What follows belongs to an exercise in optimizing a design on an open flow for a short achievable clock period and few clock cycles; a production flow would make more cautious choices.
Where RTL was checked, it was by simulation tests only, not by an equivalence proof against the original.
Some runs may be left out. An edit can pass the tests and still lose a function that they never use.
Function not checked in run 3: the RTL went through the layout flow alone.
Power figures rest on the tool's default switching activity, not on a simulated workload.

File: flow/config.mk
export PLATFORM = sky130hd
export DESIGN_NAME = RISC_V_Processor
export DESIGN_NICKNAME = RISC_V_Processor
export VERILOG_FILES = /design/flow/design.v
export SDC_FILE = /design/flow/constraint.sdc
export NUM_CORES = 4
export LEC_CHECK = 0
export CAP_MARGIN = 20
export CORE_MARGIN = 2
export CORE_UTILIZATION = 45
export PLACE_DENSITY = 0.6
export SETUP_SLACK_MARGIN = 1.5
export SLEW_MARGIN = 20
File: flow/constraint.sdc
create_clock -name core_clock -period 13.0 [get_ports {clk}]
set_input_delay 2.6000 -clock core_clock [delete_from_list [all_inputs] [get_ports {clk}]]
set_output_delay 2.6000 -clock core_clock [all_outputs]
set_load 0.01 [all_outputs]
File: flow/design.v
module adder(
	input [63:0] a,
	input [63:0] b,
	output reg [63:0] out
);
always @(*)
begin
  out = a + b;
end
endmodule
module mux1(
	input [63:0] a,
	input [63:0] b,
	input sel,
	output [63:0] data_out
);
assign data_out = sel ? b : a;
endmodule
module instruction_parser(
	input [31:0] ins,
	output [6:0] opcode,
	output [4:0] rd,
	output [2:0] func3,
	output [4:0] rs1,
	output [4:0] rs2,
	output [6:0] func7
);
assign opcode = ins[6:0];
assign rd = ins[11:7];
assign func3 = ins[14:12];
assign rs1 = ins[19:15];
assign rs2 = ins[24:20];
assign func7 = ins[31:25];
endmodule
module Control_Unit
(
    input [6:0] Opcode,
    output reg [1:0] ALUOp,
    output reg Branch,MemRead,MemtoReg,MemWrite,ALUSrc,Regwrite
);
always @(*)
begin
    case (Opcode)
    7'b0110011:
        begin
        ALUSrc = 1'b0;
        MemtoReg = 1'b0;
        Regwrite = 1'b1;
        MemRead = 1'b0;
        MemWrite = 1'b0;
        Branch = 1'b0;
        ALUOp = 2'b10;
        end
    7'b0000011:
        begin
        ALUSrc = 1'b1;
        MemtoReg = 1'b1;
        Regwrite = 1'b1;
        MemRead = 1'b1;
        MemWrite = 1'b0;
        Branch = 1'b0;
        ALUOp = 2'b00;
        end
    7'b0100011:
        begin
        ALUSrc = 1'b1;
        MemtoReg = 1'b0;
        Regwrite = 1'b0;
        MemRead = 1'b0;
        MemWrite = 1'b1;
        Branch = 1'b0;
        ALUOp = 2'b00;
        end
    7'b1100011:
        begin
        ALUSrc = 1'b0;
        MemtoReg = 1'b0;
        Regwrite = 1'b0;
        MemRead = 1'b0;
        MemWrite = 1'b0;
        Branch = 1'b1;
        ALUOp = 2'b01;
        end
	7'b0_01_00_11 : 
		begin
		ALUSrc = 1;
		MemtoReg = 0;
		Regwrite = 1;
		MemRead = 0;
		MemWrite = 0;
		Branch = 0;
		ALUOp = 2'b00;
		end
	default :
		begin
		ALUSrc = 1'b0;
		MemtoReg = 1'b0;
		Regwrite = 1'b0;
		MemRead = 1'b0;
		MemWrite = 1'b0;
		Branch = 1'b0;
		ALUOp = 2'b00;
		end
    endcase
end
endmodule
module ALU_Control
(
    input [1:0] ALUOp,
    input [3:0] Funct,
    output reg [3:0] Operation
);
always@(*)
begin
    Operation = 4'b0010;
    case(ALUOp)
        2'b00:
            begin
		Operation = 4'b0010;  
            end
        2'b01:
            begin
            Operation = 4'b0110;
            end
        2'b10:
            begin
            case(Funct)
            4'b0000:  
                begin
                Operation = 4'b0010;
                end
            4'b1000:  
                begin
                Operation = 4'b0110;
                end
            4'b0111:  
                begin
                Operation = 4'b0000;
                end
            4'b0110:  
                begin
                Operation = 4'b0001;
                end
            default: Operation = 4'b0010;
            endcase
            end
        default: Operation = 4'b0010;
    endcase
end
endmodule
module ImmGen(
	input [31:0] ins,
	output reg [63:0] data
);
always @(*)
begin
case (ins[6:5])
	2'b00 : data = {{52{ins[31]}},ins[31:20]};
	2'b01 : data = {{52{ins[31]}},{ins[31:25],ins[11:7]}};
	default : data = {{52{ins[31]}},{ins[31],ins[7],ins[30:25],ins[11:8]}};
endcase	
end
endmodule
module alu_64(
	input [63:0] a, 
    input [63:0] b,
    input [3:0] ALUOp,
	output reg [63:0] Result,
	output reg ZERO
);
always @ (*)
begin
    case(ALUOp)
    4'b0000 :
        begin
        Result = a&b;
        end
    4'b0001 :
        begin
        Result = a|b;
        end
    4'b0010 :
        begin
        Result = a+b;
        end
    4'b0110:
        begin
        Result = a-b;
        end
    4'b1100:
        begin
        Result = ~(a|b);
        end
    default : Result = 0;
endcase
  	if (Result == 64'd0)
		ZERO = 1'b1;
	else
		ZERO = 1'b0;
	end
endmodule
module registerFile(
	input [63:0] WriteData,
	input [4:0] RS1,
	input [4:0] RS2,
	input [4:0] RD,
	input RegWrite, clk, reset,
	output reg [63:0] ReadData1,
	output reg [63:0] ReadData2
);
reg [63:0] Registers [31:1];
always @(posedge clk)
    if(RegWrite && !reset && RD != 5'd0)
        begin
        Registers[RD] <= WriteData;
        end
always @(*)
    if(reset)
        begin
        ReadData1 = 64'b0;
        ReadData2 = 64'b0;
        end
    else
        begin
        ReadData1 = (RS1 == 5'd0) ? 64'b0 : Registers[RS1];
        ReadData2 = (RS2 == 5'd0) ? 64'b0 : Registers[RS2];
        end
endmodule
module pc_counter(
	input [63:0] PC_In,
	input reset,clk,
	output reg [63:0] PC_Out
);
always @(posedge reset or posedge clk)
begin
  if (reset)
      PC_Out <= 0;
 else
      PC_Out <= PC_In;
end
endmodule
module RISC_V_Processor(
	input clk,
	input reset,
	output [63:0] imem_addr,
	input  [31:0] imem_data,
	output [63:0] dmem_addr,
	output [63:0] dmem_wdata,
	output        dmem_we,
	output        dmem_re,
	input  [63:0] dmem_rdata
);
wire [63:0] out;   
wire [63:0] b1;   
wire [63:0] out1;   
wire [3:0] Operation;
wire [3:0] functx;
wire [1:0] ALUOp;   
wire Branch,MemRead,MemtoReg,MemWrite,ALUSrc,Regwrite;
wire [63:0] Read_Data;
wire [63:0] data;   
assign b1 = data << 1;
wire [31:0] Instruction;   
wire [6:0] opcode;    
wire [4:0] rd;
wire [2:0] func3;
wire [4:0] rs1;
wire [4:0] rs2;
wire [6:0] func7;
wire sel;
wire [63:0] data_out;   
wire [63:0] data_out1;   
wire [63:0] Result;
wire ZERO;
wire [4:0] RS1;
wire [4:0] RS2;
wire [4:0] RD;
wire [63:0] ReadData1;
wire [63:0] ReadData2;
wire [63:0] data_out2;   
wire [63:0] PC_Out;    
wire [63:0] b;               
assign b = 64'd4;
wire GE = ($signed(ReadData1) >= $signed(ReadData2));
assign sel = Branch & (func3[2] ? GE : ZERO);
assign functx = {Instruction[30] ,Instruction[14:12]};
	adder adder1(
	.a(PC_Out),.b(b),
	.out(out)
	);
	mux1 muxAdder(
	.a(out),
	.b(out1),
	.sel(sel),
	.data_out(data_out)
	);
	adder adder2(
	.a(PC_Out),
	.b(b1),
	.out(out1)
	);
	assign imem_addr = PC_Out;
	assign Instruction = imem_data;
	instruction_parser ins_par(
	.ins(Instruction),
	.opcode(opcode),
	.rd(rd),
	.func3(func3),
	.rs1(rs1),
	.rs2(rs2),
	.func7(func7)
	);
	Control_Unit ctrl_unit(
	.Opcode(opcode),
	.ALUOp(ALUOp),
	.Branch(Branch),
	.MemRead(MemRead),
	.MemtoReg(MemtoReg),
	.MemWrite(MemWrite),
	.ALUSrc(ALUSrc),
	.Regwrite(Regwrite)
	);
	registerFile reg_file(
	.WriteData(data_out2),
	.RS1(rs1),.RS2(rs2),
	.RD(rd),
	.RegWrite(Regwrite),
	.clk(clk),
	.reset(reset),
	.ReadData1(ReadData1),
	.ReadData2(ReadData2)
	);
	mux1 muxRegister(
	.a(ReadData2),
	.b(data),
	.sel(ALUSrc),
	.data_out(data_out1)
	);
	ALU_Control  alu_ctrl(
	.ALUOp(ALUOp),
	.Funct(functx),
	.Operation(Operation)
	);
	assign dmem_addr = Result;
	assign dmem_wdata = ReadData2;
	assign dmem_we = MemWrite & ~reset;
	assign dmem_re = MemRead;
	assign Read_Data = dmem_rdata;
	ImmGen Imm(
	.ins(Instruction),
	.data(data)
	);  
	alu_64 alu64(
	.a(ReadData1),
	.b(data_out1),
	.ALUOp(Operation),
	.Result(Result),
	.ZERO(ZERO)
	);
	mux1 mux3(
	.a(Result),
	.b(Read_Data),
	.sel(MemtoReg),
	.data_out(data_out2)
	);
	pc_counter pc(
	.PC_In(
	data_out),
	.reset(reset),
	.clk(clk),
	.PC_Out(PC_Out)
	);
endmodule
File: flow/run.sh
#!/bin/bash
# synth_recipe.tcl (not shown) runs the flow's synth.tcl, then flattens the netlist and writes it again
# the make line also repeats each setting of config.mk as NAME=value (left out here)
make -C /OpenROAD-flow-scripts/flow DESIGN_CONFIG=/design/flow/config.mk WORK_HOME=/design/flow/orfs CLKGATE_MAP_FILE= SYNTH_SCRIPT=/design/flow/synth_recipe.tcl finish
==> out/metrics.cfg, run 1 <==
[placed_design]
dp_hpwl_mm=310
postPlaceCellArea_um2=121000
place.gp.congestion=1.01

[worst_hold_path]
hold_class=flop to flop
min_from=pc.PC_Out[1]

[synth]
synthArstFlopShare=0.0308
synth_seq_cells=2047
synth-main-ff-cell=edfxtp_1
syn_inst=7884
yosysTopAreaCellShare=0.539
ys_seq_area_frac=0.553
synth_edf_count=1984
synth.distinct_cells=112
synthTopCellsByArea=edfxtp_1 (54%), mux4_2 (13%), mux2i_1 (6.3%)
syn_avg_cell_area_um2=14.0
synth_top_cell_by_area=edfxtp_1

[status]
status=finished clean

[grt]
grtUsageTotal=0.370
grt_start_max_net_pins=96

[route]
drt-pass1-iter-count=7
detail_route.wirelength_mm=474
via_per_inst=7.04
via_count=84737
routed-wl-met3_mm=73.8
wl_met2_mm=202
wl_per_cell_um=39.4
initialDrtViolationCount=14172
drcViolationCount=0
highest_layer=met5

[cts]
cts.clk_slew.worst_paths_ns=0.06
root_buffer=clkbuf_16
htreeDepth=4
cts_made_buffers=210
clk_path_buf_depth=3
hold_buffers=0

[pwr]
leakagePower_nw=46.1
ir_worst_vdd_mv=0.149
powerDensity_nw_per_um2=142

[setup_path]
critPathBufInv=4
worstSetupStartpointType=primary input
critPathMaxStageDelay_ns=0.60
r2r_end=pc.PC_Out[52]
critPathMaxFanout=6
reg2reg_depth=38
cp_num_cells=31
cp-startpoint=imem_data[20]
crit_slowest_cell=a22oi_2
path_delay_family=compound AO/OA/AOI/OAI gates

[final_layout]
final_util=0.532
syn2layout_area_growth_pct=18.0
nets=8907
drive_gt1_frac=0.252
design_area_um2=131000
final_cell_mix=edfxtp_1 (1984), mux2i_1 (697), buf_4 (683)

[sta]
tightest_slew_ns=1.26
final.setup_skew_ns=0.0971
fin_crit_sh=0.908
hold_viol=0
fmax_mhz=84.7
setup_viol=0
setup_tns_ns=0

[floorplan]
pin_count=292
start_util=0.451
core_area_um2=245000
die_w_um=500
die_area_um2=250000

[run]
drv_cap=0

Testbench counts for the RTL of run 1, summed over its fixed seeds: cycles 61,358.
run 1: cell families after synthesis:
logic type      Yosys count  share of synthesized area
other cells               1                  0.0000339
buf+inv                 707                     0.0329
mux                    1420                      0.202
compound gates         1626                     0.0998
simple gates           1635                     0.0695
flops                  2047                      0.553
fa+ha+maj               235                     0.0259
xor+xnor                213                     0.0169
run 1: worst reg2reg max path, delay by kind of cell (launching register included):
kind / cells / cell delay, ns
compound gates: 10 / 2.43
buf+inv: 9 / 1.30
fa+ha+maj: 2 / 0.55
simple gates: 14 / 3.82
mux: 2 / 0.74
flops: 1 / 0.39
xor+xnor: 1 / 0.09
run 1: power breakdown:
| group | switching (mW) | internal (mW) |
|---|---|---|
| logic | 2.75 | 1.52 |
| registers | 0.117 | 7.82 |
| clock network | 2.74 | 3.57 |
| total | 5.60 | 12.9 |
run 1: per-layer routing:
metal  vias to the layer above  track usage
li1                      33243            -
met1                     43200        0.492
met2                      7016        0.536
met3                      1254        0.134
met4                        24        0.180
met5                         -            0
run 1: layout make-up:
type	count	area [um^2]
inverters	166	624
well taps	3220	4030
multi-input cells	5131	47800
clock inverters	140	1690
flip-flops and latches	2047	61200
fillers	20107	115000
clock buffers	252	5440
diodes	23	57.6
repair buffers	1056	9770
run 1: what timing repair did:
item	CTS	global route
resized for setup	223	168
buffers inserted	56	39
gates cloned	11	1
setup endpoints to repair	103	40
pin swaps	79	68
endpoints found under the hold margin	0	0
run 1: synth_stat cells (99+ instances only):
library cell,n
o21ai_0,217
xnor2_1,115
ha_1,195
buf_2,103
a21oi_1,368
mux2i_1,700
a211oi_1,114
inv_1,162
o22ai_1,150
nand3_1,115
edfxtp_1,1984
nor3_1,99
clkbuf_1,237
nand2_1,478
mux4_2,640
nor2_1,514
run 1: per-stage QoR:
stage | worst slack, ns | instances | hold WS (ns) | power (mW)
after floorplan | 1.53 | 7884 | 0.554 | 10.2
after global placement | -0.283 | 11512 | 0.513 | 12.0
after detailed placement | -0.283 | 11513 | 0.517 | 12.0
after CTS | 1.40 | 11972 | 0.557 | 18.3
after global routing | 1.06 | 12013 | 0.573 | 19.0
final | 1.19 | 12035 | 0.542 | 18.5
run 1: state kept, by name (all words and copies together) (netlist names):
register            flops
pc.PC_Out              63
reg_file.Registers   1984
**Run 1: finished layout with every layer on**

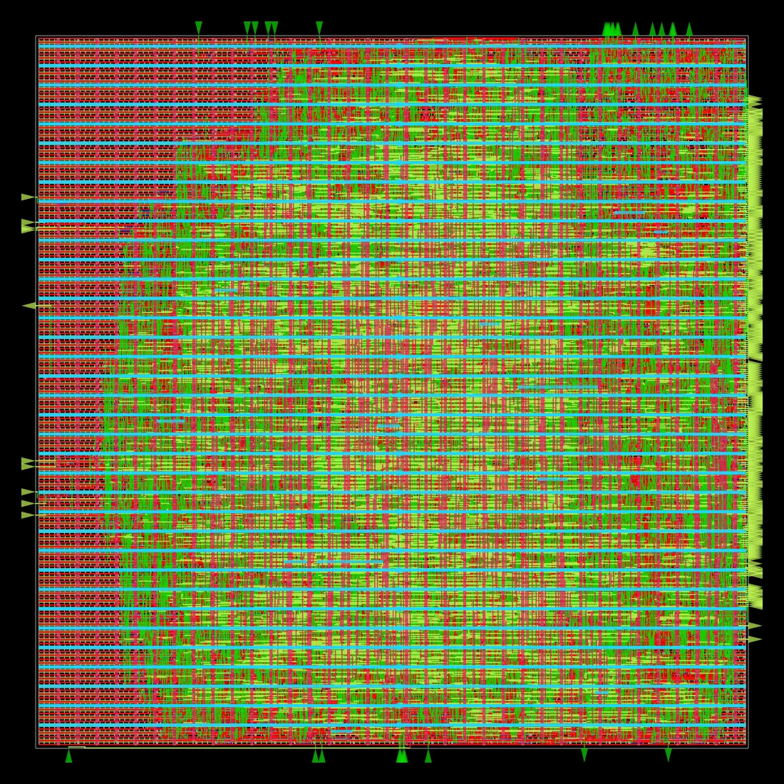
Rows: 182
Layout Cells excl Fill: 12035

**Run 1: register map, names as in the netlist**

Scale bar: 100 um. Other cells in grey.
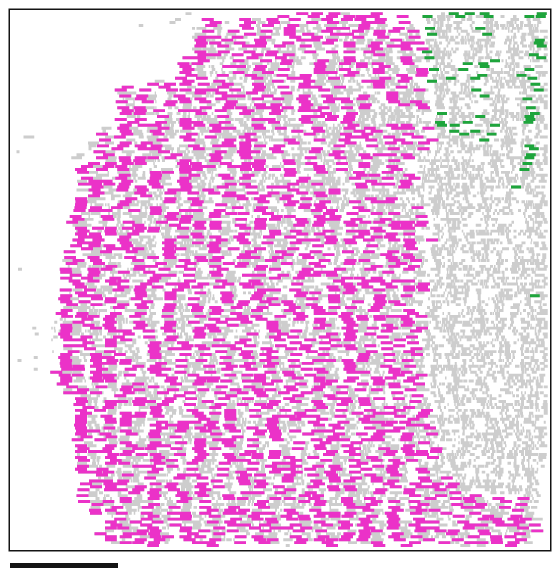
legend:
  magenta:
    name_in_the_netlist: `reg_file.Registers`
    flops: 1984
  green:
    name_in_the_netlist: `pc.PC_Out`
    flops: 63
    where: upper right

**Run 1: routed metal, one colour a layer**

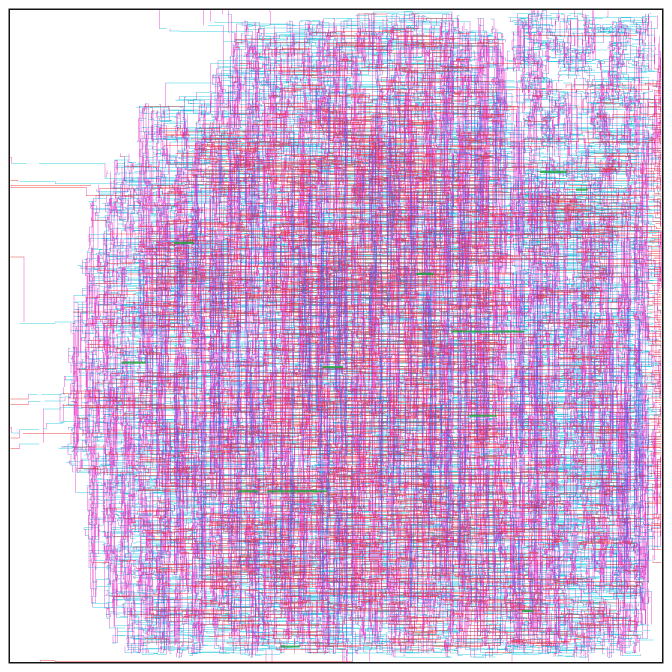
legend:
  green:
    layer: M5
    wire_length: 236 um
  magenta:
    layer: M2
    wire_length: 202 mm
  blue:
    layer: M4
    wire_length: 26.7 mm
  red:
    layer: M3
    wire_length: 73.8 mm
  cyan:
    layer: M1
    wire_length: 171 mm

**Run 1: ports around the boundary**

Pins as bars across the die edge, other pins in grey.
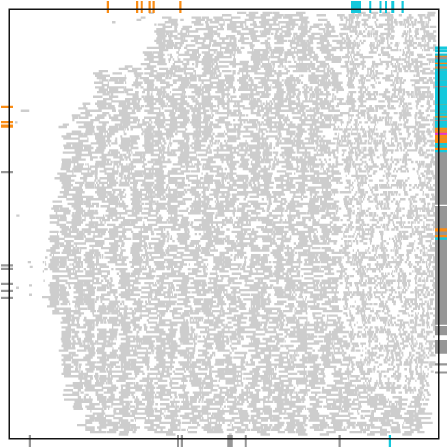

--- run 2 (changed files replaced; the others as in run 1) ---
==> flow/design.v <==
module adder(
	input [63:0] a,
	input [63:0] b,
	output reg [63:0] out
);
always @(*)
begin
  out = a + b;
end
endmodule
module mux1(
	input [63:0] a,
	input [63:0] b,
	input sel,
	output [63:0] data_out
);
assign data_out = sel ? b : a;
endmodule
module instruction_parser(
	input [31:0] ins,
	output [6:0] opcode,
	output [4:0] rd,
	output [2:0] func3,
	output [4:0] rs1,
	output [4:0] rs2,
	output [6:0] func7
);
assign opcode = ins[6:0];
assign rd = ins[11:7];
assign func3 = ins[14:12];
assign rs1 = ins[19:15];
assign rs2 = ins[24:20];
assign func7 = ins[31:25];
endmodule
module Control_Unit
(
    input [6:0] Opcode,
    output reg [1:0] ALUOp,
    output reg Branch,MemRead,MemtoReg,MemWrite,ALUSrc,Regwrite
);
always @(*)
begin
    case (Opcode)
    7'b0110011:
        begin
        ALUSrc = 1'b0;
        MemtoReg = 1'b0;
        Regwrite = 1'b1;
        MemRead = 1'b0;
        MemWrite = 1'b0;
        Branch = 1'b0;
        ALUOp = 2'b10;
        end
    7'b0000011:
        begin
        ALUSrc = 1'b1;
        MemtoReg = 1'b1;
        Regwrite = 1'b1;
        MemRead = 1'b1;
        MemWrite = 1'b0;
        Branch = 1'b0;
        ALUOp = 2'b00;
        end
    7'b0100011:
        begin
        ALUSrc = 1'b1;
        MemtoReg = 1'b0;
        Regwrite = 1'b0;
        MemRead = 1'b0;
        MemWrite = 1'b1;
        Branch = 1'b0;
        ALUOp = 2'b00;
        end
    7'b1100011:
        begin
        ALUSrc = 1'b0;
        MemtoReg = 1'b0;
        Regwrite = 1'b0;
        MemRead = 1'b0;
        MemWrite = 1'b0;
        Branch = 1'b1;
        ALUOp = 2'b01;
        end
	7'b0_01_00_11 : 
		begin
		ALUSrc = 1;
		MemtoReg = 0;
		Regwrite = 1;
		MemRead = 0;
		MemWrite = 0;
		Branch = 0;
		ALUOp = 2'b00;
		end
	default :
		begin
		ALUSrc = 1'b0;
		MemtoReg = 1'b0;
		Regwrite = 1'b0;
		MemRead = 1'b0;
		MemWrite = 1'b0;
		Branch = 1'b0;
		ALUOp = 2'b00;
		end
    endcase
end
endmodule
module ALU_Control
(
    input [1:0] ALUOp,
    input [3:0] Funct,
    output reg [3:0] Operation
);
always@(*)
begin
    Operation = 4'b0010;
    case(ALUOp)
        2'b00:
            begin
		Operation = 4'b0010;  
            end
        2'b01:
            begin
            Operation = 4'b0110;
            end
        2'b10:
            begin
            case(Funct)
            4'b0000:  
                begin
                Operation = 4'b0010;
                end
            4'b1000:  
                begin
                Operation = 4'b0110;
                end
            4'b0111:  
                begin
                Operation = 4'b0000;
                end
            4'b0110:  
                begin
                Operation = 4'b0001;
                end
            default: Operation = 4'b0010;
            endcase
            end
        default: Operation = 4'b0010;
    endcase
end
endmodule
module ImmGen(
	input [31:0] ins,
	output reg [63:0] data
);
always @(*)
begin
case (ins[6:5])
	2'b00 : data = {{52{ins[31]}},ins[31:20]};
	2'b01 : data = {{52{ins[31]}},{ins[31:25],ins[11:7]}};
	default : data = {{52{ins[31]}},{ins[31],ins[7],ins[30:25],ins[11:8]}};
endcase	
end
endmodule
module alu_64(
	input [63:0] a, 
    input [63:0] b,
    input [3:0] ALUOp,
	output reg [63:0] Result,
	output reg ZERO
);
always @ (*)
begin
    case(ALUOp)
    4'b0000 :
        begin
        Result = a&b;
        end
    4'b0001 :
        begin
        Result = a|b;
        end
    4'b0010 :
        begin
        Result = a+b;
        end
    4'b0110:
        begin
        Result = a-b;
        end
    4'b1100:
        begin
        Result = ~(a|b);
        end
    default : Result = 0;
endcase
  	if (Result == 64'd0)
		ZERO = 1'b1;
	else
		ZERO = 1'b0;
	end
endmodule
module registerFile(
	input [63:0] WriteData,
	input [4:0] RS1,
	input [4:0] RS2,
	input [4:0] RD,
	input RegWrite, clk, reset,
	output reg [63:0] ReadData1,
	output reg [63:0] ReadData2
);
reg [63:0] Registers [31:1];
always @(posedge clk)
    if(RegWrite && !reset && RD != 5'd0)
        begin
        Registers[RD] <= WriteData;
        end
always @(*)
    if(reset)
        begin
        ReadData1 = 64'b0;
        ReadData2 = 64'b0;
        end
    else
        begin
        ReadData1 = (RS1 == 5'd0) ? 64'b0 : Registers[RS1];
        ReadData2 = (RS2 == 5'd0) ? 64'b0 : Registers[RS2];
        end
endmodule
module pc_counter(
	input [63:0] PC_In,
	input reset,clk,
	output reg [63:0] PC_Out
);
always @(posedge reset or posedge clk)
begin
  if (reset)
      PC_Out <= 0;
 else
      PC_Out <= PC_In;
end
endmodule
module RISC_V_Processor(
	input clk,
	input reset,
	output [63:0] imem_addr,
	input  [31:0] imem_data,
	output [63:0] dmem_addr,
	output [63:0] dmem_wdata,
	output        dmem_we,
	output        dmem_re,
	input  [63:0] dmem_rdata
);
reg  [63:0] pc_f;
reg  [31:0] ir_d;
reg  [63:0] pc_d;
reg         v_d, pred_d;
reg  [63:0] a_e, b_e, imm_e, alt_e;
reg  [4:0]  rd_e;
reg         wr_e, ld_e, st_e, br_e, pred_e, ge_e;
reg         useimm_e, sub_e, and_e, or_e;
reg         f1m_e, f1w_e, f2m_e, f2w_e;
reg  [63:0] res_m, wd_m;
reg  [4:0]  rd_m;
reg         wr_m, we_m, re_m;
reg  [63:0] wb_w;
reg  [4:0]  rd_w;
reg         wr_w;
reg  [63:0] rf [31:1];
wire redirect;
wire loaduse;
assign imem_addr = pc_f;
wire [31:0] ins_f = imem_data;
wire br_f   = ins_f[6:0] == 7'b1100011;
wire pred_f = br_f & (ins_f[31] | (ins_f[19:15] == ins_f[24:20]));
wire [12:0] off_f = {ins_f[31], ins_f[7], ins_f[30:25], ins_f[11:8], 1'b0};
wire [13:0] lo_f  = {1'b0, pc_f[12:0]} + {1'b0, off_f};
wire [50:0] hi_f  = pc_f[63:13];
wire [50:0] hip_f = hi_f + 51'd1;
wire [50:0] him_f = hi_f - 51'd1;
wire [50:0] hit_f = ins_f[31] ? (lo_f[13] ? hi_f : him_f) : (lo_f[13] ? hip_f : hi_f);
wire [63:0] tgt_f = {hit_f, lo_f[12:0]};
wire [63:0] seq_f = pc_f + 64'd4;
always @(posedge clk or posedge reset)
	if (reset)
		pc_f <= 64'd0;
	else if (redirect)
		pc_f <= alt_e;
	else if (!loaduse)
		pc_f <= pred_f ? tgt_f : seq_f;
always @(posedge clk or posedge reset)
	if (reset) begin
		v_d <= 1'b0;
		pred_d <= 1'b0;
	end else if (redirect) begin
		v_d <= 1'b0;
		pred_d <= 1'b0;
	end else if (!loaduse) begin
		v_d <= 1'b1;
		pred_d <= pred_f;
	end
always @(posedge clk)
	if (!loaduse) begin
		ir_d <= ins_f;
		pc_d <= pc_f;
	end
wire [6:0] op_d  = ir_d[6:0];
wire [4:0] rd_d  = ir_d[11:7];
wire [2:0] f3_d  = ir_d[14:12];
wire [4:0] rs1_d = ir_d[19:15];
wire [4:0] rs2_d = ir_d[24:20];
wire r_d  = op_d == 7'b0110011;
wire i_d  = op_d == 7'b0010011;
wire ld_d = op_d == 7'b0000011;
wire st_d = op_d == 7'b0100011;
wire br_d = op_d == 7'b1100011;
wire wr_d = (r_d | i_d | ld_d) & (rd_d != 5'd0);
wire u1_d = r_d | i_d | ld_d | st_d | br_d;
wire u2_d = r_d | st_d | br_d;
wire [63:0] immi_d = {{52{ir_d[31]}}, ir_d[31:20]};
wire [63:0] imms_d = {{52{ir_d[31]}}, ir_d[31:25], ir_d[11:7]};
wire [63:0] immb_d = {{51{ir_d[31]}}, ir_d[31], ir_d[7], ir_d[30:25], ir_d[11:8], 1'b0};
wire [63:0] tgt_d = pc_d + immb_d;
wire [63:0] seq_d = pc_d + 64'd4;
wire byp1_d = wr_w & (rd_w == rs1_d);
wire byp2_d = wr_w & (rd_w == rs2_d);
wire [63:0] rf1_d = (rs1_d == 5'd0) ? 64'd0 : byp1_d ? wb_w : rf[rs1_d];
wire [63:0] rf2_d = (rs2_d == 5'd0) ? 64'd0 : byp2_d ? wb_w : rf[rs2_d];
assign loaduse = v_d & ld_e & ((u1_d & (rs1_d == rd_e)) | (u2_d & (rs2_d == rd_e)));
wire go_d = v_d & ~redirect & ~loaduse;
always @(posedge clk or posedge reset)
	if (reset) begin
		wr_e <= 1'b0; ld_e <= 1'b0; st_e <= 1'b0; br_e <= 1'b0;
	end else begin
		wr_e <= go_d & wr_d;
		ld_e <= go_d & ld_d & wr_d;
		st_e <= go_d & st_d;
		br_e <= go_d & br_d;
	end
always @(posedge clk) begin
	a_e      <= rf1_d;
	b_e      <= rf2_d;
	imm_e    <= st_d ? imms_d : immi_d;
	alt_e    <= pred_d ? seq_d : tgt_d;
	rd_e     <= rd_d;
	pred_e   <= pred_d;
	ge_e     <= f3_d[2];
	useimm_e <= i_d | ld_d | st_d;
	sub_e    <= r_d & ( ir_d[30] & (f3_d == 3'b000));
	and_e    <= r_d & (~ir_d[30] & (f3_d == 3'b111));
	or_e     <= r_d & (~ir_d[30] & (f3_d == 3'b110));
	f1m_e    <= wr_e & (rd_e == rs1_d);
	f1w_e    <= wr_m & (rd_m == rs1_d);
	f2m_e    <= wr_e & (rd_e == rs2_d);
	f2w_e    <= wr_m & (rd_m == rs2_d);
end
wire [63:0] a_x  = f1m_e ? res_m : f1w_e ? wb_w : a_e;
wire [63:0] b_x  = f2m_e ? res_m : f2w_e ? wb_w : b_e;
wire [63:0] o2_x = useimm_e ? imm_e : b_x;
wire [64:0] as_x = {a_x, 1'b1} + {o2_x ^ {64{sub_e}}, sub_e};
wire [63:0] res_x = and_e ? (a_x & o2_x) : or_e ? (a_x | o2_x) : as_x[64:1];
wire eq_x    = a_x == b_x;
wire ge_x    = $signed(a_x) >= $signed(b_x);
wire taken_x = ge_e ? ge_x : eq_x;
assign redirect = br_e & (taken_x ^ pred_e);
always @(posedge clk or posedge reset)
	if (reset) begin
		wr_m <= 1'b0; we_m <= 1'b0; re_m <= 1'b0;
	end else begin
		wr_m <= wr_e;
		we_m <= st_e;
		re_m <= ld_e;
	end
always @(posedge clk) begin
	res_m <= res_x;
	wd_m  <= b_x;
	rd_m  <= rd_e;
end
assign dmem_addr  = res_m;
assign dmem_wdata = wd_m;
assign dmem_we    = we_m;
assign dmem_re    = re_m;
always @(posedge clk or posedge reset)
	if (reset)
		wr_w <= 1'b0;
	else
		wr_w <= wr_m;
always @(posedge clk) begin
	wb_w <= re_m ? dmem_rdata : res_m;
	rd_w <= rd_m;
end
always @(posedge clk)
	if (wr_w)
		rf[rd_w] <= wb_w;
endmodule
**Run 2: ports around the boundary**

Pins as bars across the die edge, other pins in grey.
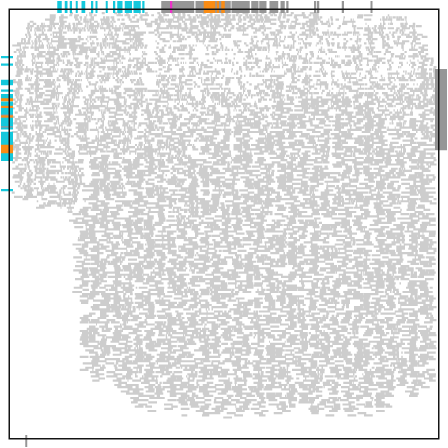
legend:
  orange:
    port: `imem_data`
    pins: 32
    direction: input
    edge: 18 left, 14 top
  cyan:
    port: `imem_addr`
    pins: 64
    direction: output
    edge: 37 left, 27 top
  magenta:
    port: `dmem_we`
    pins: 1
    direction: output
    edge: top

**Run 2: register map, names as in the netlist**

Scale bar: 200 um. Other sequential cells in the stronger grey, the rest of the logic in the fainter grey.
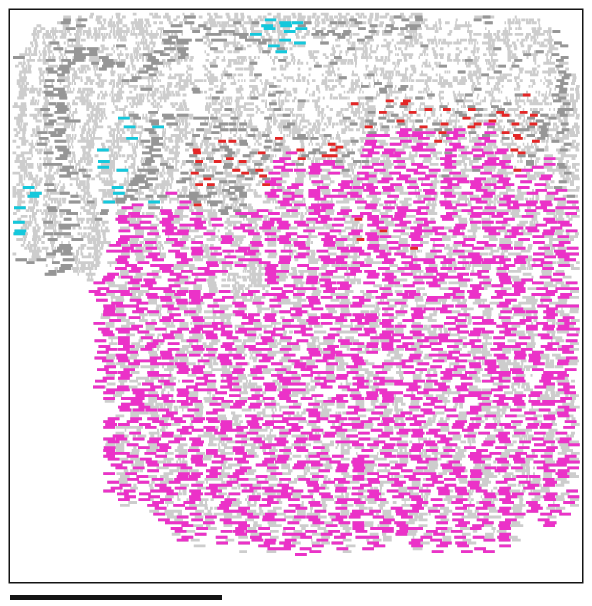
Seq power: 11.3 mW
Seq area share: 0.500
final core occ: 0.511
register area: 72800 um^2

==> run 2 against run 1 <==
Synthesized cell count rose by 11%. Die area grew 16%. First-iteration DRC count fell by 30%. Global-route usage down 6.9 points. Critical endpoint is now pc_f[56].
==> out/metrics.cfg, run 2 <==
[sta]
rsz0062_at_grt=no  ; was yes
setup_ws_ns=6.31  ; was 1.19 ns
setup_viol=0  ; unchanged
fmax_mhz=149  ; was 84.7 MHz
fin_crit_sh=0.515  ; was 0.908
tightest_slew_ns=1.24  ; was 1.26 ns
setup_tns_ns=0  ; unchanged
drv_slew=0  ; unchanged
hold_viol=0  ; unchanged
final.setup_skew_ns=0.0556  ; was 0.0971 ns
max-slew-margin-rel=0.174  ; was 0.159
fin_crit_ns=6.69  ; was 11.81 ns

[setup_path]
cp-startpoint=f1m_e  ; was imem_data[20]
crit_path_end_kind=flop  ; was output pin
reg2reg_depth=17  ; was 38
crit_slowest_cell=buf_4  ; was a22oi_2
critPathMaxFanout=68  ; was 6
r2r_start=f1m_e  ; was reg_file.Registers[26][0]
worstSetupStartpointType=flop  ; was primary input
worstPathCellList=buf_4 > buf_4 > nor2_1 > a21oi_1 > inv_1 > ha_1 > a21oi_1 > a21oi_1 > a2111oi_0 > o21ai_1 > a21o_1 > a311oi_2 > mux2i_4 > buf_4 > inv_2 > and3_1 > a221o_1
cp.arrival_ns=7.48  ; was 9.21 ns
worst-setup-path-type=flop to flop  ; was primary input to output pin
worstPathRequired_ns=13.79  ; was 10.40 ns
critPathMaxStageDelay_ns=0.65  ; was 0.60 ns
crit_end=pc_f[56]  ; was dmem_addr[63]
r2r_end=pc_f[56]  ; was pc.PC_Out[52]
rrSetupSlack_ns=6.31  ; was 3.60 ns

[synth]
synth.distinct_cells=92  ; was 112
synth_top_cell_by_area=edfxtp_1  ; unchanged
syn_inst=8775  ; was 7884
synthTopCellsByArea=edfxtp_1 (49%), mux4_2 (17%), dfxtp_1 (6.6%)  ; was edfxtp_1 (54%), mux4_2 (13%), mux2i_1 (6.3%)
ys_warn_count=1  ; was 7
synthTopCellsByCount=edfxtp_1 (2080), mux4_2 (998), a21oi_1 (622), nor2_1 (534), clkbuf_1 (434)  ; was edfxtp_1 (1984), mux2i_1 (700), mux4_2 (640), nor2_1 (514), nand2_1 (478)
yosysMostFrequentCell=edfxtp_1  ; unchanged
ys_seq_area_frac=0.566  ; was 0.553
synth-main-ff-cell=edfxtp_1  ; unchanged
synth_edf_count=2080  ; was 1984
synth_seq_cells=2575  ; was 2047
yosysTopAreaCellShare=0.486  ; was 0.539
synth_area_um2=129000  ; was 111000 um^2
syn_avg_cell_area_um2=14.6  ; was 14.0 um^2
synthArstFlopShare=0.0287  ; was 0.0308

[grt]
grt_pass1_vias=86363  ; was 79832
grtUsageTotal=0.301  ; was 0.370
antenna_found_initial=9  ; was 37
grt_overflow=0  ; unchanged
grt_pass1_wl_mm=629  ; was 643 mm
grt_start_max_net_pins=125  ; was 96

[placed_design]
dp_hpwl_mm=273  ; was 310 mm
place.gp.congestion=0.933  ; was 1.01
pre_cts_slack_ns=5.66  ; was -0.283 ns
io_buffer_count=291  ; was 290
numPlacedInstances=12467  ; was 11513

[final_layout]
drive_gt1_frac=0.212  ; was 0.252
final_cells=12989  ; was 12035
largest_register_ffs=1984  ; unchanged
final_cell_mix=edfxtp_1 (2080), mux4_2 (998), a21oi_1 (620)  ; was edfxtp_1 (1984), mux2i_1 (697), buf_4 (683)
layout_commonest_cell=edfxtp_1  ; unchanged
nets=9360  ; was 8907
syn2layout_area_growth_pct=13.2  ; was 18.0%
regMostFlops=rf  ; was reg_file.Registers

[route]
drcViolationCount=0  ; unchanged
via_count=85938  ; was 84737
ant_nets=0  ; unchanged
detail_route.wirelength_mm=444  ; was 474 mm
wl_per_cell_um=34.2  ; was 39.4 um
initialDrtViolationCount=9864  ; was 14172
drt-pass1-iter-count=6  ; was 7
via_per_inst=6.62  ; was 7.04

[floorplan]
start_util=0.451  ; about the same
die_area_um2=290000  ; was 250000 um^2
die_h_um=538  ; was 500 um
rows=196  ; was 182
pin_count=292  ; unchanged
core_area_um2=285000  ; was 245000 um^2
die_w_um=538  ; was 500 um

[status]
status=finished clean  ; unchanged

[cts]
root_buffer=clkbuf_16  ; unchanged
clk_path_buf_depth=4  ; was 3
cts.clk_slew.worst_paths_ns=0.06  ; about the same
cts_made_buffers=298  ; was 210
cts_tree=yes  ; unchanged
hold_buffers=0  ; unchanged
clk_latency_ns=0.95  ; was 0.92 ns
cts_setup_buffers=0  ; was 56
htreeDepth=5  ; was 4
clock_sinks=2575  ; was 2047
cts_resized=0  ; was 223

[pwr]
leakagePower_nw=49.4  ; was 46.1 nW
ir_worst_vdd_mv=0.113  ; was 0.149 mV
powerDensity_nw_per_um2=169  ; was 142 nW/um^2

[worst_hold_path]
hold_class=flop to flop  ; unchanged

[run]
drv_cap=0  ; unchanged

Testbench counts for the RTL of run 2, summed over its fixed seeds: cycles 69,827.
## run 2: metal layers
layer / up-vias / track usage / part of all wire
li1: 35661 / - / -
met5: - / 0 / 0.000061
met1: 44703 / 0.383 / 0.37
met4: 4 / 0.176 / 0.067
met3: 1045 / 0.0414 / 0.077
met2: 4525 / 0.493 / 0.48
## run 2: per-stage QoR
step | hold slack, ns | power [mW] | area (um^2) | utilization
after floorplan | 0.323 | 14.1 | 129000 | -
after global placement | 0.327 | 16.6 | 136000 | 0.478
after detailed placement | 0.330 | 16.6 | 136000 | 0.479
after CTS | 0.343 | 24.6 | 145000 | 0.511
after global routing | 0.344 | 25.4 | 145000 | 0.511
final | 0.342 | 24.6 | 145000 | 0.511
## run 2: power by group
part           internal [mW]  leakage [nW]  total (mW)  switching [mW]
Sequential              10.4          23.2        11.3           0.907
Combinational           1.97          21.8        5.26            3.29
Clock                   4.66          4.49        8.05            3.38
## run 2: worst max-delay path: cells and delay by family, from the launching register on
family | cells | cell delay, ns
buf+inv | 5 | 2.26
simple gates | 2 | 0.40
fa+ha+maj | 1 | 0.33
mux | 1 | 0.31
compound gates | 8 | 2.61
flops | 1 | 0.48
## run 2: kinds of logic after synthesis
logic type / after synthesis / share of synthesized area
mux: 1617 / 0.225
fa+ha+maj: 255 / 0.0250
simple gates: 1490 / 0.0536
flops: 2575 / 0.566
compound gates: 1733 / 0.0849
xor+xnor: 322 / 0.0219
buf+inv: 783 / 0.0233
## run 2: worst min path at each step
stage | start | endpoint | cells after the start
floorplan | pc_d[0] | alt_e[0] | 0
global placement | pc_d[0] | alt_e[0] | 0
detailed placement | pc_d[0] | alt_e[0] | 0
CTS | pc_d[0] | alt_e[0] | 0
global route | pc_d[0] | alt_e[0] | 0
finish | pc_d[0] | alt_e[0] | 0
## run 2: layout make-up
| cell class | instances | area (um^2) |
|---|---|---|
| Fill cell | 23541 | 139000 |
| Sequential cell | 2575 | 72800 |
| Multi-Input combinational cell | 5417 | 53100 |
| Clock buffer | 374 | 8000 |
| Timing Repair Buffer | 524 | 4990 |
| Tap cell | 3762 | 4710 |
| Clock inverter | 141 | 1150 |
| Inverter | 191 | 721 |
| Antenna cell | 5 | 12.5 |
**Run 2: routed metal, one colour a layer**

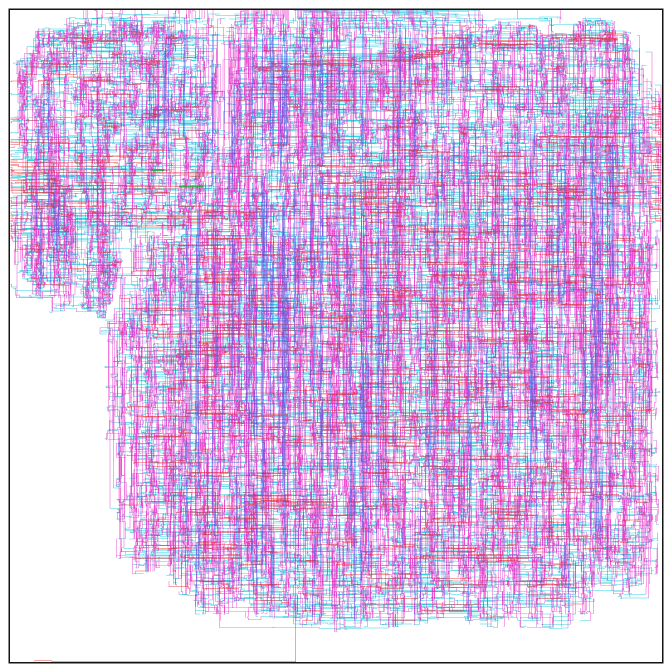

## Run 3: files that changed since run 2, shown whole
removed: flow/run.sh
==> flow/design.v <==
module adder(
	input [63:0] a,
	input [63:0] b,
	output reg [63:0] out
);
always @(*)
begin
  out = a + b;
end
endmodule
module mux1(
	input [63:0] a,
	input [63:0] b,
	input sel,
	output [63:0] data_out
);
assign data_out = sel ? b : a;
endmodule
module instruction_parser(
	input [31:0] ins,
	output [6:0] opcode,
	output [4:0] rd,
	output [2:0] func3,
	output [4:0] rs1,
	output [4:0] rs2,
	output [6:0] func7
);
assign opcode = ins[6:0];
assign rd = ins[11:7];
assign func3 = ins[14:12];
assign rs1 = ins[19:15];
assign rs2 = ins[24:20];
assign func7 = ins[31:25];
endmodule
module Control_Unit
(
    input [6:0] Opcode,
    output reg [1:0] ALUOp,
    output reg Branch,MemRead,MemtoReg,MemWrite,ALUSrc,Regwrite
);
always @(*)
begin
    case (Opcode)
    7'b0110011:
        begin
        ALUSrc = 1'b0;
        MemtoReg = 1'b0;
        Regwrite = 1'b1;
        MemRead = 1'b0;
        MemWrite = 1'b0;
        Branch = 1'b0;
        ALUOp = 2'b10;
        end
    7'b0000011:
        begin
        ALUSrc = 1'b1;
        MemtoReg = 1'b1;
        Regwrite = 1'b1;
        MemRead = 1'b1;
        MemWrite = 1'b0;
        Branch = 1'b0;
        ALUOp = 2'b00;
        end
    7'b0100011:
        begin
        ALUSrc = 1'b1;
        MemtoReg = 1'b0;
        Regwrite = 1'b0;
        MemRead = 1'b0;
        MemWrite = 1'b1;
        Branch = 1'b0;
        ALUOp = 2'b00;
        end
    7'b1100011:
        begin
        ALUSrc = 1'b0;
        MemtoReg = 1'b0;
        Regwrite = 1'b0;
        MemRead = 1'b0;
        MemWrite = 1'b0;
        Branch = 1'b1;
        ALUOp = 2'b01;
        end
	7'b0_01_00_11 : 
		begin
		ALUSrc = 1;
		MemtoReg = 0;
		Regwrite = 1;
		MemRead = 0;
		MemWrite = 0;
		Branch = 0;
		ALUOp = 2'b00;
		end
	default :
		begin
		ALUSrc = 1'b0;
		MemtoReg = 1'b0;
		Regwrite = 1'b0;
		MemRead = 1'b0;
		MemWrite = 1'b0;
		Branch = 1'b0;
		ALUOp = 2'b00;
		end
    endcase
end
endmodule
module ALU_Control
(
    input [1:0] ALUOp,
    input [3:0] Funct,
    output reg [3:0] Operation
);
always@(*)
begin
    Operation = 4'b0010;
    case(ALUOp)
        2'b00:
            begin
		Operation = 4'b0010;  
            end
        2'b01:
            begin
            Operation = 4'b0110;
            end
        2'b10:
            begin
            case(Funct)
            4'b0000:  
                begin
                Operation = 4'b0010;
                end
            4'b1000:  
                begin
                Operation = 4'b0110;
                end
            4'b0111:  
                begin
                Operation = 4'b0000;
                end
            4'b0110:  
                begin
                Operation = 4'b0001;
                end
            default: Operation = 4'b0010;
            endcase
            end
        default: Operation = 4'b0010;
    endcase
end
endmodule
module ImmGen(
	input [31:0] ins,
	output reg [63:0] data
);
always @(*)
begin
case (ins[6:5])
	2'b00 : data = {{52{ins[31]}},ins[31:20]};
	2'b01 : data = {{52{ins[31]}},{ins[31:25],ins[11:7]}};
	default : data = {{52{ins[31]}},{ins[31],ins[7],ins[30:25],ins[11:8]}};
endcase	
end
endmodule
module alu_64(
	input [63:0] a, 
    input [63:0] b,
    input [3:0] ALUOp,
	output reg [63:0] Result,
	output reg ZERO
);
always @ (*)
begin
    case(ALUOp)
    4'b0000 :
        begin
        Result = a&b;
        end
    4'b0001 :
        begin
        Result = a|b;
        end
    4'b0010 :
        begin
        Result = a+b;
        end
    4'b0110:
        begin
        Result = a-b;
        end
    4'b1100:
        begin
        Result = ~(a|b);
        end
    default : Result = 0;
endcase
  	if (Result == 64'd0)
		ZERO = 1'b1;
	else
		ZERO = 1'b0;
	end
endmodule
module registerFile(
	input [63:0] WriteData,
	input [4:0] RS1,
	input [4:0] RS2,
	input [4:0] RD,
	input RegWrite, clk, reset,
	output reg [63:0] ReadData1,
	output reg [63:0] ReadData2
);
reg [63:0] Registers [31:1];
always @(posedge clk)
    if(RegWrite && !reset && RD != 5'd0)
        begin
        Registers[RD] <= WriteData;
        end
always @(*)
    if(reset)
        begin
        ReadData1 = 64'b0;
        ReadData2 = 64'b0;
        end
    else
        begin
        ReadData1 = (RS1 == 5'd0) ? 64'b0 : Registers[RS1];
        ReadData2 = (RS2 == 5'd0) ? 64'b0 : Registers[RS2];
        end
endmodule
module pc_counter(
	input [63:0] PC_In,
	input reset,clk,
	output reg [63:0] PC_Out
);
always @(posedge reset or posedge clk)
begin
  if (reset)
      PC_Out <= 0;
 else
      PC_Out <= PC_In;
end
endmodule
module RISC_V_Processor(
	input clk,
	input reset,
	output [63:0] imem_addr,
	input  [31:0] imem_data,
	output [63:0] dmem_addr,
	output [63:0] dmem_wdata,
	output        dmem_we,
	output        dmem_re,
	input  [63:0] dmem_rdata
);
reg  [63:0] pc_f;
reg  [63:0] a_x, b_x, imm_x, alt_x;
reg  [4:0]  rd_x;
reg         wr_x, ld_x, st_x, br_x, pred_x, ge_x;
reg         useimm_x, sub_x, and_x, or_x;
reg         f1m_x, f2m_x;
reg  [63:0] res_m, wd_m;
reg  [4:0]  rd_m;
reg         wr_m, we_m, re_m;
reg  [63:0] rf [31:1];
wire redirect;
wire loaduse;
assign imem_addr = pc_f;
wire [31:0] ir = imem_data;
wire [6:0] op  = ir[6:0];
wire [4:0] rd  = ir[11:7];
wire [2:0] f3  = ir[14:12];
wire [4:0] rs1 = ir[19:15];
wire [4:0] rs2 = ir[24:20];
wire is_r  = op == 7'b0110011;
wire is_i  = op == 7'b0010011;
wire is_ld = op == 7'b0000011;
wire is_st = op == 7'b0100011;
wire is_br = op == 7'b1100011;
wire wr_f  = (is_r | is_i | is_ld) & (rd != 5'd0);
wire u1_f  = is_r | is_i | is_ld | is_st | is_br;
wire u2_f  = is_r | is_st | is_br;
wire pred_f = is_br & (ir[31] | (rs1 == rs2));
wire [12:0] off_f = {ir[31], ir[7], ir[30:25], ir[11:8], 1'b0};
wire [13:0] lo_f  = {1'b0, pc_f[12:0]} + {1'b0, off_f};
wire [50:0] hi_f  = pc_f[63:13];
wire [50:0] hip_f = hi_f + 51'd1;
wire [50:0] him_f = hi_f - 51'd1;
wire [50:0] hit_f = ir[31] ? (lo_f[13] ? hi_f : him_f) : (lo_f[13] ? hip_f : hi_f);
wire [63:0] tgt_f = {hit_f, lo_f[12:0]};
wire [63:0] seq_f = pc_f + 64'd4;
wire [63:0] val_m = re_m ? dmem_rdata : res_m;
wire byp1 = wr_m & (rd_m == rs1);
wire byp2 = wr_m & (rd_m == rs2);
wire [63:0] rf1 = (rs1 == 5'd0) ? 64'd0 : byp1 ? val_m : rf[rs1];
wire [63:0] rf2 = (rs2 == 5'd0) ? 64'd0 : byp2 ? val_m : rf[rs2];
wire [63:0] imm_i = {{52{ir[31]}}, ir[31:20]};
wire [63:0] imm_s = {{52{ir[31]}}, ir[31:25], ir[11:7]};
assign loaduse = ld_x & ((u1_f & (rs1 == rd_x)) | (u2_f & (rs2 == rd_x)));
wire go = ~redirect & ~loaduse;
always @(posedge clk or posedge reset)
	if (reset)
		pc_f <= 64'd0;
	else if (redirect)
		pc_f <= alt_x;
	else if (!loaduse)
		pc_f <= pred_f ? tgt_f : seq_f;
always @(posedge clk or posedge reset)
	if (reset) begin
		wr_x <= 1'b0; ld_x <= 1'b0; st_x <= 1'b0; br_x <= 1'b0;
	end else begin
		wr_x <= go & wr_f;
		ld_x <= go & is_ld & wr_f;
		st_x <= go & is_st;
		br_x <= go & is_br;
	end
always @(posedge clk) begin
	a_x      <= rf1;
	b_x      <= rf2;
	imm_x    <= is_st ? imm_s : imm_i;
	alt_x    <= pred_f ? seq_f : tgt_f;
	rd_x     <= rd;
	pred_x   <= pred_f;
	ge_x     <= f3[2];
	useimm_x <= is_i | is_ld | is_st;
	sub_x    <= is_r & ( ir[30] & (f3 == 3'b000));
	and_x    <= is_r & (~ir[30] & (f3 == 3'b111));
	or_x     <= is_r & (~ir[30] & (f3 == 3'b110));
	f1m_x    <= wr_x & (rd_x == rs1);
	f2m_x    <= wr_x & (rd_x == rs2);
end
wire [63:0] a   = f1m_x ? res_m : a_x;
wire [63:0] b   = f2m_x ? res_m : b_x;
wire [63:0] o2  = useimm_x ? imm_x : b;
wire [64:0] as  = {a, 1'b1} + {o2 ^ {64{sub_x}}, sub_x};
wire [63:0] res = and_x ? (a & o2) : or_x ? (a | o2) : as[64:1];
wire eq    = a == b;
wire ge    = $signed(a) >= $signed(b);
wire taken = ge_x ? ge : eq;
assign redirect = br_x & (taken ^ pred_x);
always @(posedge clk or posedge reset)
	if (reset) begin
		wr_m <= 1'b0; we_m <= 1'b0; re_m <= 1'b0;
	end else begin
		wr_m <= wr_x;
		we_m <= st_x;
		re_m <= ld_x;
	end
always @(posedge clk) begin
	res_m <= res;
	wd_m  <= b;
	rd_m  <= rd_x;
end
assign dmem_addr  = res_m;
assign dmem_wdata = wd_m;
assign dmem_we    = we_m;
assign dmem_re    = re_m;
always @(posedge clk)
	if (wr_m)
		rf[rd_m] <= val_m;
endmodule
==> flow/flow/run.sh <==
#!/bin/bash
# Standard layout, with repair_timing asked to aim well below the clock period
# (a larger setup margin); the clock, SDC and everything else are the standard flow's.
set -euo pipefail
bash standard.sh SETUP_SLACK_MARGIN=9 finish > standard_flow.log 2>&1
==> flow/standard.sh <==
#!/bin/bash
# synth_recipe.tcl (not shown) runs the flow's synth.tcl, then flattens the netlist and writes it again
# the make line also repeats each setting of config.mk as NAME=value (left out here)
make -C /OpenROAD-flow-scripts/flow DESIGN_CONFIG=/design/flow/config.mk WORK_HOME=/design/flow/orfs CLKGATE_MAP_FILE= SYNTH_SCRIPT=/design/flow/synth_recipe.tcl "${@:-finish}"
**Run 3: routed metal, one colour a layer**

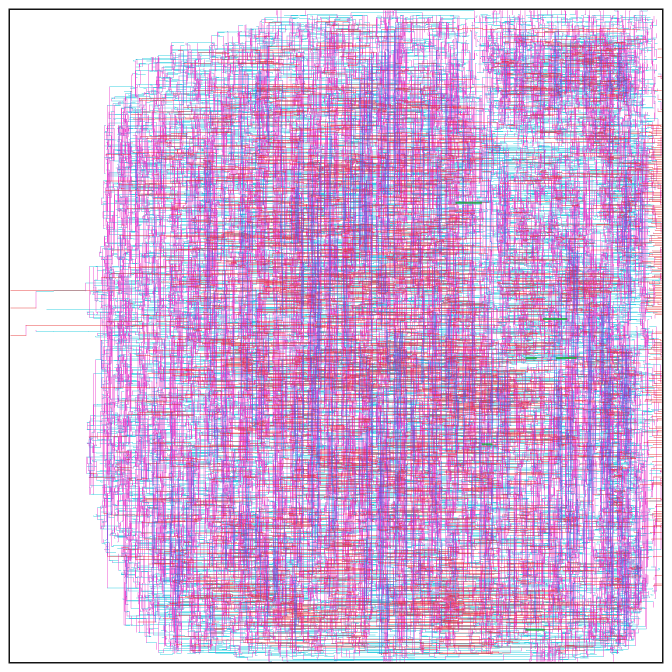
legend:
  cyan:
    layer: M1
    wire_length: 173 mm
  blue:
    layer: M4
    wire_length: 30.0 mm
  magenta:
    layer: M2
    wire_length: 215 mm
  red:
    layer: M3
    wire_length: 68.4 mm
  green:
    layer: M5
    wire_length: 79.6 um

**Run 3: finished layout with every layer on**

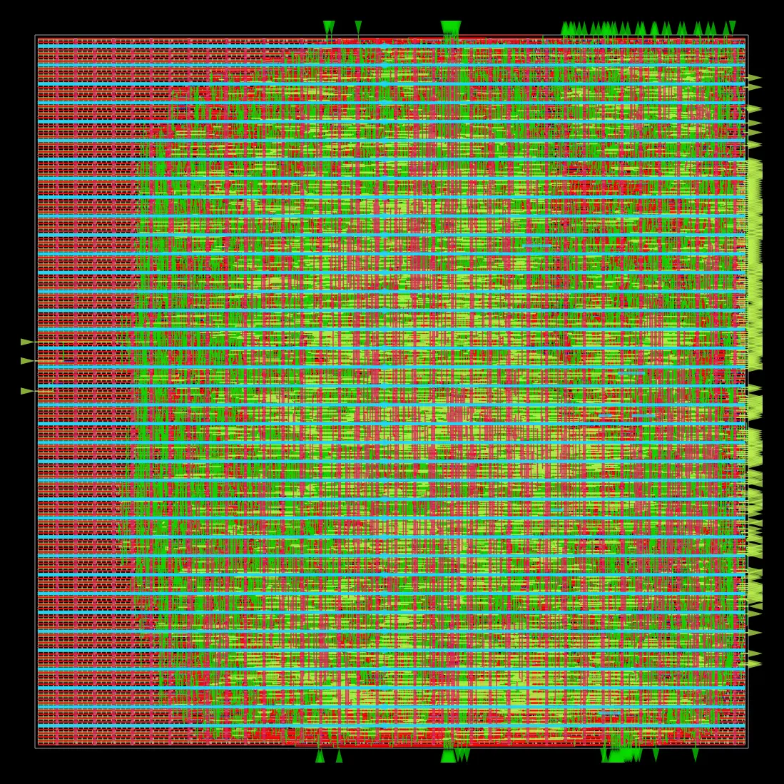
Die H: 514 um
# IOs: 292

==> run 3 against run 2 <==
Still clean. Maximum frequency increased by 40%. Via count decreased by 0.50%. Clock skew increased by 0.016 ns. Sequential share of layout area decreased by 4.4 points. Critical path depth decreased by 2. Hold slack improved by 0.0092 ns. Largest cell class unchanged. Highest routed layer unchanged.
==> out/metrics.cfg, run 3 <==
[status]
status=finished clean  ; unchanged

[final_layout]
largest_register_ffs=1984  ; unchanged
fillers=19378  ; was 23541
final_cells=12262  ; was 12989
regMostFlops=rf  ; unchanged
drive_gt1_frac=0.430  ; was 0.212
final_util=0.581  ; was 0.511
final_cell_mix=edfxtp_1 (1984), mux4_2 (878), buf_4 (519)  ; was edfxtp_1 (2080), mux4_2 (998), a21oi_1 (620)
syn2layout_area_growth_pct=28.7  ; was 13.2%

[pwr]
leakagePower_nw=52.5  ; was 49.4 nW

[synth]
synth_seq_cells=2405  ; was 2575
synth_area_um2=117000  ; was 129000 um^2
syn_inst=7684  ; was 8775
synth_top_cell_by_area=edfxtp_1  ; unchanged
synthTopCellsByCount=edfxtp_1 (1984), mux4_2 (878), a21oi_1 (476), clkbuf_1 (404), mux2_2 (373)  ; was edfxtp_1 (2080), mux4_2 (998), a21oi_1 (622), nor2_1 (534), clkbuf_1 (434)
synthTopCellsByArea=edfxtp_1 (51%), mux4_2 (17%), dfxtp_1 (6.0%)  ; was edfxtp_1 (49%), mux4_2 (17%), dfxtp_1 (6.6%)
ys_warn_count=1  ; unchanged
yosysMostFrequentCell=edfxtp_1  ; unchanged
synth.distinct_cells=82  ; was 92
synth_edf_count=1984  ; was 2080

[floorplan]
rows=187  ; was 196
die_area_um2=264000  ; was 290000 um^2
core_area_um2=259000  ; was 285000 um^2
die_w_um=514  ; was 538 um
start_util=0.452  ; was 0.451

[sta]
drv_slew=0  ; unchanged
rsz0062_at_grt=yes  ; was no
hold_viol=0  ; unchanged
tightest_slew_ns=1.16  ; was 1.24 ns
setup_ws_ns=8.21  ; was 6.31 ns
fmax_mhz=209  ; was 149 MHz
whs_ns=0.351  ; was 0.342 ns
setup_viol=0  ; unchanged

[cts]
hold_buffers=0  ; unchanged
root_buffer=clkbuf_16  ; unchanged
htreeDepth=4  ; was 5
cts_tree=yes  ; unchanged
clock_sinks=2405  ; was 2575
cts.clk_slew.worst_paths_ns=0.06  ; about the same
cts_made_buffers=249  ; was 298

[setup_path]
critPathMaxFanout=6  ; was 68
critPathBufInv=3  ; was 5
worst-setup-path-type=primary input to flop  ; was flop to flop
critPathMaxStageDelay_ns=0.41  ; was 0.65 ns
crit_path_end_kind=flop  ; unchanged
crit_slowest_cell=a211o_4  ; was buf_4

[route]
drcViolationCount=0  ; unchanged
ant_nets=0  ; unchanged
drt-pass1-iter-count=8  ; was 6
initialDrtViolationCount=14791  ; was 9864
wl_per_cell_um=39.7  ; was 34.2 um
via_count=85510  ; was 85938

[placed_design]
dp_hpwl_mm=246  ; was 273 mm
postPlaceCellArea_um2=126000  ; was 136000 um^2
numPlacedInstances=10972  ; was 12467
pre_cts_slack_ns=5.96  ; was 5.66 ns

[worst_hold_path]
hold_class=flop to flop  ; unchanged

[run]
drv_cap=0  ; unchanged

[grt]
grt_start_max_net_pins=64  ; was 125
grtUsageTotal=0.346  ; was 0.301
grt_pass1_vias=80953  ; was 86363

==> run 3: cell count changes after synthesis, sizes merged, moves of 71 or more <==
cell,change
a211oi,-75
a21oi,-147
a21o,-80
mux4,-120
edfxtp,-96
nand2,-128
dfxtp,-71
nor2,-221
ha,-110
mux2,+184
==> run 3: cell type report <==
class                           count  area, um^2  area share
Sequential cell                  2405       68700       0.456
Multi-Input combinational cell   4523       52200       0.347
Timing Repair Buffer             1268       16500       0.109
Clock buffer                      335        6930      0.0461
Tap cell                         3402        4260      0.0283
Clock inverter                    123        1210     0.00802
Inverter                          182         711     0.00472
Antenna cell                       21        52.6    0.000349
Timing Repair inverter              3        15.0   0.0000997
==> run 3: where the power goes <==
group          switching, mW  internal (mW)
Clock                   3.15           4.14
Combinational           3.29           2.05
Sequential             0.341           9.62
Total                   6.78           15.8
==> run 3: what timing repair did <==
item                        CTS  global route
gates cloned                106            73
pin swaps                   174           292
setup buffers               377           255
setup endpoints to repair   699           478
gates resized for setup    1944           635
==> run 3: kinds of logic after synthesis <==
family	synth area share
XOR/XNOR	0.0201
AND/OR/NAND/NOR	0.0474
adder cells (fa/ha/maj)	0.0154
buffers and inverters	0.0249
multiplexers	0.237
flip-flops	0.584
AO/OA/AOI/OAI	0.0712
==> run 3: final timing paths <==
kind | from | to | slack, ns | depth (start not counted)
worst max register to register | f2m_x | pc_f[56] | 8.36 | 18
worst min-delay path | st_x | we_m | 0.35 | 0
min in group asynchronous | reset | wr_m | 1.98 | 2
worst max-delay path | imem_data[9] | pc_f[48] | 8.21 | 15
max in group asynchronous | reset | pc_f[48] | 9.66 | 3
worst min register to register | st_x | we_m | 0.35 | 0
==> run 3: metal layers <==
metal / vias to the layer above / wire (um) / GRT usage
met5: - / 79 / 0
met4: 12 / 30000 / 0.169
met3: 1505 / 68400 / 0.0983
met2: 6996 / 215000 / 0.524
met1: 43980 / 173000 / 0.458
li1: 33017 / - / -
**Run 3: ports around the boundary**

Pins as bars across the die edge, other pins in grey.
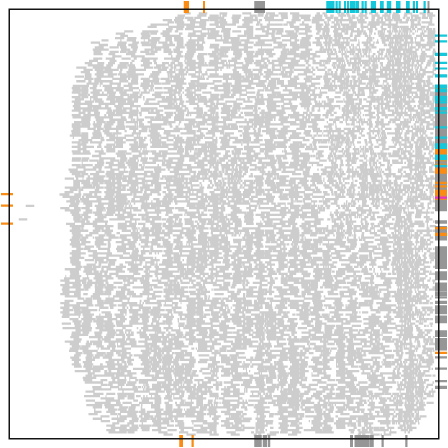

==> run 3 -> run 4 <==
--- a/flow/design.v
+++ b/flow/design.v
@@ -333,4 +333,10 @@
 wire [63:0] res = and_x ? (a & o2) : or_x ? (a | o2) : as[64:1];
-wire eq    = a == b;
-wire ge    = $signed(a) >= $signed(b);
+wire eq_nn = a_x == b_x;
+wire eq_mn = res_m == b_x;
+wire eq_nm = a_x == res_m;
+wire ge_nn = $signed(a_x) >= $signed(b_x);
+wire ge_mn = $signed(res_m) >= $signed(b_x);
+wire ge_nm = $signed(a_x) >= $signed(res_m);
+wire eq    = f1m_x ? (f2m_x ? 1'b1 : eq_mn) : (f2m_x ? eq_nm : eq_nn);
+wire ge    = f1m_x ? (f2m_x ? 1'b1 : ge_mn) : (f2m_x ? ge_nm : ge_nn);
 wire taken = ge_x ? ge : eq;
**Run 4: ports around the boundary**

Pins as bars across the die edge, other pins in grey.
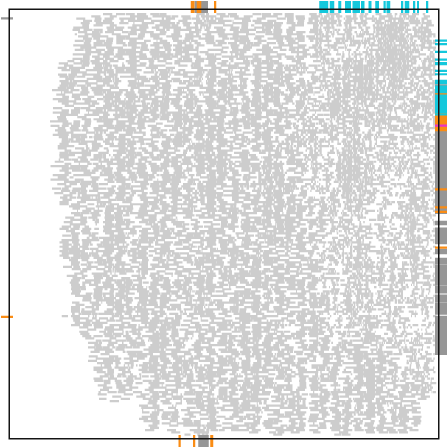
Buffers on Ports: 291
Die W: 520 um
Die H: 520 um

**Run 4: routed metal, one colour a layer**

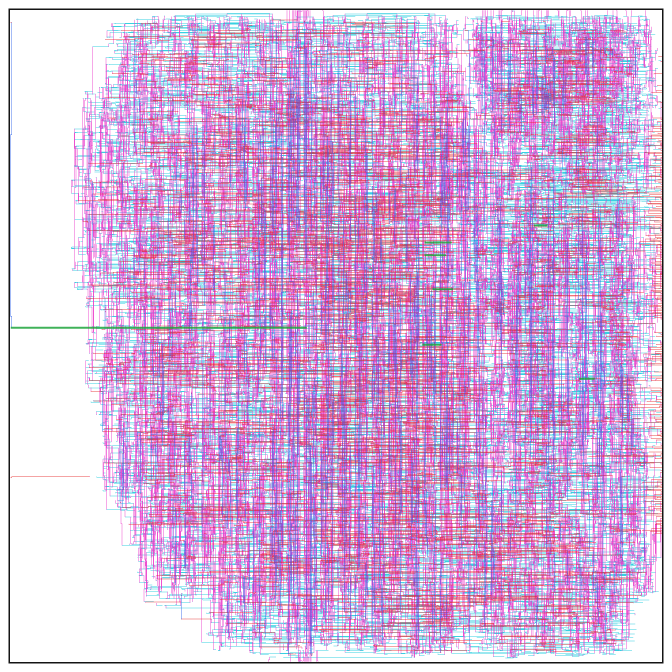
legend:
  magenta:
    layer: M2
    wire_length: 220 mm
  blue:
    layer: M4
    wire_length: 32.8 mm
  green:
    layer: M5
    wire_length: 319 um
  cyan:
    layer: M1
    wire_length: 181 mm
  red:
    layer: M3
    wire_length: 69.7 mm
drt total wl: 504 mm
Via Count: 88729
WL/cell: 39.5 um

==> run 4 against run 3 <==
Still clean on timing, DRC and antenna. Critical path depth shrank 1. Synthesized area grew 2.6%. Final cell count grew 4.1%. Clock power grew 6.2%. Global-route usage grew 0.74 points. Power grew 6.8%. Clock skew shrank 0.021 ns. Maximum frequency shrank 0.32%. Synthesized cell count grew 4.2%. Critical endpoint is now pc_f[60]. Largest cell class unchanged.
==> out/metrics.cfg, run 4 <==
[synth]
synthArstFlopShare=0.0295  ; unchanged
synth-adder-area-share=0.0283  ; was 0.0154
ys_warn_count=1  ; unchanged
synth_seq_cells=2405  ; unchanged
synth.distinct_cells=82  ; unchanged
synth.mux.area_fraction=0.235  ; was 0.237
ys_seq_area_frac=0.570  ; was 0.584
synth_top_cell_by_area=edfxtp_1  ; unchanged
yosys.area_share.simple=0.0504  ; was 0.0474
syn_inst=8004  ; was 7684
synth_xor_area_frac=0.0193  ; was 0.0201
synth_edf_count=1984  ; unchanged
synthTopCellsByCount=edfxtp_1 (1984), mux4_2 (1008), o21ai_0 (459), a21oi_1 (458), clkbuf_1 (453)  ; was edfxtp_1 (1984), mux4_2 (878), a21oi_1 (476), clkbuf_1 (404), mux2_2 (373)
yosysMostFrequentCell=edfxtp_1  ; unchanged
synth_area_um2=120000  ; was 117000 um^2
synthTopCellsByArea=edfxtp_1 (50%), mux4_2 (19%), dfxtp_1 (5.8%)  ; was edfxtp_1 (51%), mux4_2 (17%), dfxtp_1 (6.0%)
synth-main-ff-cell=edfxtp_1  ; unchanged
syn_avg_cell_area_um2=15.0  ; was 15.2 um^2
synth-compound-area-share=0.0717  ; was 0.0712
yosysTopAreaCellShare=0.496  ; was 0.509
synth_top_family_by_area=multiplexers  ; unchanged

[sta]
drv_slew=0  ; unchanged
rsz0062_at_grt=yes  ; unchanged
tightest_slew_ns=1.26  ; was 1.16 ns
whs_ns=0.363  ; was 0.351 ns
fin_crit_sh=0.370  ; was 0.369
hold_viol=0  ; unchanged
setup_tns_ns=0  ; unchanged
max-slew-margin-rel=0.162  ; was 0.223
fmax_mhz=208  ; was 209 MHz
final.setup_skew_ns=0.0508  ; was 0.0716 ns
fin_crit_ns=4.81  ; was 4.79 ns
setup_viol=0  ; unchanged

[pwr]
pwr-share-clk=0.321  ; was 0.323
p_switching_mw=7.50  ; was 6.78 mW
seq_power_share=0.417  ; was 0.441
leakagePower_nw=55.0  ; was 52.5 nW
powerDensity_nw_per_um2=156  ; was 150 nW/um^2
intPower_mw=16.6  ; was 15.8 mW
combPwrFrac=0.262  ; was 0.236
ir_worst_vdd_mv=0.104  ; was 0.148 mV
switching_share=0.311  ; was 0.300

[setup_path]
cp-startpoint=imem_data[28]  ; was imem_data[9]
crit_end=pc_f[60]  ; was pc_f[48]
worstSetupStartpointType=primary input  ; unchanged
r2r_end=res_m[61]  ; was pc_f[56]
cp.arrival_ns=5.55  ; was 5.58 ns
r2r_start=f2m_x  ; unchanged
crit_path_end_kind=flop  ; unchanged
worstPathRequired_ns=13.74  ; was 13.79 ns
critPathMaxFanout=7  ; was 6
reg2reg_depth=21  ; was 18
worst-setup-path-type=primary input to flop  ; unchanged
rrSetupSlack_ns=8.39  ; was 8.36 ns

[cts]
cts_made_buffers=272  ; was 249
hold_buffers=0  ; unchanged
htreeDepth=5  ; was 4
clk_path_buf_depth=4  ; unchanged
clock_sinks=2405  ; unchanged
cts_tree=yes  ; unchanged
cts.clk_slew.worst_paths_ns=0.06  ; about the same
clk_latency_ns=0.87  ; was 0.95 ns
root_buffer=clkbuf_16  ; unchanged

[final_layout]
syn2layout_area_growth_pct=29.0  ; was 28.7%
drive_gt1_frac=0.413  ; was 0.430
design_area_um2=155000  ; was 151000 um^2
final_util=0.584  ; was 0.581
nets=9385  ; was 8873
final_cells=12764  ; was 12262
layout_commonest_cell=edfxtp_1  ; unchanged
final_cell_mix=edfxtp_1 (1984), mux4_2 (1008), buf_4 (524)  ; was edfxtp_1 (1984), mux4_2 (878), buf_4 (519)
regMostFlops=rf  ; unchanged
largest_register_ffs=1984  ; unchanged

[route]
via_per_inst=6.95  ; was 6.97
drt-pass1-iter-count=8  ; unchanged
ant_nets=0  ; unchanged
initialDrtViolationCount=14240  ; was 14791
drcViolationCount=0  ; unchanged

[grt]
antenna_found_initial=17  ; was 31
grtUsageTotal=0.353  ; was 0.346
grt_overflow=0  ; unchanged
grt_pass1_vias=83646  ; was 80953
grt_start_max_net_pins=86  ; was 64
grt_pass1_wl_mm=669  ; was 639 mm

[worst_hold_path]
holdPathEnd=we_m  ; unchanged
hold_class=flop to flop  ; unchanged
hold_depth=0  ; unchanged
min_from=st_x  ; unchanged

[placed_design]
postPlaceCellArea_um2=129000  ; was 126000 um^2
dp_hpwl_mm=252  ; was 246 mm
place.gp.congestion=0.976  ; was 0.944
numPlacedInstances=11444  ; was 10972

[floorplan]
rows=189  ; was 187
pin_count=292  ; unchanged
start_util=0.452  ; about the same
core_area_um2=265000  ; was 259000 um^2
die_area_um2=271000  ; was 264000 um^2

[status]
status=finished clean  ; unchanged

[run]
drv_cap=0  ; unchanged

Testbench counts for the RTL of run 4, summed over its fixed seeds: cycles 65,665.
[run 4: cell types whose count changed in the layout (fill, tap and decap cells not counted), moves of 43 or more]
cell	previous run	this run
ha_1	106	224
buf_6	278	217
mux2_2	222	107
a221oi_2	158	80
nand2_1	202	330
nor2_1	249	324
nor3_1	129	70
mux2_4	153	70
buf_2	50	93
a21o_1	56	109
mux4_2	878	1008
o21ai_2	39	111
[run 4: area by class of cell]
type,instances,area (um^2)
fill,19818,110000
sequential,2405,68700
multi-input combinational,4804,54800
timing repair buffer,1303,17200
clock buffer,360,7480
tap,3533,4420
clock inverter,120,1220
inverter,228,936
timing repair inverter,2,22.5
antenna,9,22.5
[run 4: cell families (layout without fill, tap and decap cells)]
family	after synthesis	count (layout)
AOI/OAI and AO/OA	1417	1418
xor gates and xnor gates	265	265
adders and majority gates	271	271
buffers and inverters	810	2013
DFF	2405	2405
muxes	1539	1544
other	0	9
and+or+nand+nor	1297	1306
[run 4: repair_timing]
action / 4_1_cts / 5_1_grt
resized for setup: 2043 / 598
setup endpoints to repair: 534 / 759
buffers inserted: 410 / 218
pin swaps: 171 / 289
cloned: 150 / 51
[run 4: power groups by stage]
| stage | clock network, mW | registers, mW | logic [mW] |
|---|---|---|---|
| floorplan | 0 | 10.1 | 2.79 |
| global placement | 0 | 10.2 | 4.58 |
| detailed placement | 0 | 10.2 | 4.71 |
| CTS | 7.75 | 10.0 | 5.67 |
| global route | 8.03 | 10.1 | 6.62 |
| finish | 7.74 | 10.1 | 6.33 |
[run 4: critical path: stages]
cell	delay, ns
clkdlybuf4s15_2	0.24
ha_2	0.22
a21oi_4	0.16
nor3b_2	0.22
nand3_2	0.11
a311oi_2	0.26
buf_6	0.17
and2_4	0.17
nand3_4	0.09
or2_4	0.37
o32a_1	0.39
o22ai_1	0.19
a21oi_1	0.10
mux2_4	0.27
[run 4: layer usage]
layer,part of all wire,track usage
met5,0.00063,0
met2,0.44,0.528
met3,0.14,0.107
met1,0.36,0.469
met4,0.065,0.177
[run 4: stage by stage]
step	total power [mW]	setup WS (ns)
after floorplan	12.9	7.53
after global placement	14.8	5.77
after detailed placement	14.9	5.79
after CTS	23.4	8.28
after global routing	24.7	8.15
final	24.1	8.19
**Run 4: finished layout with every layer on**

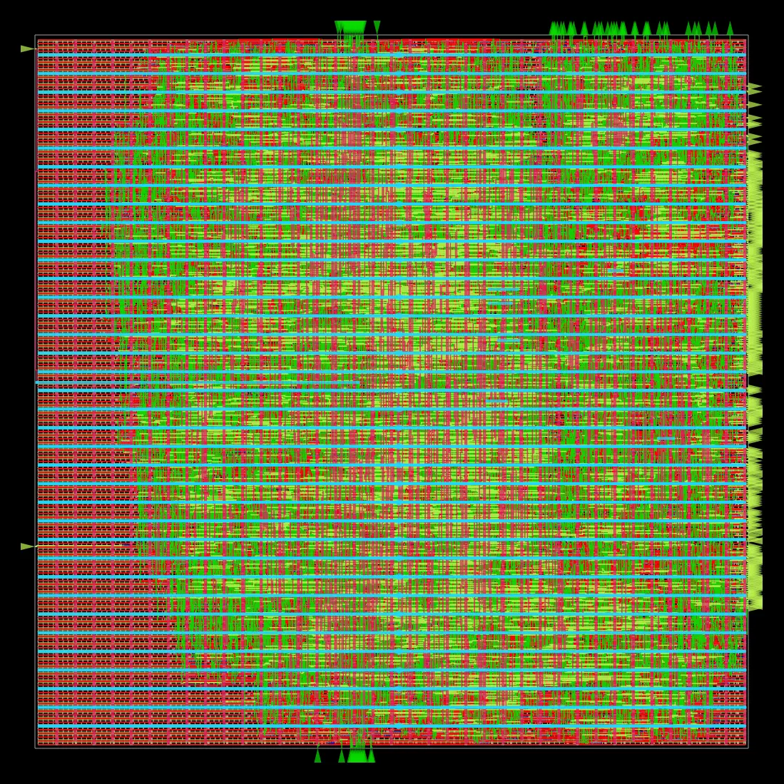

## Run 5: files that changed since run 4, shown whole
==> flow/design.v <==
module adder(
	input [63:0] a,
	input [63:0] b,
	output reg [63:0] out
);
always @(*)
begin
  out = a + b;
end
endmodule
module branch_unit(
	input  [63:0] a,
	input  [63:0] b,
	input         ge_sel,
	input         br,
	input         pred,
	input         far,
	output        taken,
	output        redirect
);
wire eq = a == b;
wire ge = $signed(a) >= $signed(b);
assign taken    = ge_sel ? ge : eq;
assign redirect = br & ((taken ^ pred) | far);
endmodule
module instruction_parser(
	input [31:0] ins,
	output [6:0] opcode,
	output [4:0] rd,
	output [2:0] func3,
	output [4:0] rs1,
	output [4:0] rs2,
	output [6:0] func7
);
assign opcode = ins[6:0];
assign rd = ins[11:7];
assign func3 = ins[14:12];
assign rs1 = ins[19:15];
assign rs2 = ins[24:20];
assign func7 = ins[31:25];
endmodule
module Control_Unit
(
    input [6:0] Opcode,
    output reg [1:0] ALUOp,
    output reg Branch,MemRead,MemtoReg,MemWrite,ALUSrc,Regwrite
);
always @(*)
begin
    case (Opcode)
    7'b0110011:
        begin
        ALUSrc = 1'b0;
        MemtoReg = 1'b0;
        Regwrite = 1'b1;
        MemRead = 1'b0;
        MemWrite = 1'b0;
        Branch = 1'b0;
        ALUOp = 2'b10;
        end
    7'b0000011:
        begin
        ALUSrc = 1'b1;
        MemtoReg = 1'b1;
        Regwrite = 1'b1;
        MemRead = 1'b1;
        MemWrite = 1'b0;
        Branch = 1'b0;
        ALUOp = 2'b00;
        end
    7'b0100011:
        begin
        ALUSrc = 1'b1;
        MemtoReg = 1'b0;
        Regwrite = 1'b0;
        MemRead = 1'b0;
        MemWrite = 1'b1;
        Branch = 1'b0;
        ALUOp = 2'b00;
        end
    7'b1100011:
        begin
        ALUSrc = 1'b0;
        MemtoReg = 1'b0;
        Regwrite = 1'b0;
        MemRead = 1'b0;
        MemWrite = 1'b0;
        Branch = 1'b1;
        ALUOp = 2'b01;
        end
	7'b0_01_00_11 : 
		begin
		ALUSrc = 1;
		MemtoReg = 0;
		Regwrite = 1;
		MemRead = 0;
		MemWrite = 0;
		Branch = 0;
		ALUOp = 2'b00;
		end
	default :
		begin
		ALUSrc = 1'b0;
		MemtoReg = 1'b0;
		Regwrite = 1'b0;
		MemRead = 1'b0;
		MemWrite = 1'b0;
		Branch = 1'b0;
		ALUOp = 2'b00;
		end
    endcase
end
endmodule
module sign_x(
	input  [63:0] a,
	input  [63:0] b,
	input         cin,
	input         and_op,
	input         or_op,
	output        s
);
wire [63:0] sum = a + b + {63'd0, cin};
assign s = and_op ? (a[63] & b[63]) : or_op ? (a[63] | b[63]) : sum[63];
endmodule
module inc64(
	input  [63:0] a,
	output [63:0] y,
	output [50:0] hp,
	output [50:0] hm
);
assign y  = a + 64'd4;
assign hp = a[63:13] + 51'd1;
assign hm = a[63:13] - 51'd1;
endmodule
module alu_64(
	input  [63:0] a,
	input  [63:0] b,
	input         sub,
	input         and_op,
	input         or_op,
	output [63:0] res
);
wire [64:0] s = {a, 1'b1} + {b, sub};
assign res = and_op ? (a & b) : or_op ? (a | b) : s[64:1];
endmodule
module rf_read(
	input  [4:0]   rs,
	input  [247:0] rf,       
	output [7:0]   rd
);
wire [3:0] lo = 4'b1 << rs[1:0];
wire [7:0] hi = 8'b1 << rs[4:2];
reg  [7:0] grp [0:7];
reg  [7:0] v;
integer i, j;
always @(*) begin
	for (i = 0; i < 8; i = i + 1) begin
		grp[i] = 8'd0;
		for (j = 0; j < 4; j = j + 1)
			if (i*4+j > 0)
				grp[i] = grp[i] | ({8{lo[j]}} & rf[8*(i*4+j-1) +: 8]);
	end
	v = 8'd0;
	for (i = 0; i < 8; i = i + 1)
		v = v | ({8{hi[i]}} & grp[i]);
end
assign rd = v;
endmodule
module fetch_next(
	input  [63:0] pc,
	input  [31:0] ir,
	input  [50:0] hip,        
	input  [50:0] him,        
	output [12:0] lo,
	output [50:0] hi,
	output        far
);
wire [12:0] off = {ir[31], ir[7], ir[30:25], ir[11:8], 1'b0};
reg  [12:0] kg, kp;
integer d, j;
always @(*) begin
	kg = pc[12:0] & off;
	kp = pc[12:0] ^ off;
	for (d = 1; d < 13; d = d * 2)
		for (j = 12; j >= d; j = j - 1) begin
			kg[j] = kg[j] | (kp[j] & kg[j-d]);
			kp[j] = kp[j] & kp[j-d];
		end
end
assign lo  = (pc[12:0] ^ off) ^ {kg[11:0], 1'b0};
assign far = kg[12] != ir[31];
assign hi  = far ? (ir[31] ? him : hip) : pc[63:13];
endmodule
module RISC_V_Processor(
	input clk,
	input reset,
	output [63:0] imem_addr,
	input  [31:0] imem_data,
	output [63:0] dmem_addr,
	output [63:0] dmem_wdata,
	output        dmem_we,
	output        dmem_re,
	input  [63:0] dmem_rdata
);
reg  [63:0] pc_f;    
reg  [63:0] pc_i;    
reg  [63:0] a_x, b_x, o2_x, tgt_x, seq_x;
reg  [4:0]  rd_x;
reg         wr_x, ld_x, st_x, br_x, pred_x, far_x, ge_x;
reg         sub_x, and_x, or_x;
reg  [63:0] res_m, ad_m, wd_m;
reg  [4:0]  rd_m;
reg         wr_m, we_m, re_m;
reg  [63:0] rf [31:1];
wire redirect;
wire sgn_x;
wire loaduse;
wire [63:0] res;
wire [63:0] alt;
assign imem_addr = pc_f;
wire [31:0] ir = imem_data;
wire [6:0] op  = ir[6:0];
wire [4:0] rd  = ir[11:7];
wire [2:0] f3  = ir[14:12];
wire [4:0] rs1 = ir[19:15];
wire [4:0] rs2 = ir[24:20];
wire is_r  = op == 7'b0110011;
wire is_i  = op == 7'b0010011;
wire is_ld = op == 7'b0000011;
wire is_st = op == 7'b0100011;
wire is_br = op == 7'b1100011;
wire wr_f  = (is_r | is_i | is_ld) & (rd != 5'd0);
wire u1_f  = is_r | is_i | is_ld | is_st | is_br;
wire u2_f  = is_r | is_st | is_br;
wire sub_f = is_r & ( ir[30] & (f3 == 3'b000));
wire imm_sel = is_i | is_ld | is_st;
wire pred_f, far_f;
wire [63:0] seq_f, pc_next;
wire [63:0] val_m = re_m ? dmem_rdata : res_m;
wire fw1 = wr_x & (rd_x == rs1);
wire fw2 = wr_x & (rd_x == rs2);
wire by1 = wr_m & (rd_m == rs1);
wire by2 = wr_m & (rd_m == rs2);
wire bgez_f = is_br & f3[2] & (rs2 == 5'd0);
wire known_f = bgez_f & ((fw1 & ~ld_x) | (~fw1 & by1));
wire sign_f  = fw1 ? sgn_x : val_m[63];
wire [63:0] tgt_f, nt_f;
wire [50:0] hip_f, him_f, hi_f;
wire [12:0] lo_f;
wire spred_f;
inc64 inc(.a(pc_i), .y(seq_f), .hp(hip_f), .hm(him_f));
fetch_next nxt(
	.pc(pc_i), .ir(ir), .hip(hip_f), .him(him_f), .lo(lo_f), .hi(hi_f), .far(far_f)
);
assign tgt_f   = {pc_i[63:13], lo_f};
assign spred_f = is_br & (ir[31] | (rs1 == rs2));
assign nt_f    = loaduse ? pc_i : spred_f ? tgt_f : seq_f;
assign pred_f = known_f ? ~sign_f : spred_f;
assign pc_next = redirect ? alt : known_f ? (sign_f ? seq_f : tgt_f) : nt_f;
wire [247:0] rf_sl [0:7];
genvar gi, gs;
generate
	for (gs = 0; gs < 8; gs = gs + 1) begin : g_sl
		for (gi = 1; gi < 32; gi = gi + 1) begin : g_rf
			assign rf_sl[gs][8*(gi-1) +: 8] = rf[gi][8*gs +: 8];
		end
	end
endgenerate
wire [63:0] src1, src2, o2_f;
wire [63:0] imm_i = {{52{ir[31]}}, ir[31:20]};
wire [63:0] imm_s = {{52{ir[31]}}, ir[31:25], ir[11:7]};
wire [63:0] imm_f = is_st ? imm_s : imm_i;
wire [63:0] rd1, rd2;
generate
	for (gs = 0; gs < 8; gs = gs + 1) begin : g_rd
		rf_read rp1(.rs(rs1), .rf(rf_sl[gs]), .rd(rd1[8*gs +: 8]));
		rf_read rp2(.rs(rs2), .rf(rf_sl[gs]), .rd(rd2[8*gs +: 8]));
	end
endgenerate
wire [63:0] oth1 = by1 ? val_m : rd1;
wire [63:0] oth2 = by2 ? val_m : rd2;
assign src1 = fw1 ? res : oth1;
assign src2 = fw2 ? res : oth2;
wire fwo2 = fw2 & ~imm_sel;
assign o2_f = fwo2 ? (res ^ {64{sub_f}}) : imm_sel ? imm_f : (oth2 ^ {64{sub_f}});
assign loaduse = ld_x & ((u1_f & (rs1 == rd_x)) | (u2_f & (rs2 == rd_x)));
wire go = ~redirect & ~loaduse;
always @(posedge clk)
	if (reset)
		pc_f <= 64'd0;
	else
		pc_f <= pc_next;
always @(posedge clk or posedge reset)
	if (reset)
		pc_i <= 64'd0;
	else
		pc_i <= pc_next;
always @(posedge clk or posedge reset)
	if (reset) begin
		wr_x <= 1'b0; ld_x <= 1'b0; st_x <= 1'b0; br_x <= 1'b0;
	end else begin
		wr_x <= go & wr_f;
		ld_x <= go & is_ld & wr_f;
		st_x <= go & is_st;
		br_x <= go & is_br;
	end
always @(posedge clk) begin
	a_x    <= src1;
	b_x    <= src2;
	o2_x   <= o2_f;
	tgt_x  <= {hi_f, lo_f};
	seq_x  <= seq_f;
	rd_x   <= rd;
	pred_x <= pred_f;
	far_x  <= pred_f & far_f;
	ge_x   <= f3[2];
	sub_x  <= sub_f;
	and_x  <= is_r & (~ir[30] & (f3 == 3'b111));
	or_x   <= is_r & (~ir[30] & (f3 == 3'b110));
end
alu_64 alu(
	.a(a_x), .b(o2_x), .sub(sub_x), .and_op(and_x), .or_op(or_x), .res(res)
);
sign_x sgn(
	.a(a_x), .b(o2_x), .cin(sub_x), .and_op(and_x), .or_op(or_x), .s(sgn_x)
);
wire taken;
branch_unit bru(
	.a(a_x), .b(b_x), .ge_sel(ge_x), .br(br_x), .pred(pred_x), .far(far_x),
	.taken(taken), .redirect(redirect)
);
assign alt = taken ? tgt_x : seq_x;
always @(posedge clk or posedge reset)
	if (reset) begin
		wr_m <= 1'b0;
	end else begin
		wr_m <= wr_x;
	end
always @(posedge clk)
	if (reset) begin
		we_m <= 1'b0; re_m <= 1'b0; ad_m <= 64'd0;
	end else begin
		we_m <= st_x; re_m <= ld_x; ad_m <= res;
	end
always @(posedge clk) begin
	res_m <= res;
	wd_m  <= b_x;
	rd_m  <= rd_x;
end
assign dmem_addr  = ad_m;
assign dmem_wdata = wd_m;
assign dmem_we    = we_m;
assign dmem_re    = re_m;
always @(posedge clk)
	if (wr_m)
		rf[rd_m] <= val_m;
endmodule
==> flow/flow/run.sh <==
#!/bin/bash
# The standard layout, with these changes to how hard it optimises:
#  - ABC maps with its delay-oriented 'map' (flow/abc_speed.script) in place
#    of ORFS's default speed script; the rest of ORFS's scripts are copied as
#    they are
#  - no full-adder extraction (ADDER_MAP_FILE empty), so ABC maps the adders
#  - repair_timing aims well below the clock period (a larger setup margin)
#  - the port buffers are plain buffers (buf_4) rather than the default pick
# The clock, the SDC and the rest of the flow are the standard flow's.
set -euo pipefail
rm -rf scripts_abc
cp -r "$FLOW_HOME/scripts" scripts_abc
cp flow/abc_speed.script scripts_abc/abc_speed.script
bash standard.sh "SCRIPTS_DIR=$PWD/scripts_abc" ADDER_MAP_FILE= SETUP_SLACK_MARGIN=9 \
	"BUFFER_PORTS_ARGS=-buffer_cell sky130_fd_sc_hd__buf_4" finish > standard_flow.log 2>&1
==> flow/flow/abc_speed.script <==
&get -n
&st
&dch
&put
map -D 300
buffer -c
topo
stime -c
upsize -c -D 300
dnsize -c -D 300
==> flow/config.mk <==
export PLATFORM = sky130hd
export DESIGN_NAME = RISC_V_Processor
export DESIGN_NICKNAME = RISC_V_Processor
export VERILOG_FILES = /design/flow/design.v
export SDC_FILE = /design/flow/constraint.sdc
export NUM_CORES = 4
export LEC_CHECK = 0
export CAP_MARGIN = 20
export CORE_MARGIN = 2
export CORE_UTILIZATION = 50
export CTS_CLUSTER_DIAMETER = 100
export CTS_CLUSTER_SIZE = 20
export PLACE_DENSITY = 0.62
export SETUP_SLACK_MARGIN = 1.5
export SLEW_MARGIN = 20
export SYNTH_HIERARCHICAL = 1
**Run 5: finished layout with every layer on**

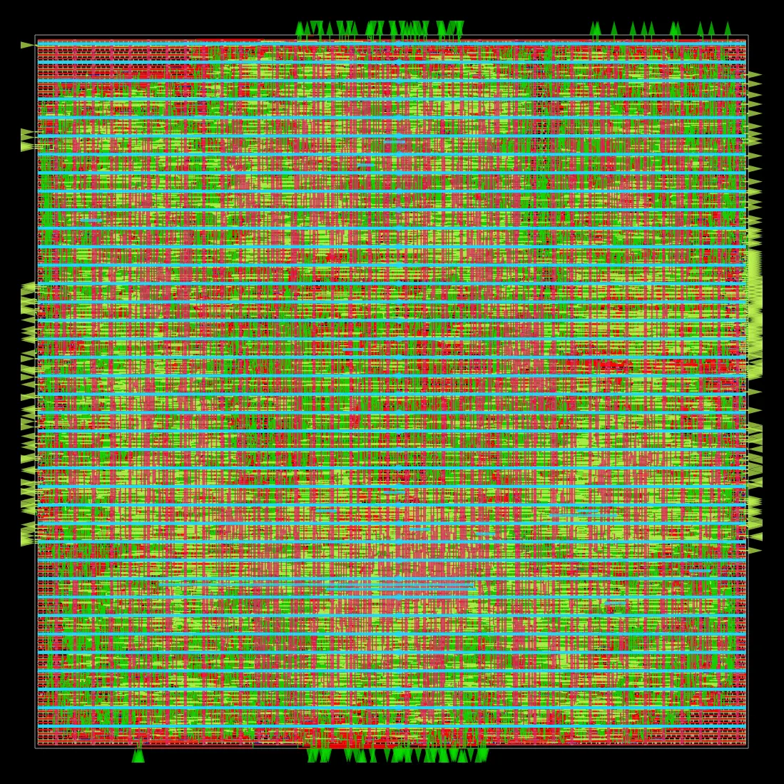
Die W: 526 um
final core occ: 0.596
Rows: 191

**Run 5: ports around the boundary**

Pins as bars across the die edge, other pins in grey.
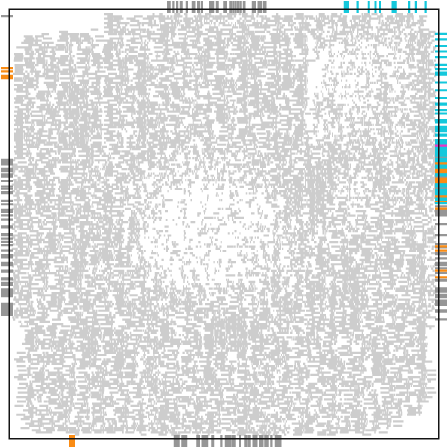
Die H: 526 um

==> run 5 against run 4 <==
Clock power is 29% lower. Utilization is 1.2 points higher. Count of clock-buffer cells in the layout shrank 102.
==> out/metrics.cfg, run 5 <==
[grt]
grt_pass1_vias=122064  ; was 83646
grt_use_met2=0.635  ; was 0.528
use_met3=0.141  ; was 0.107
grt-busiest-layer=met2  ; unchanged
grt_pass1_wl_mm=889  ; was 669 mm
grt_overflow=0  ; unchanged
grt_start_max_net_pins=161  ; was 86
antenna_found_initial=44  ; was 17

[route]
drcViolationCount=0  ; unchanged
via_count=135801  ; was 88729
met1Wirelength_mm=230  ; was 181 mm
ant_nets=0  ; unchanged
highest_layer=met5  ; unchanged
routed-wl-met3_mm=104  ; was 69.7 mm
wl_met2_mm=272  ; was 220 mm
wl_per_cell_um=35.0  ; was 39.5 um

[cts]
hold_buffers=0  ; unchanged
htreeDepth=4  ; was 5
cts_setup_buffers=230  ; was 410
cts_made_buffers=160  ; was 272
clk_path_buf_depth=4  ; unchanged
cts_tree=yes  ; unchanged
root_buffer=clkbuf_16  ; unchanged
cts.clk_slew.worst_paths_ns=0.09  ; was 0.06 ns
clk_latency_ns=0.93  ; was 0.87 ns

[status]
status=finished clean  ; unchanged

[final_layout]
fillers=22451  ; was 19818
nets=15278  ; was 9385
final_cell_mix=nand3_1 (2750), nand2_1 (2289), edfxtp_1 (1984)  ; was edfxtp_1 (1984), mux4_2 (1008), buf_4 (524)
syn2layout_area_growth_pct=18.5  ; was 29.0%
layout_commonest_cell=nand3_1  ; was edfxtp_1
drive_gt1_frac=0.157  ; was 0.413

[synth]
synthTopCellsByCount=nand3_1 (2838), nand2_1 (2359), edfxtp_1 (1984), nand4_1 (1293), nor2_1 (839)  ; was edfxtp_1 (1984), mux4_2 (1008), o21ai_0 (459), a21oi_1 (458), clkbuf_1 (453)
synth_top_cell_by_area=edfxtp_1  ; unchanged
synth.distinct_cells=81  ; was 82
synth-main-ff-cell=edfxtp_1  ; unchanged
synth_area_um2=136000  ; was 120000 um^2
syn_inst=14885  ; was 8004
synth_seq_cells=2647  ; was 2405
synth_edf_count=1984  ; unchanged
yosysMostFrequentCell=nand3_1  ; was edfxtp_1
yosysTopAreaCellShare=0.437  ; was 0.496

[setup_path]
reg2reg_depth=18  ; was 21
crit_path_end_kind=flop  ; unchanged
worstSetupStartpointType=primary input  ; unchanged
cp.arrival_ns=5.06  ; was 5.55 ns

[sta]
whs_ns=0.357  ; was 0.363 ns
tightest_slew_ns=1.25  ; was 1.26 ns
fin_crit_ns=4.30  ; was 4.81 ns
setup_tns_ns=0  ; unchanged
drv_slew=0  ; unchanged
rsz0062_at_grt=yes  ; unchanged
fin_crit_sh=0.331  ; was 0.370

[floorplan]
pin_count=292  ; unchanged
start_util=0.503  ; was 0.452

[pwr]
power_mw=21.5  ; was 24.1 mW

[worst_hold_path]
hold_class=flop to flop  ; unchanged

[placed_design]
place.gp.congestion=1.01  ; was 0.976
dp_hpwl_mm=369  ; was 252 mm

Testbench counts for the RTL of run 5, summed over its fixed seeds: cycles 62,850.
[run 5: cell types whose count changed after synthesis, sizes merged, moves of 174 or more]
cell    delta
nand3b   +699
inv      +474
nand3   +2723
nor2     +494
mux4    -1008
buf      +518
ha       -270
dfxtp    +244
nand4   +1231
mux2     -174
a22oi    +504
mux2i    -357
nand2   +1992
[run 5: modules after synthesis (local to each module, per instance)]
module            area [um^2]  cells
fetch_next               2140    474
sign_x                   1400    255
RISC_V_Processor        83600   4846
rf_read                  2240    415
branch_unit              1750    373
inc64                    4440    849
alu_64                   7070   1448
[run 5: cell type report]
type,instances,area (um^2),share of cell area
sequential,2647,73500,0.455
inverter,705,2920,0.0181
tap,3570,4470,0.0277
clock buffer,258,4450,0.0275
timing repair buffer,1170,16100,0.0997
antenna,29,72.6,0.000449
multi-input combinational,10491,59700,0.369
clock inverter,21,294,0.00182
timing repair inverter,5,50.0,0.000310
[run 5: worst max-delay path, cell delays in order]
cell	delay, ns
buf_8	0.25
buf_16	0.31
inv_2	0.16
nor3_4	0.50
a22oi_1	0.25
nand4_1	0.20
inv_1	0.07
o21ai_2	0.23
a21oi_1	0.12
a21oi_1	0.18
o21ai_0	0.09
[run 5: cell families (layout without fill, tap and decap cells)]
family,count (synthesis),after routing,synth area share
buf+inv,1767,2159,0.0543
flops,2647,2647,0.537
compound gates,1926,1928,0.0880
other cells,0,29,0
simple gates,8388,8406,0.310
xor+xnor,157,157,0.0103
[run 5: worst paths after layout]
kind | from | end | slack [ns]
max reg2reg | a_x[35] | pc_f[35] | 8.80
max | imem_data[23] | o2_x[0] | 8.70
min in group asynchronous | reset | br_x | 2.59
min reg2reg | b_x[9] | wd_m[9] | 0.36
min | b_x[9] | wd_m[9] | 0.36
max in group asynchronous | reset | pc_i[33] | 9.00
[run 5: per-stage QoR]
step / setup slack (ns) / cells / utilization / instance area (um^2)
after CTS: 8.87 / 18624 / 0.574 / 156000
final: 8.70 / 18896 / 0.596 / 162000
after global placement: 6.30 / 18002 / 0.522 / 141000
after detailed placement: 6.18 / 18003 / 0.522 / 141000
after global routing: 8.68 / 18872 / 0.596 / 161000
after floorplan: 8.87 / 14885 / - / 137000
[run 5: report_power, final]
part	leakage [nW]	switching (mW)	internal [mW]
sequential	23.7	0.553	10.2
clock	2.26	3.06	2.42
combinational	31.7	3.73	1.54
**Run 5: routed metal, one colour a layer**

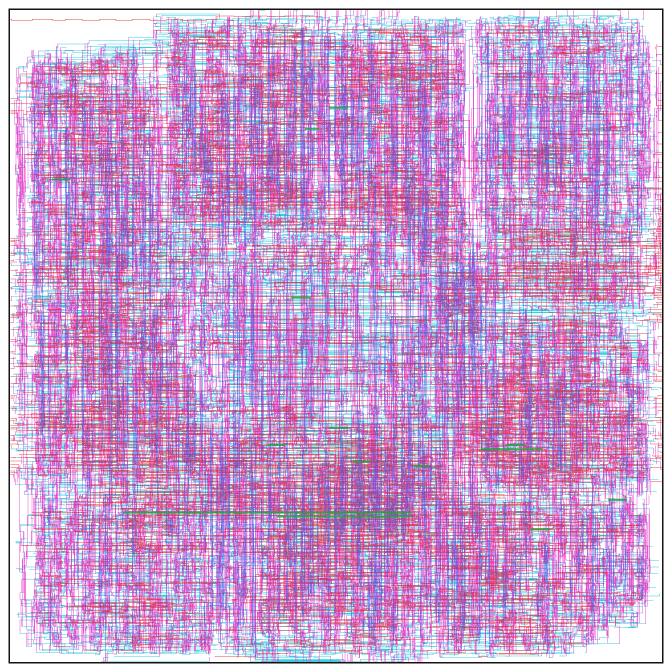

==> run 5 -> run 6 <==
--- a/flow/design.v
+++ b/flow/design.v
@@ -25,2 +25,9 @@
 endmodule
+module mux4oh(
+	input  [3:0]  s,
+	input  [63:0] d0, d1, d2, d3,
+	output [63:0] y
+);
+assign y = ({64{s[0]}} & d0) | ({64{s[1]}} & d1) | ({64{s[2]}} & d2) | ({64{s[3]}} & d3);
+endmodule
 module instruction_parser(
@@ -116,3 +123,3 @@
 	input  [63:0] b,
-	input         cin,
+	input         sub_op,
 	input         and_op,
@@ -121,4 +128,6 @@
 );
-wire [63:0] sum = a + b + {63'd0, cin};
-assign s = and_op ? (a[63] & b[63]) : or_op ? (a[63] | b[63]) : sum[63];
+wire [63:0] sum = a + b;
+wire [63:0] dif = a - b;
+assign s = and_op ? (a[63] & b[63]) : or_op ? (a[63] | b[63]) :
+           sub_op ? dif[63] : sum[63];
 endmodule
@@ -137,3 +146,4 @@
 	input  [63:0] b,
-	input         sub,
+	input         add_op,
+	input         sub_op,
 	input         and_op,
@@ -142,4 +152,6 @@
 );
-wire [64:0] s = {a, 1'b1} + {b, sub};
-assign res = and_op ? (a & b) : or_op ? (a | b) : s[64:1];
+wire [63:0] s = a + b;
+wire [63:0] d = a - b;
+assign res = ({64{add_op}} & s) | ({64{sub_op}} & d) |
+             ({64{and_op}} & (a & b)) | ({64{or_op}} & (a | b));
 endmodule
@@ -209,3 +221,3 @@
 reg         wr_x, ld_x, st_x, br_x, pred_x, far_x, ge_x;
-reg         sub_x, and_x, or_x;
+reg         add_x, sub_x, and_x, or_x;
 reg  [63:0] res_m, ad_m, wd_m;
@@ -236,2 +248,4 @@
 wire imm_sel = is_i | is_ld | is_st;
+wire and_f = is_r & (~ir[30] & (f3 == 3'b111));
+wire or_f  = is_r & (~ir[30] & (f3 == 3'b110));
 wire pred_f, far_f;
@@ -279,8 +293,14 @@
 endgenerate
-wire [63:0] oth1 = by1 ? val_m : rd1;
-wire [63:0] oth2 = by2 ? val_m : rd2;
-assign src1 = fw1 ? res : oth1;
-assign src2 = fw2 ? res : oth2;
-wire fwo2 = fw2 & ~imm_sel;
-assign o2_f = fwo2 ? (res ^ {64{sub_f}}) : imm_sel ? imm_f : (oth2 ^ {64{sub_f}});
+mux4oh m1(
+	.s({1'b0, ~fw1 & ~by1, ~fw1 & by1, fw1}),
+	.d0(res), .d1(val_m), .d2(rd1), .d3(64'd0), .y(src1)
+);
+mux4oh m2(
+	.s({1'b0, ~fw2 & ~by2, ~fw2 & by2, fw2}),
+	.d0(res), .d1(val_m), .d2(rd2), .d3(64'd0), .y(src2)
+);
+mux4oh mo(
+	.s({~imm_sel & ~fw2 & ~by2, ~imm_sel & ~fw2 & by2, imm_sel, ~imm_sel & fw2}),
+	.d0(res), .d1(imm_f), .d2(val_m), .d3(rd2), .y(o2_f)
+);
 assign loaduse = ld_x & ((u1_f & (rs1 == rd_x)) | (u2_f & (rs2 == rd_x)));
@@ -317,10 +337,12 @@
 	sub_x  <= sub_f;
-	and_x  <= is_r & (~ir[30] & (f3 == 3'b111));
-	or_x   <= is_r & (~ir[30] & (f3 == 3'b110));
+	and_x  <= and_f;
+	or_x   <= or_f;
+	add_x  <= ~sub_f & ~and_f & ~or_f;
 end
 alu_64 alu(
-	.a(a_x), .b(o2_x), .sub(sub_x), .and_op(and_x), .or_op(or_x), .res(res)
+	.a(a_x), .b(o2_x), .add_op(add_x), .sub_op(sub_x), .and_op(and_x), .or_op(or_x),
+	.res(res)
 );
 sign_x sgn(
-	.a(a_x), .b(o2_x), .cin(sub_x), .and_op(and_x), .or_op(or_x), .s(sgn_x)
+	.a(a_x), .b(o2_x), .sub_op(sub_x), .and_op(and_x), .or_op(or_x), .s(sgn_x)
 );
**Run 6: routed metal, one colour a layer**

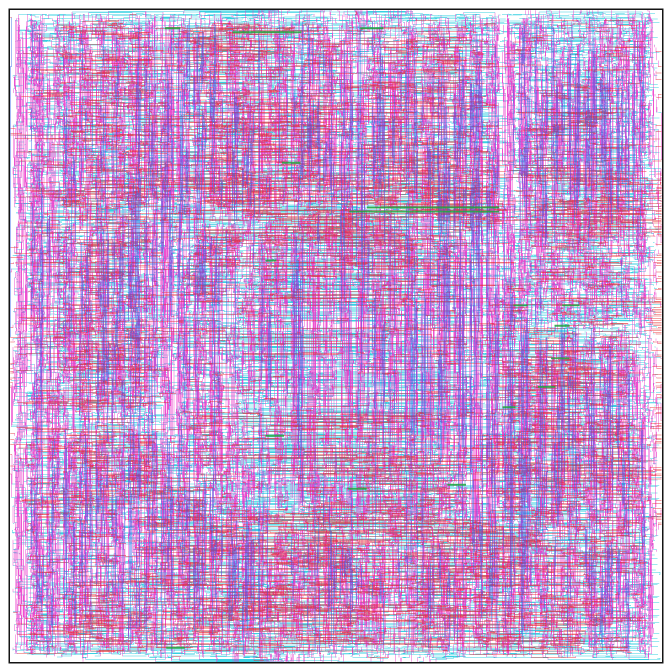
legend:
  green:
    layer: M5
    wire_length: 463 um
  magenta:
    layer: M2
    wire_length: 298 mm
  red:
    layer: M3
    wire_length: 108 mm
  blue:
    layer: M4
    wire_length: 56.4 mm
  cyan:
    layer: M1
    wire_length: 260 mm
Via Count: 144098
WL/cell: 35.5 um
drt total wl: 722 mm
Total GRT Usage: 0.463

**Run 6: ports around the boundary**

Pins as bars across the die edge, other pins in grey.
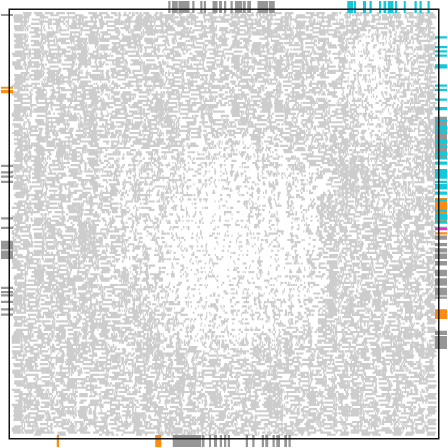
legend:
  cyan:
    port: `imem_addr`
    pins: 64
    direction: output
    edge: 46 right, 18 top
  magenta:
    port: `dmem_we`
    pins: 1
    direction: output
    edge: right
  orange:
    port: `imem_data`
    pins: 32
    direction: input
    edge: 22 right, 7 bottom, 3 left
all pins by edge: 137 right, 68 top, 61 bottom, 26 left

==> run 6 against run 5 <==
Still clean. Count of clock-buffer cells in the layout rose by 14. First-iteration DRC count fell by 0.65%. Sequential power about the same. Critical path type is now flop to flop. Critical endpoint is now pc_f[42].
==> out/metrics.cfg, run 6 <==
[final_layout]
drive_gt1_frac=0.140  ; was 0.157
regMostFlops=rf  ; unchanged
final_cell_mix=nand3_1 (2966), nand2_1 (2577), edfxtp_1 (1984)  ; was nand3_1 (2750), nand2_1 (2289), edfxtp_1 (1984)
nets=16422  ; was 15278
final_cells=20370  ; was 18896
syn2layout_area_growth_pct=14.3  ; was 18.5%
layout_commonest_cell=nand3_1  ; unchanged
largest_register_ffs=1984  ; unchanged
final_util=0.573  ; was 0.596

[grt]
grt_pass1_wl_mm=975  ; was 889 mm
grt_pass1_vias=129086  ; was 122064
antenna_found_initial=45  ; was 44
grt_start_max_net_pins=91  ; was 161
grt_overflow=0  ; unchanged

[synth]
synth.distinct_cells=96  ; was 81
ys_warn_count=10  ; unchanged
yosysMostFrequentCell=nand3_1  ; unchanged
synth_top_cell_by_area=edfxtp_1  ; unchanged
synth_area_um2=146000  ; was 136000 um^2
synth_seq_cells=2648  ; was 2647
ys_seq_area_frac=0.502  ; was 0.537
synthTopCellsByCount=nand3_1 (2992), nand2_1 (2604), edfxtp_1 (1984), nand4_1 (1434), nor2_1 (876)  ; was nand3_1 (2838), nand2_1 (2359), edfxtp_1 (1984), nand4_1 (1293), nor2_1 (839)
synth_edf_count=1984  ; unchanged
syn_avg_cell_area_um2=9.05  ; was 9.15 um^2
synthTopCellsByArea=edfxtp_1 (41%), nand3_1 (10%), dfxtp_1 (8.2%)  ; was edfxtp_1 (44%), nand3_1 (10%), dfxtp_1 (8.7%)
syn_inst=16095  ; was 14885
synthArstFlopShare=0.0261  ; about the same
yosysTopAreaCellShare=0.409  ; was 0.437
synth-main-ff-cell=edfxtp_1  ; unchanged

[pwr]
seq_power_share=0.474  ; was 0.499
power-top-group=registers  ; unchanged
clk-power_mw=5.42  ; was 5.48 mW
ir_worst_vdd_mv=0.140  ; was 0.127 mV
combPwrFrac=0.289  ; was 0.245
pwr-share-clk=0.238  ; was 0.255
leakagePower_nw=59.2  ; was 57.7 nW
power_mw=22.8  ; was 21.5 mW
switching_share=0.369  ; was 0.342
intPower_mw=14.4  ; was 14.1 mW
seq_power_mw=10.8  ; was 10.7 mW
p_comb_mw=6.57  ; was 5.27 mW
powerDensity_nw_per_um2=137  ; was 133 nW/um^2
p_switching_mw=8.42  ; was 7.34 mW

[setup_path]
crit_slowest_cell=dfxtp_4  ; was nor3_4
crit_end=pc_f[42]  ; was o2_x[0]
worstSetupStartpointType=flop  ; was primary input
critPathMaxFanout=7  ; was 17
reg2reg_depth=26  ; was 18
cp_num_cells=26  ; was 11
crit_path_frequent_cell=nand3_1  ; was a21oi_1
cp.arrival_ns=5.41  ; was 5.06 ns
cp-startpoint=o2_x[2]  ; was imem_data[23]
worst-setup-path-type=flop to flop  ; was primary input to flop
critPathBufInv=5  ; was 4
worstPathRequired_ns=13.83  ; was 13.77 ns
critPathMaxStageDelay_ns=0.39  ; was 0.50 ns
r2r_end=pc_f[42]  ; was pc_f[35]
path_delay_family=simple AND/OR/NAND/NOR gates  ; was compound AO/OA/AOI/OAI gates
crit_path_end_kind=flop  ; unchanged
rrSetupSlack_ns=8.42  ; was 8.80 ns
r2r_start=o2_x[2]  ; was a_x[35]

[status]
status=finished clean  ; unchanged

[floorplan]
die_w_um=544  ; was 526 um
die_area_um2=296000  ; was 277000 um^2
start_util=0.502  ; was 0.503
die_h_um=544  ; was 526 um
core_area_um2=291000  ; was 271000 um^2
rows=198  ; was 191
pin_count=292  ; unchanged

[sta]
fin_crit_sh=0.352  ; was 0.331
final.setup_skew_ns=0.0735  ; was 0.0476 ns
fmax_mhz=218  ; was 233 MHz
drv_slew=0  ; unchanged
setup_tns_ns=0  ; unchanged
rsz0062_at_grt=yes  ; unchanged
hold_viol=0  ; unchanged
max-slew-margin-rel=0.120  ; was 0.168
fin_crit_ns=4.58  ; was 4.30 ns
tightest_slew_ns=1.32  ; was 1.25 ns
setup_viol=0  ; unchanged

[placed_design]
io_buffer_count=291  ; unchanged
numPlacedInstances=19691  ; was 18003
dp_hpwl_mm=443  ; was 369 mm
place.gp.congestion=1.08  ; was 1.01

[cts]
clock_sinks=2648  ; was 2647
clk_path_buf_depth=4  ; unchanged
hold_buffers=0  ; unchanged
cts.clk_slew.worst_paths_ns=0.09  ; about the same
clk_latency_ns=0.96  ; was 0.93 ns
cts_tree=yes  ; unchanged
cts_made_buffers=158  ; was 160
root_buffer=clkbuf_16  ; unchanged
htreeDepth=4  ; unchanged

[worst_hold_path]
hold_depth=0  ; unchanged
hold_class=flop to flop  ; unchanged

[route]
ant_nets=0  ; unchanged
drcViolationCount=0  ; unchanged
via_per_inst=7.07  ; was 7.19
initialDrtViolationCount=26312  ; was 26483
drt-pass1-iter-count=9  ; was 15

[run]
drv_cap=0  ; unchanged

Testbench counts for the RTL of run 6, summed over its fixed seeds: cycles 62,850.
-- run 6: cell types whose count changed in the layout (fill, tap and decap cells not counted), sizes merged, moves of 63 or more --
cell   change
a22oi    +323
a31oi    +102
buf      -142
conb     +130
mux2      +63
nand2    +283
nand3    +167
nand4    +164
-- run 6: how the worst min path moves through the flow --
| stage | endpoint | slack (ns) | from |
|---|---|---|---|
| floorplan | wd_m[12] | 0.33 | b_x[12] |
| global placement | wd_m[38] | 0.36 | b_x[38] |
| detailed placement | wd_m[38] | 0.37 | b_x[38] |
| CTS | wd_m[39] | 0.37 | b_x[39] |
| global route | wd_m[39] | 0.38 | b_x[39] |
| finish | wd_m[39] | 0.36 | b_x[39] |
-- run 6: per-layer routing --
metal | global-route usage | share of wire
met3 | 0.141 | 0.15
met4 | 0.292 | 0.078
met2 | 0.662 | 0.41
met1 | 0.610 | 0.36
met5 | 0 | 0.00064
-- run 6: modules after synthesis (local to each module, per instance) --
module            cell area, um^2  flip-flops and latches
sign_x                       4840                       0
rf_read                      2240                       0
fetch_next                   2140                       0
alu_64                      13300                       0
RISC_V_Processor            78800                    2648
branch_unit                  1750                       0
mux4oh                       1520                       0
inc64                        4440                       0
-- run 6: final cells by class --
type	instances	area [um^2]
multi-input cells	11829	68100
well taps	3900	4880
clock buffers	272	4480
clock inverters	17	254
fillers	25526	124000
inverters	685	2690
repair buffers	1000	12600
repair inverters	2	17.5
diodes	17	42.5
flip-flops and latches	2648	73500
-- run 6: timing repair --
item                                    4_1_cts  5_1_grt
gates resized for setup                     814      343
cloned                                       75       37
pin swaps                                    90      111
endpoints found under the setup margin      495      437
buffers inserted                            156      105
-- run 6: kinds of logic after synthesis --
logic type,Yosys count,share of synthesized area
flip-flops,2648,0.502
AO/OA/AOI/OAI,2445,0.112
buffers and inverters,1758,0.0548
AND/OR/NAND/NOR,9054,0.315
multiplexers,63,0.00487
XOR/XNOR,126,0.0113
other,1,0.0000257
-- run 6: through the flow --
stage | hold slack (ns) | worst slack, ns | area (um^2)
2_1_floorplan | 0.331 | 8.81 | 146000
3_3_place_gp | 0.365 | 6.53 | 151000
3_5_place_dp | 0.366 | 6.46 | 151000
4_1_cts | 0.368 | 8.77 | 163000
5_1_grt | 0.380 | 8.30 | 167000
6_report | 0.365 | 8.42 | 167000
**Run 6: finished layout with every layer on**

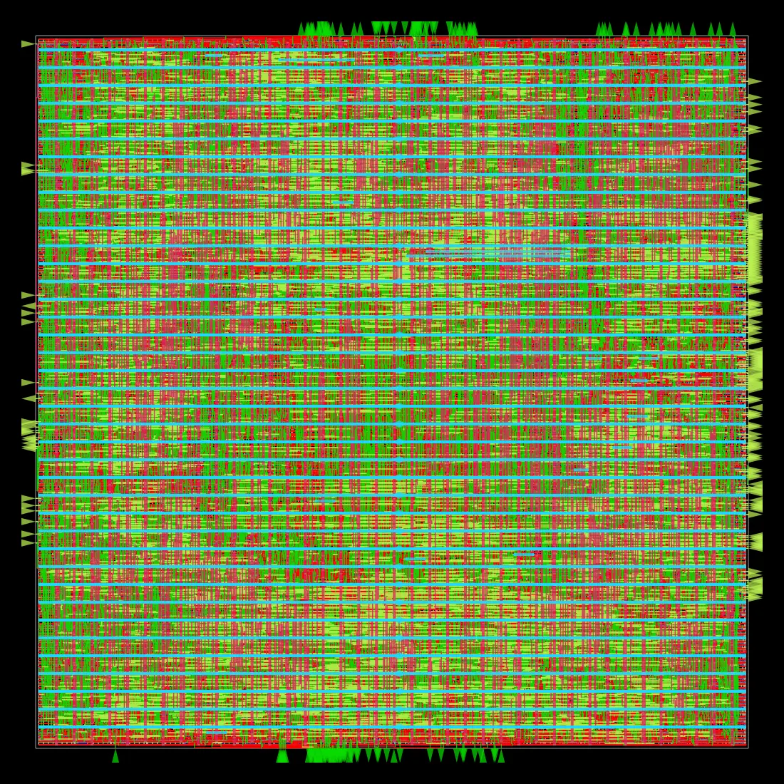

==> run 6 -> run 7 <==
--- a/flow/design.v
+++ b/flow/design.v
@@ -123,5 +123,2 @@
 	input  [63:0] b,
-	input         sub_op,
-	input         and_op,
-	input         or_op,
 	output        s
@@ -129,5 +126,3 @@
 wire [63:0] sum = a + b;
-wire [63:0] dif = a - b;
-assign s = and_op ? (a[63] & b[63]) : or_op ? (a[63] | b[63]) :
-           sub_op ? dif[63] : sum[63];
+assign s = sum[63];
 endmodule
@@ -258,3 +253,3 @@
 wire bgez_f = is_br & f3[2] & (rs2 == 5'd0);
-wire known_f = bgez_f & ((fw1 & ~ld_x) | (~fw1 & by1));
+wire known_f = bgez_f & ((fw1 & add_x & ~ld_x) | (~fw1 & by1));
 wire sign_f  = fw1 ? sgn_x : val_m[63];
@@ -346,3 +341,3 @@
 sign_x sgn(
-	.a(a_x), .b(o2_x), .sub_op(sub_x), .and_op(and_x), .or_op(or_x), .s(sgn_x)
+	.a(a_x), .b(o2_x), .s(sgn_x)
 );
**Run 7: finished layout with every layer on**

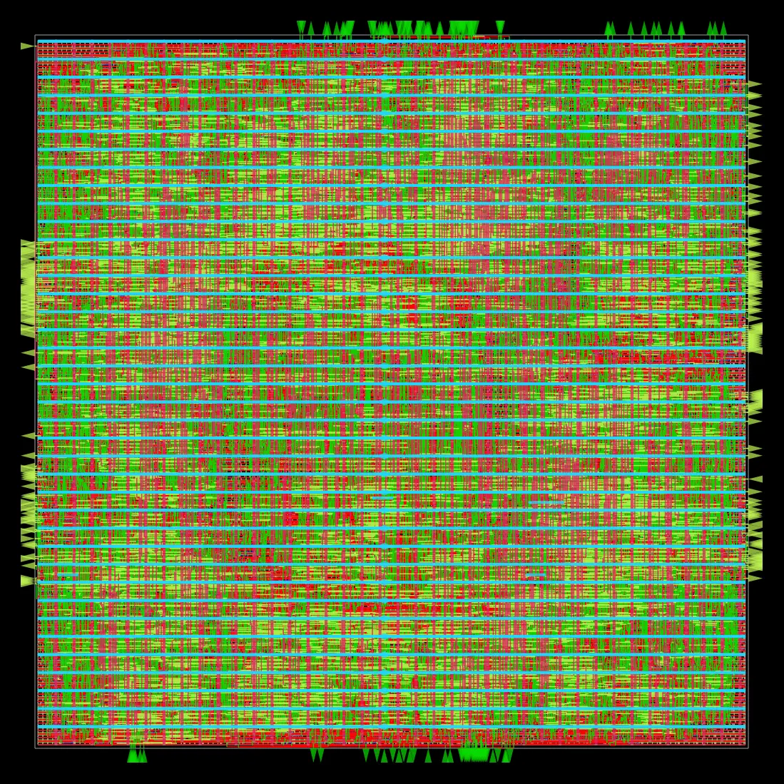
Rows: 195
drt total wl: 671 mm
design area: 161000 um^2

==> run 7 against run 6 <==
Still clean. Cell area decreased by 3.3%. Maximum frequency increased by 8.4%. Register-to-register slack improved by 0.47 ns. Worst setup slack improved by 0.35 ns. Via count decreased by 3.9%. Routed wire length decreased by 7.1%. Flip-flop and latch count unchanged. Sequential power about the same. Combinational power decreased by 6.8%. Critical endpoint is now b_x[46]. Largest power group unchanged.
==> out/metrics.cfg, run 7 <==
[status]
status=finished clean  ; unchanged

[sta]
drv_slew=0  ; unchanged
fin_crit_sh=0.325  ; was 0.352
max-slew-margin-rel=0.137  ; was 0.120
rsz0062_at_grt=yes  ; unchanged
tightest_slew_ns=1.29  ; was 1.32 ns
fmax_mhz=237  ; was 218 MHz
hold_viol=0  ; unchanged
setup_viol=0  ; unchanged
final.setup_skew_ns=0.0547  ; was 0.0735 ns
fin_crit_ns=4.22  ; was 4.58 ns
setup_tns_ns=0  ; unchanged

[final_layout]
largest_register_ffs=1984  ; unchanged
final_cell_mix=nand3_1 (2931), nand2_1 (2511), edfxtp_1 (1984)  ; was nand3_1 (2966), nand2_1 (2577), edfxtp_1 (1984)
drive_gt1_frac=0.127  ; was 0.140
syn2layout_area_growth_pct=13.1  ; was 14.3%
multiInputGateArea_um2=65000  ; was 68100 um^2
ff_latch_area_um2=73400  ; was 73500 um^2
fillers=24931  ; was 25526
layout_commonest_cell=nand3_1  ; unchanged
regMostFlops=rf  ; unchanged
nets=15799  ; was 16422

[pwr]
powerDensity_nw_per_um2=138  ; was 137 nW/um^2
ir_worst_vdd_mv=0.144  ; was 0.140 mV
leakagePower_nw=56.7  ; was 59.2 nW

[setup_path]
worst-setup-path-type=primary input to flop  ; was flop to flop
cp.arrival_ns=5.03  ; was 5.41 ns
critPathMaxStageDelay_ns=0.36  ; was 0.39 ns
path_delay_family=buffers and inverters  ; was simple AND/OR/NAND/NOR gates
critPathBufInv=4  ; was 5
crit_slowest_cell=buf_16  ; was dfxtp_4
critPathMaxFanout=102  ; was 7
crit_path_end_kind=flop  ; unchanged
worstPathCellList=buf_16 > buf_8 > buf_16 > nor2_4 > buf_8 > nand2_1 > nand4_1 > a22oi_1 > nand4_1 > a22oi_1 > nand2_1
worstSetupStartpointType=primary input  ; was flop
worstPathRequired_ns=13.80  ; was 13.83 ns

[synth]
yosysTopAreaCellShare=0.418  ; was 0.409
synthTopCellsByCount=nand3_1 (2999), nand2_1 (2531), edfxtp_1 (1984), nand4_1 (1326), nor2_1 (866)  ; was nand3_1 (2992), nand2_1 (2604), edfxtp_1 (1984), nand4_1 (1434), nor2_1 (876)
synth_seq_cells=2648  ; unchanged
synth_edf_count=1984  ; unchanged
synth_area_um2=142000  ; was 146000 um^2
synth-main-ff-cell=edfxtp_1  ; unchanged
ys_seq_area_frac=0.514  ; was 0.502
syn_avg_cell_area_um2=9.11  ; was 9.05 um^2
synth_top_cell_by_area=edfxtp_1  ; unchanged
synthArstFlopShare=0.0261  ; unchanged
yosysMostFrequentCell=nand3_1  ; unchanged
ys_warn_count=10  ; unchanged
syn_inst=15631  ; was 16095
synth.distinct_cells=90  ; was 96
synthTopCellsByArea=edfxtp_1 (42%), nand3_1 (11%), dfxtp_1 (8.4%)  ; was edfxtp_1 (41%), nand3_1 (10%), dfxtp_1 (8.2%)

[floorplan]
die_h_um=538  ; was 544 um
pin_count=292  ; unchanged
die_w_um=538  ; was 544 um
core_area_um2=283000  ; was 291000 um^2
die_area_um2=289000  ; was 296000 um^2
start_util=0.504  ; was 0.502

[placed_design]
place.gp.congestion=1.09  ; was 1.08
postPlaceCellArea_um2=148000  ; was 151000 um^2
io_buffer_count=291  ; unchanged
dp_hpwl_mm=402  ; was 443 mm

[cts]
clock_sinks=2648  ; unchanged
cts.clk_slew.worst_paths_ns=0.09  ; about the same
clk_path_buf_depth=4  ; unchanged
cts_made_buffers=156  ; was 158
hold_buffers=0  ; unchanged
cts_tree=yes  ; unchanged
clk_latency_ns=0.93  ; was 0.96 ns
root_buffer=clkbuf_16  ; unchanged
htreeDepth=4  ; unchanged

[grt]
grt_start_max_net_pins=165  ; was 91
antenna_found_initial=38  ; was 45
grt_pass1_vias=122498  ; was 129086
grt_pass1_wl_mm=909  ; was 975 mm
grt_overflow=0  ; unchanged

[run]
drv_cap=0  ; unchanged

[route]
drt-pass1-iter-count=9  ; unchanged
ant_nets=0  ; unchanged
initialDrtViolationCount=24768  ; was 26312
drcViolationCount=0  ; unchanged
via_per_inst=7.07  ; about the same

[worst_hold_path]
hold_class=flop to flop  ; unchanged

Testbench counts for the RTL of run 7, summed over its fixed seeds: cycles 62,850.
**Run 7: routed metal, one colour a layer**

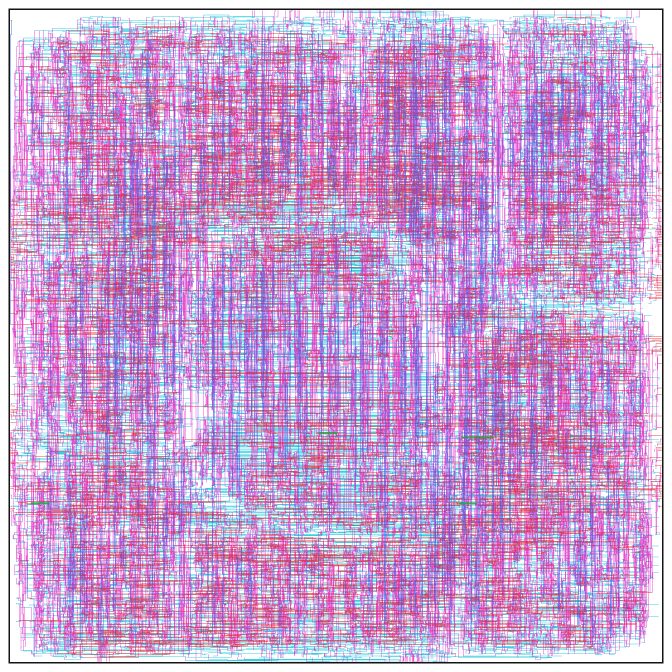
legend:
  magenta:
    layer: M2
    wire_length: 281 mm
  cyan:
    layer: M1
    wire_length: 246 mm
  blue:
    layer: M4
    wire_length: 50.7 mm
  red:
    layer: M3
    wire_length: 93.8 mm
  green:
    layer: M5
    wire_length: 65.3 um
WL/cell: 34.3 um
Total GRT Usage: 0.435
Via Count: 138532

[run 7: cell count changes in the layout (fill, tap and decap cells not counted), sizes merged, moves of 55 or more]
| cell | change |
|---|---|
| a31oi | -55 |
| buf | -166 |
| inv | -77 |
| nand2 | -76 |
| nand4 | -117 |
| o21ai | -90 |
[run 7: repair_timing]
item / CTS / global route
buffers inserted: 54 / 104
endpoints found under the hold margin: 0 / 0
resized for setup: 602 / 393
pin swaps: 40 / 158
endpoints found under the setup margin: 429 / 417
cloned: 60 / 51
[run 7: worst paths after layout]
kind	slack [ns]	cells after the start	startpoint	endpoint
min in group asynchronous	1.80	2	reset	pc_i[9]
min reg2reg	0.37	0	b_x[15]	wd_m[15]
min	0.37	0	b_x[15]	wd_m[15]
max in group asynchronous	9.95	3	reset	pc_i[35]
max reg2reg	8.89	11	a_x[48]	b_x[57]
max	8.78	11	imem_data[21]	b_x[46]
[run 7: kinds of logic (layout without fill, tap and decap cells)]
kind of cell              Yosys count  after routing  synth area share
other                               1            155         0.0000263
muxes                              64             64           0.00506
buffers and inverters            1679           1736            0.0541
AOI/OAI and AO/OA                2321           2325             0.109
xor gates and xnor gates           84             84           0.00516
and+or+nand+nor                  8834           8840             0.313
DFF                              2648           2648             0.514
[run 7: metal layers]
layer | GRT usage | up-vias | wire [um]
met5 | 0 | - | 65
met4 | 0.270 | 8 | 50700
met3 | 0.0979 | 2261 | 93800
met2 | 0.632 | 11362 | 281000
met1 | 0.591 | 66660 | 246000
li1 | - | 58241 | -
[run 7: report_power, final]
group | leakage (nW) | switching, mW | internal, mW
Combinational | 30.9 | 4.50 | 1.62
Sequential | 23.7 | 0.515 | 10.2
Clock | 2.17 | 3.00 | 2.34
Total | 56.7 | 8.01 | 14.2
[run 7: layout make-up]
type	count	share of cell area
well taps	3743	0.0291
clock inverters	14	0.00111
repair buffers	835	0.0681
flip-flops and latches	2648	0.456
clock buffers	270	0.0273
diodes	25	0.000388
inverters	615	0.0151
repair inverters	2	0.000109
multi-input cells	11443	0.403
[run 7: metrics by stage]
stage,hold WS (ns),cells,power (mW),util,setup slack [ns]
2_1_floorplan,0.331,15760,13.9,-,8.93
3_3_place_gp,0.366,19005,16.2,0.522,6.64
3_5_place_dp,0.367,19016,16.2,0.523,6.60
4_1_cts,0.374,19414,21.6,0.556,8.83
5_1_grt,0.382,19574,22.7,0.569,8.80
6_report,0.373,19595,22.2,0.570,8.78
**Run 7: ports around the boundary**

Pins as bars across the die edge, other pins in grey.
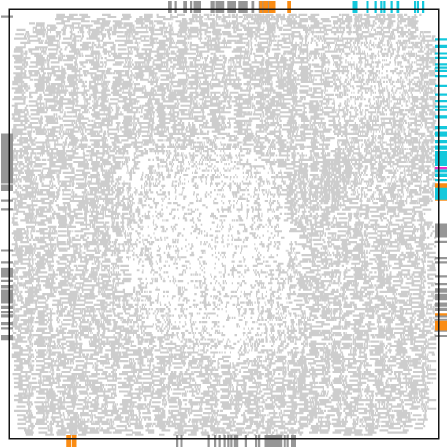

==> run 7 -> run 8 <==
--- a/flow/design.v
+++ b/flow/design.v
@@ -157,5 +157,5 @@
 );
-wire [3:0] lo = 4'b1 << rs[1:0];
-wire [7:0] hi = 8'b1 << rs[4:2];
-reg  [7:0] grp [0:7];
+wire [7:0] lo = 8'b1 << rs[2:0];
+wire [3:0] hi = 4'b1 << rs[4:3];
+reg  [7:0] grp [0:3];
 reg  [7:0] v;
@@ -163,10 +163,10 @@
 always @(*) begin
-	for (i = 0; i < 8; i = i + 1) begin
+	for (i = 0; i < 4; i = i + 1) begin
 		grp[i] = 8'd0;
-		for (j = 0; j < 4; j = j + 1)
-			if (i*4+j > 0)
-				grp[i] = grp[i] | ({8{lo[j]}} & rf[8*(i*4+j-1) +: 8]);
+		for (j = 0; j < 8; j = j + 1)
+			if (i*8+j > 0)
+				grp[i] = grp[i] | ({8{lo[j]}} & rf[8*(i*8+j-1) +: 8]);
 	end
 	v = 8'd0;
-	for (i = 0; i < 8; i = i + 1)
+	for (i = 0; i < 4; i = i + 1)
 		v = v | ({8{hi[i]}} & grp[i]);
**Run 8: ports around the boundary**

Pins as bars across the die edge, other pins in grey.
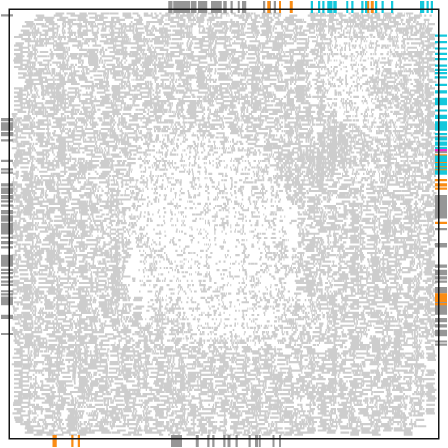
legend:
  magenta:
    port: `dmem_we`
    pins: 1
    direction: output
    edge: right
  orange:
    port: `imem_data`
    pins: 32
    direction: input
    edge: 19 right, 9 top, 4 bottom
  cyan:
    port: `imem_addr`
    pins: 64
    direction: output
    edge: 45 right, 19 top
all pins by edge: 123 right, 79 top, 64 left, 26 bottom

==> run 8 against run 7 <==
Critical endpoint is now o2_x[46]. Maximum frequency up 1.3%. Cell area grew 2.6%. Largest power group unchanged. Via count up 8.3%. Die area rose by 2.5%. Flip-flop and latch count did not move. Highest routed layer unchanged.
==> out/metrics.cfg, run 8 <==
[setup_path]
crit_end=o2_x[46]  ; was b_x[46]
cp.arrival_ns=5.04  ; was 5.03 ns
cp-startpoint=imem_data[24]  ; was imem_data[21]
worstSetupStartpointType=primary input  ; unchanged
reg2reg_depth=12  ; was 11
crit_path_end_kind=flop  ; unchanged
crit_path_frequent_cell=buf_4
critPathMaxStageDelay_ns=1.02  ; was 0.36 ns
r2r_start=a_x[28]  ; was a_x[48]
rrSetupSlack_ns=8.91  ; was 8.89 ns
critPathBufInv=3  ; was 4
crit_slowest_cell=nor2_1  ; was buf_16
worst-setup-path-type=primary input to flop  ; unchanged
cp_num_cells=8  ; was 11
worstPathRequired_ns=13.87  ; was 13.80 ns
r2r_end=a_x[58]  ; was b_x[57]
path_delay_family=simple AND/OR/NAND/NOR gates  ; was buffers and inverters
worstPathCellList=buf_12 > buf_4 > nor2_1 > o21ai_0 > nand4_1 > buf_4 > a22oi_1 > nand2_1  ; was buf_16 > buf_8 > buf_16 > nor2_4 > buf_8 > nand2_1 > nand4_1 > a22oi_1 > nand4_1 > a22oi_1 > nand2_1
critPathMaxFanout=17  ; was 102

[route]
met1Wirelength_mm=260  ; was 246 mm
via_per_inst=7.56  ; was 7.07
via_count=149993  ; was 138532
routed-wl-met3_mm=115  ; was 93.8 mm
wl_per_cell_um=36.7  ; was 34.3 um
ant_nets=0  ; unchanged
wl_met2_mm=297  ; was 281 mm
highest_layer=met5  ; unchanged
initialDrtViolationCount=30104  ; was 24768
drcViolationCount=0  ; unchanged
drt-pass1-iter-count=12  ; was 9
detail_route.wirelength_mm=727  ; was 671 mm

[pwr]
powerDensity_nw_per_um2=136  ; was 138 nW/um^2
ir_worst_vdd_mv=0.143  ; was 0.144 mV
leakagePower_nw=57.4  ; was 56.7 nW
switching_share=0.368  ; was 0.361
intPower_mw=14.2  ; about the same
power_mw=22.4  ; was 22.2 mW
pwr-share-clk=0.240  ; was 0.241
seq_power_share=0.476  ; was 0.483
combPwrFrac=0.284  ; was 0.276
p_switching_mw=8.27  ; was 8.01 mW

[synth]
ys_seq_area_frac=0.502  ; was 0.514
synth_top_cell_by_area=edfxtp_1  ; unchanged
ys_warn_count=10  ; unchanged
synthArstFlopShare=0.0261  ; unchanged
yosysMostFrequentCell=nand4_1  ; was nand3_1
synthTopCellsByArea=edfxtp_1 (41%), nand4_1 (19%), dfxtp_1 (8.2%)  ; was edfxtp_1 (42%), nand3_1 (11%), dfxtp_1 (8.4%)
synth_seq_cells=2648  ; unchanged
yosysTopAreaCellShare=0.408  ; was 0.418
syn_inst=15951  ; was 15631
synth_area_um2=146000  ; was 142000 um^2
syn_avg_cell_area_um2=9.15  ; was 9.11 um^2
synthTopCellsByCount=nand4_1 (4398), edfxtp_1 (1984), nand2_1 (1763), nand3_1 (1415), nor2_1 (930)  ; was nand3_1 (2999), nand2_1 (2531), edfxtp_1 (1984), nand4_1 (1326), nor2_1 (866)
synth.distinct_cells=90  ; unchanged
synth-main-ff-cell=edfxtp_1  ; unchanged
synth_edf_count=1984  ; unchanged

[final_layout]
layout_commonest_cell=nand4_1  ; was nand3_1
syn2layout_area_growth_pct=13.2  ; was 13.1%
nets=15883  ; was 15799
drive_gt1_frac=0.132  ; was 0.127
final_cells=19831  ; was 19595
final_cell_mix=nand4_1 (4398), edfxtp_1 (1984), nand2_1 (1743)  ; was nand3_1 (2931), nand2_1 (2511), edfxtp_1 (1984)
largest_register_ffs=1984  ; unchanged
regMostFlops=rf  ; unchanged
fillers=25561  ; was 24931

[run]
drv_cap=0  ; unchanged

[grt]
grt_pass1_vias=132640  ; was 122498
grt_start_max_net_pins=96  ; was 165
antenna_found_initial=37  ; was 38
grt_overflow=0  ; unchanged
grt_pass1_wl_mm=992  ; was 909 mm
grtUsageTotal=0.460  ; was 0.435

[placed_design]
io_buffer_count=291  ; unchanged
pre_cts_slack_ns=5.94  ; was 6.60 ns
numPlacedInstances=19172  ; was 19016
dp_hpwl_mm=419  ; was 402 mm
place.gp.congestion=1.08  ; was 1.09

[worst_hold_path]
min_from=b_x[9]  ; was b_x[15]
hold_class=flop to flop  ; unchanged

[cts]
cts_tree=yes  ; unchanged
cts_made_buffers=157  ; was 156
htreeDepth=4  ; unchanged
cts.clk_slew.worst_paths_ns=0.09  ; about the same
root_buffer=clkbuf_16  ; unchanged
clk_latency_ns=0.95  ; was 0.93 ns
clock_sinks=2648  ; unchanged
clk_path_buf_depth=4  ; unchanged

[floorplan]
core_area_um2=291000  ; was 283000 um^2
rows=198  ; was 195
start_util=0.502  ; was 0.504
pin_count=292  ; unchanged
die_area_um2=296000  ; was 289000 um^2

[sta]
fin_crit_ns=4.17  ; was 4.22 ns
fmax_mhz=240  ; was 237 MHz
final.setup_skew_ns=0.0662  ; was 0.0547 ns
hold_viol=0  ; unchanged
drv_slew=0  ; unchanged
fin_crit_sh=0.321  ; was 0.325
rsz0062_at_grt=yes  ; unchanged
tightest_slew_ns=1.34  ; was 1.29 ns
max-slew-margin-rel=0.103  ; was 0.137
setup_viol=0  ; unchanged
setup_ws_ns=8.83  ; was 8.78 ns
setup_tns_ns=0  ; unchanged

[status]
status=finished clean  ; unchanged

Testbench counts for the RTL of run 8, summed over its fixed seeds: cycles 62,850.
**Run 8: finished layout with every layer on**

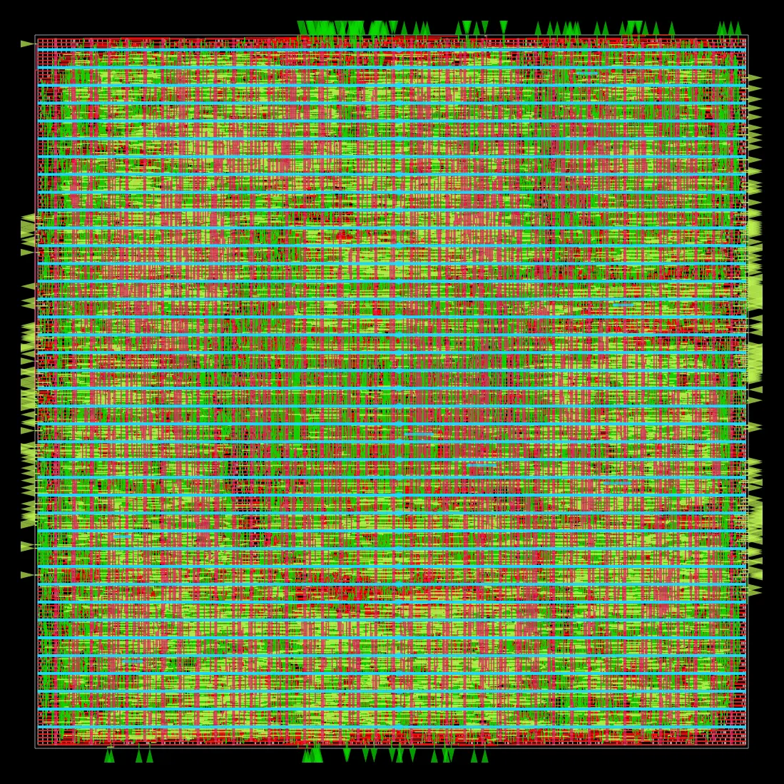
Die W: 544 um
final core occ: 0.568

-- run 8: logic make-up (layout without fill, tap and decap cells) --
group	after synthesis	count (layout)	synth area share
AND/OR/NAND/NOR	8882	8890	0.327
flip-flops	2648	2648	0.502
AO/OA/AOI/OAI	2209	2210	0.0945
buffers and inverters	2063	1886	0.0669
XOR/XNOR	84	84	0.00504
multiplexers	64	64	0.00494
other	1	149	0.0000257
-- run 8: area by class of cell --
| type | instances | area (um^2) | share of cell area |
|---|---|---|---|
| diodes | 19 | 47.5 | 0.000288 |
| flip-flops and latches | 2648 | 73400 | 0.444 |
| repair inverters | 3 | 28.8 | 0.000174 |
| well taps | 3900 | 4880 | 0.0295 |
| clock inverters | 16 | 215 | 0.00130 |
| inverters | 615 | 2590 | 0.0157 |
| repair buffers | 982 | 13600 | 0.0825 |
| clock buffers | 270 | 4430 | 0.0268 |
| multi-input cells | 11378 | 66000 | 0.400 |
-- run 8: what timing repair did --
item	4_1_cts	5_1_grt
gates cloned	95	63
pin swaps	66	123
setup endpoints to repair	481	455
resized for setup	745	530
hold buffers	0	0
buffers inserted	97	97
endpoints found under the hold margin	0	0
-- run 8: power groups by stage --
stage          Combinational (mW)  Clock [mW]  Sequential, mW
3_5_place_dp                 5.49           0            10.8
4_1_cts                      5.84        5.36            10.6
3_3_place_gp                 5.49           0            10.8
5_1_grt                      6.61        5.64            10.7
2_1_floorplan                3.35           0            10.6
6_report                     6.37        5.40            10.7
-- run 8: worst reg2reg max path: cells and delay by family, from the launching register on --
kind,cells,cell delay (ns)
and+or+nand+nor,5,1.07
DFF,1,0.55
AOI/OAI and AO/OA,6,2.27
buffers and inverters,1,0.12
-- run 8: how the worst min path moves through the flow --
stage,endpoint,slack [ns],depth (start not counted)
after global placement,wd_m[23],0.36,0
after global routing,wd_m[9],0.36,0
after floorplan,wd_m[12],0.33,0
final,wd_m[9],0.33,0
after CTS,wd_m[9],0.34,0
after detailed placement,wd_m[14],0.36,0
-- run 8: metrics by stage --
step / hold WS (ns) / area, um^2
final: 0.335 / 165000
after global routing: 0.362 / 165000
after CTS: 0.336 / 161000
after detailed placement: 0.358 / 150000
after global placement: 0.358 / 150000
after floorplan: 0.331 / 147000
-- run 8: metal layers --
metal,up-vias,GRT usage
met1,71736,0.615
met3,2770,0.145
li1,61643,-
met2,13830,0.651
met5,-,0
met4,14,0.273

-- separate check: timing with driven ports --
Ports are ideal in the flow. The routed layouts listed here were re-timed in OpenROAD. Step 1: set_driving_cell puts a clkbuf_16 on clk and a buf_2 on each other input, an assumption about the parent block. Step 2 also shifts input and output timing later by t, the mid clock arrival at the registers, as if the neighbouring blocks saw the same clock. a / b / c = no drivers / after step 1 / after step 2; a / b = the first two.
run | t, ns | setup WS [ns]
run 1 | 0.970 | 1.194 / 1.105 / 0.878
run 2 | 1.009 | 6.306 / 6.306 / 5.504
run 3 | 1.016 | 8.209 / 8.263 / 7.246
run 4 | 0.949 | 8.194 / 8.258 / 7.310
run 5 | 1.016 | 8.703 / 8.469 / 7.453
run 6 | 1.026 | 8.422 / 8.422 / 7.425
run 7 | 1.011 | 8.775 / 8.583 / 7.572
run 8 | 1.016 | 8.828 / 8.571 / 7.556
After both steps setup and hold are still met in every run listed.
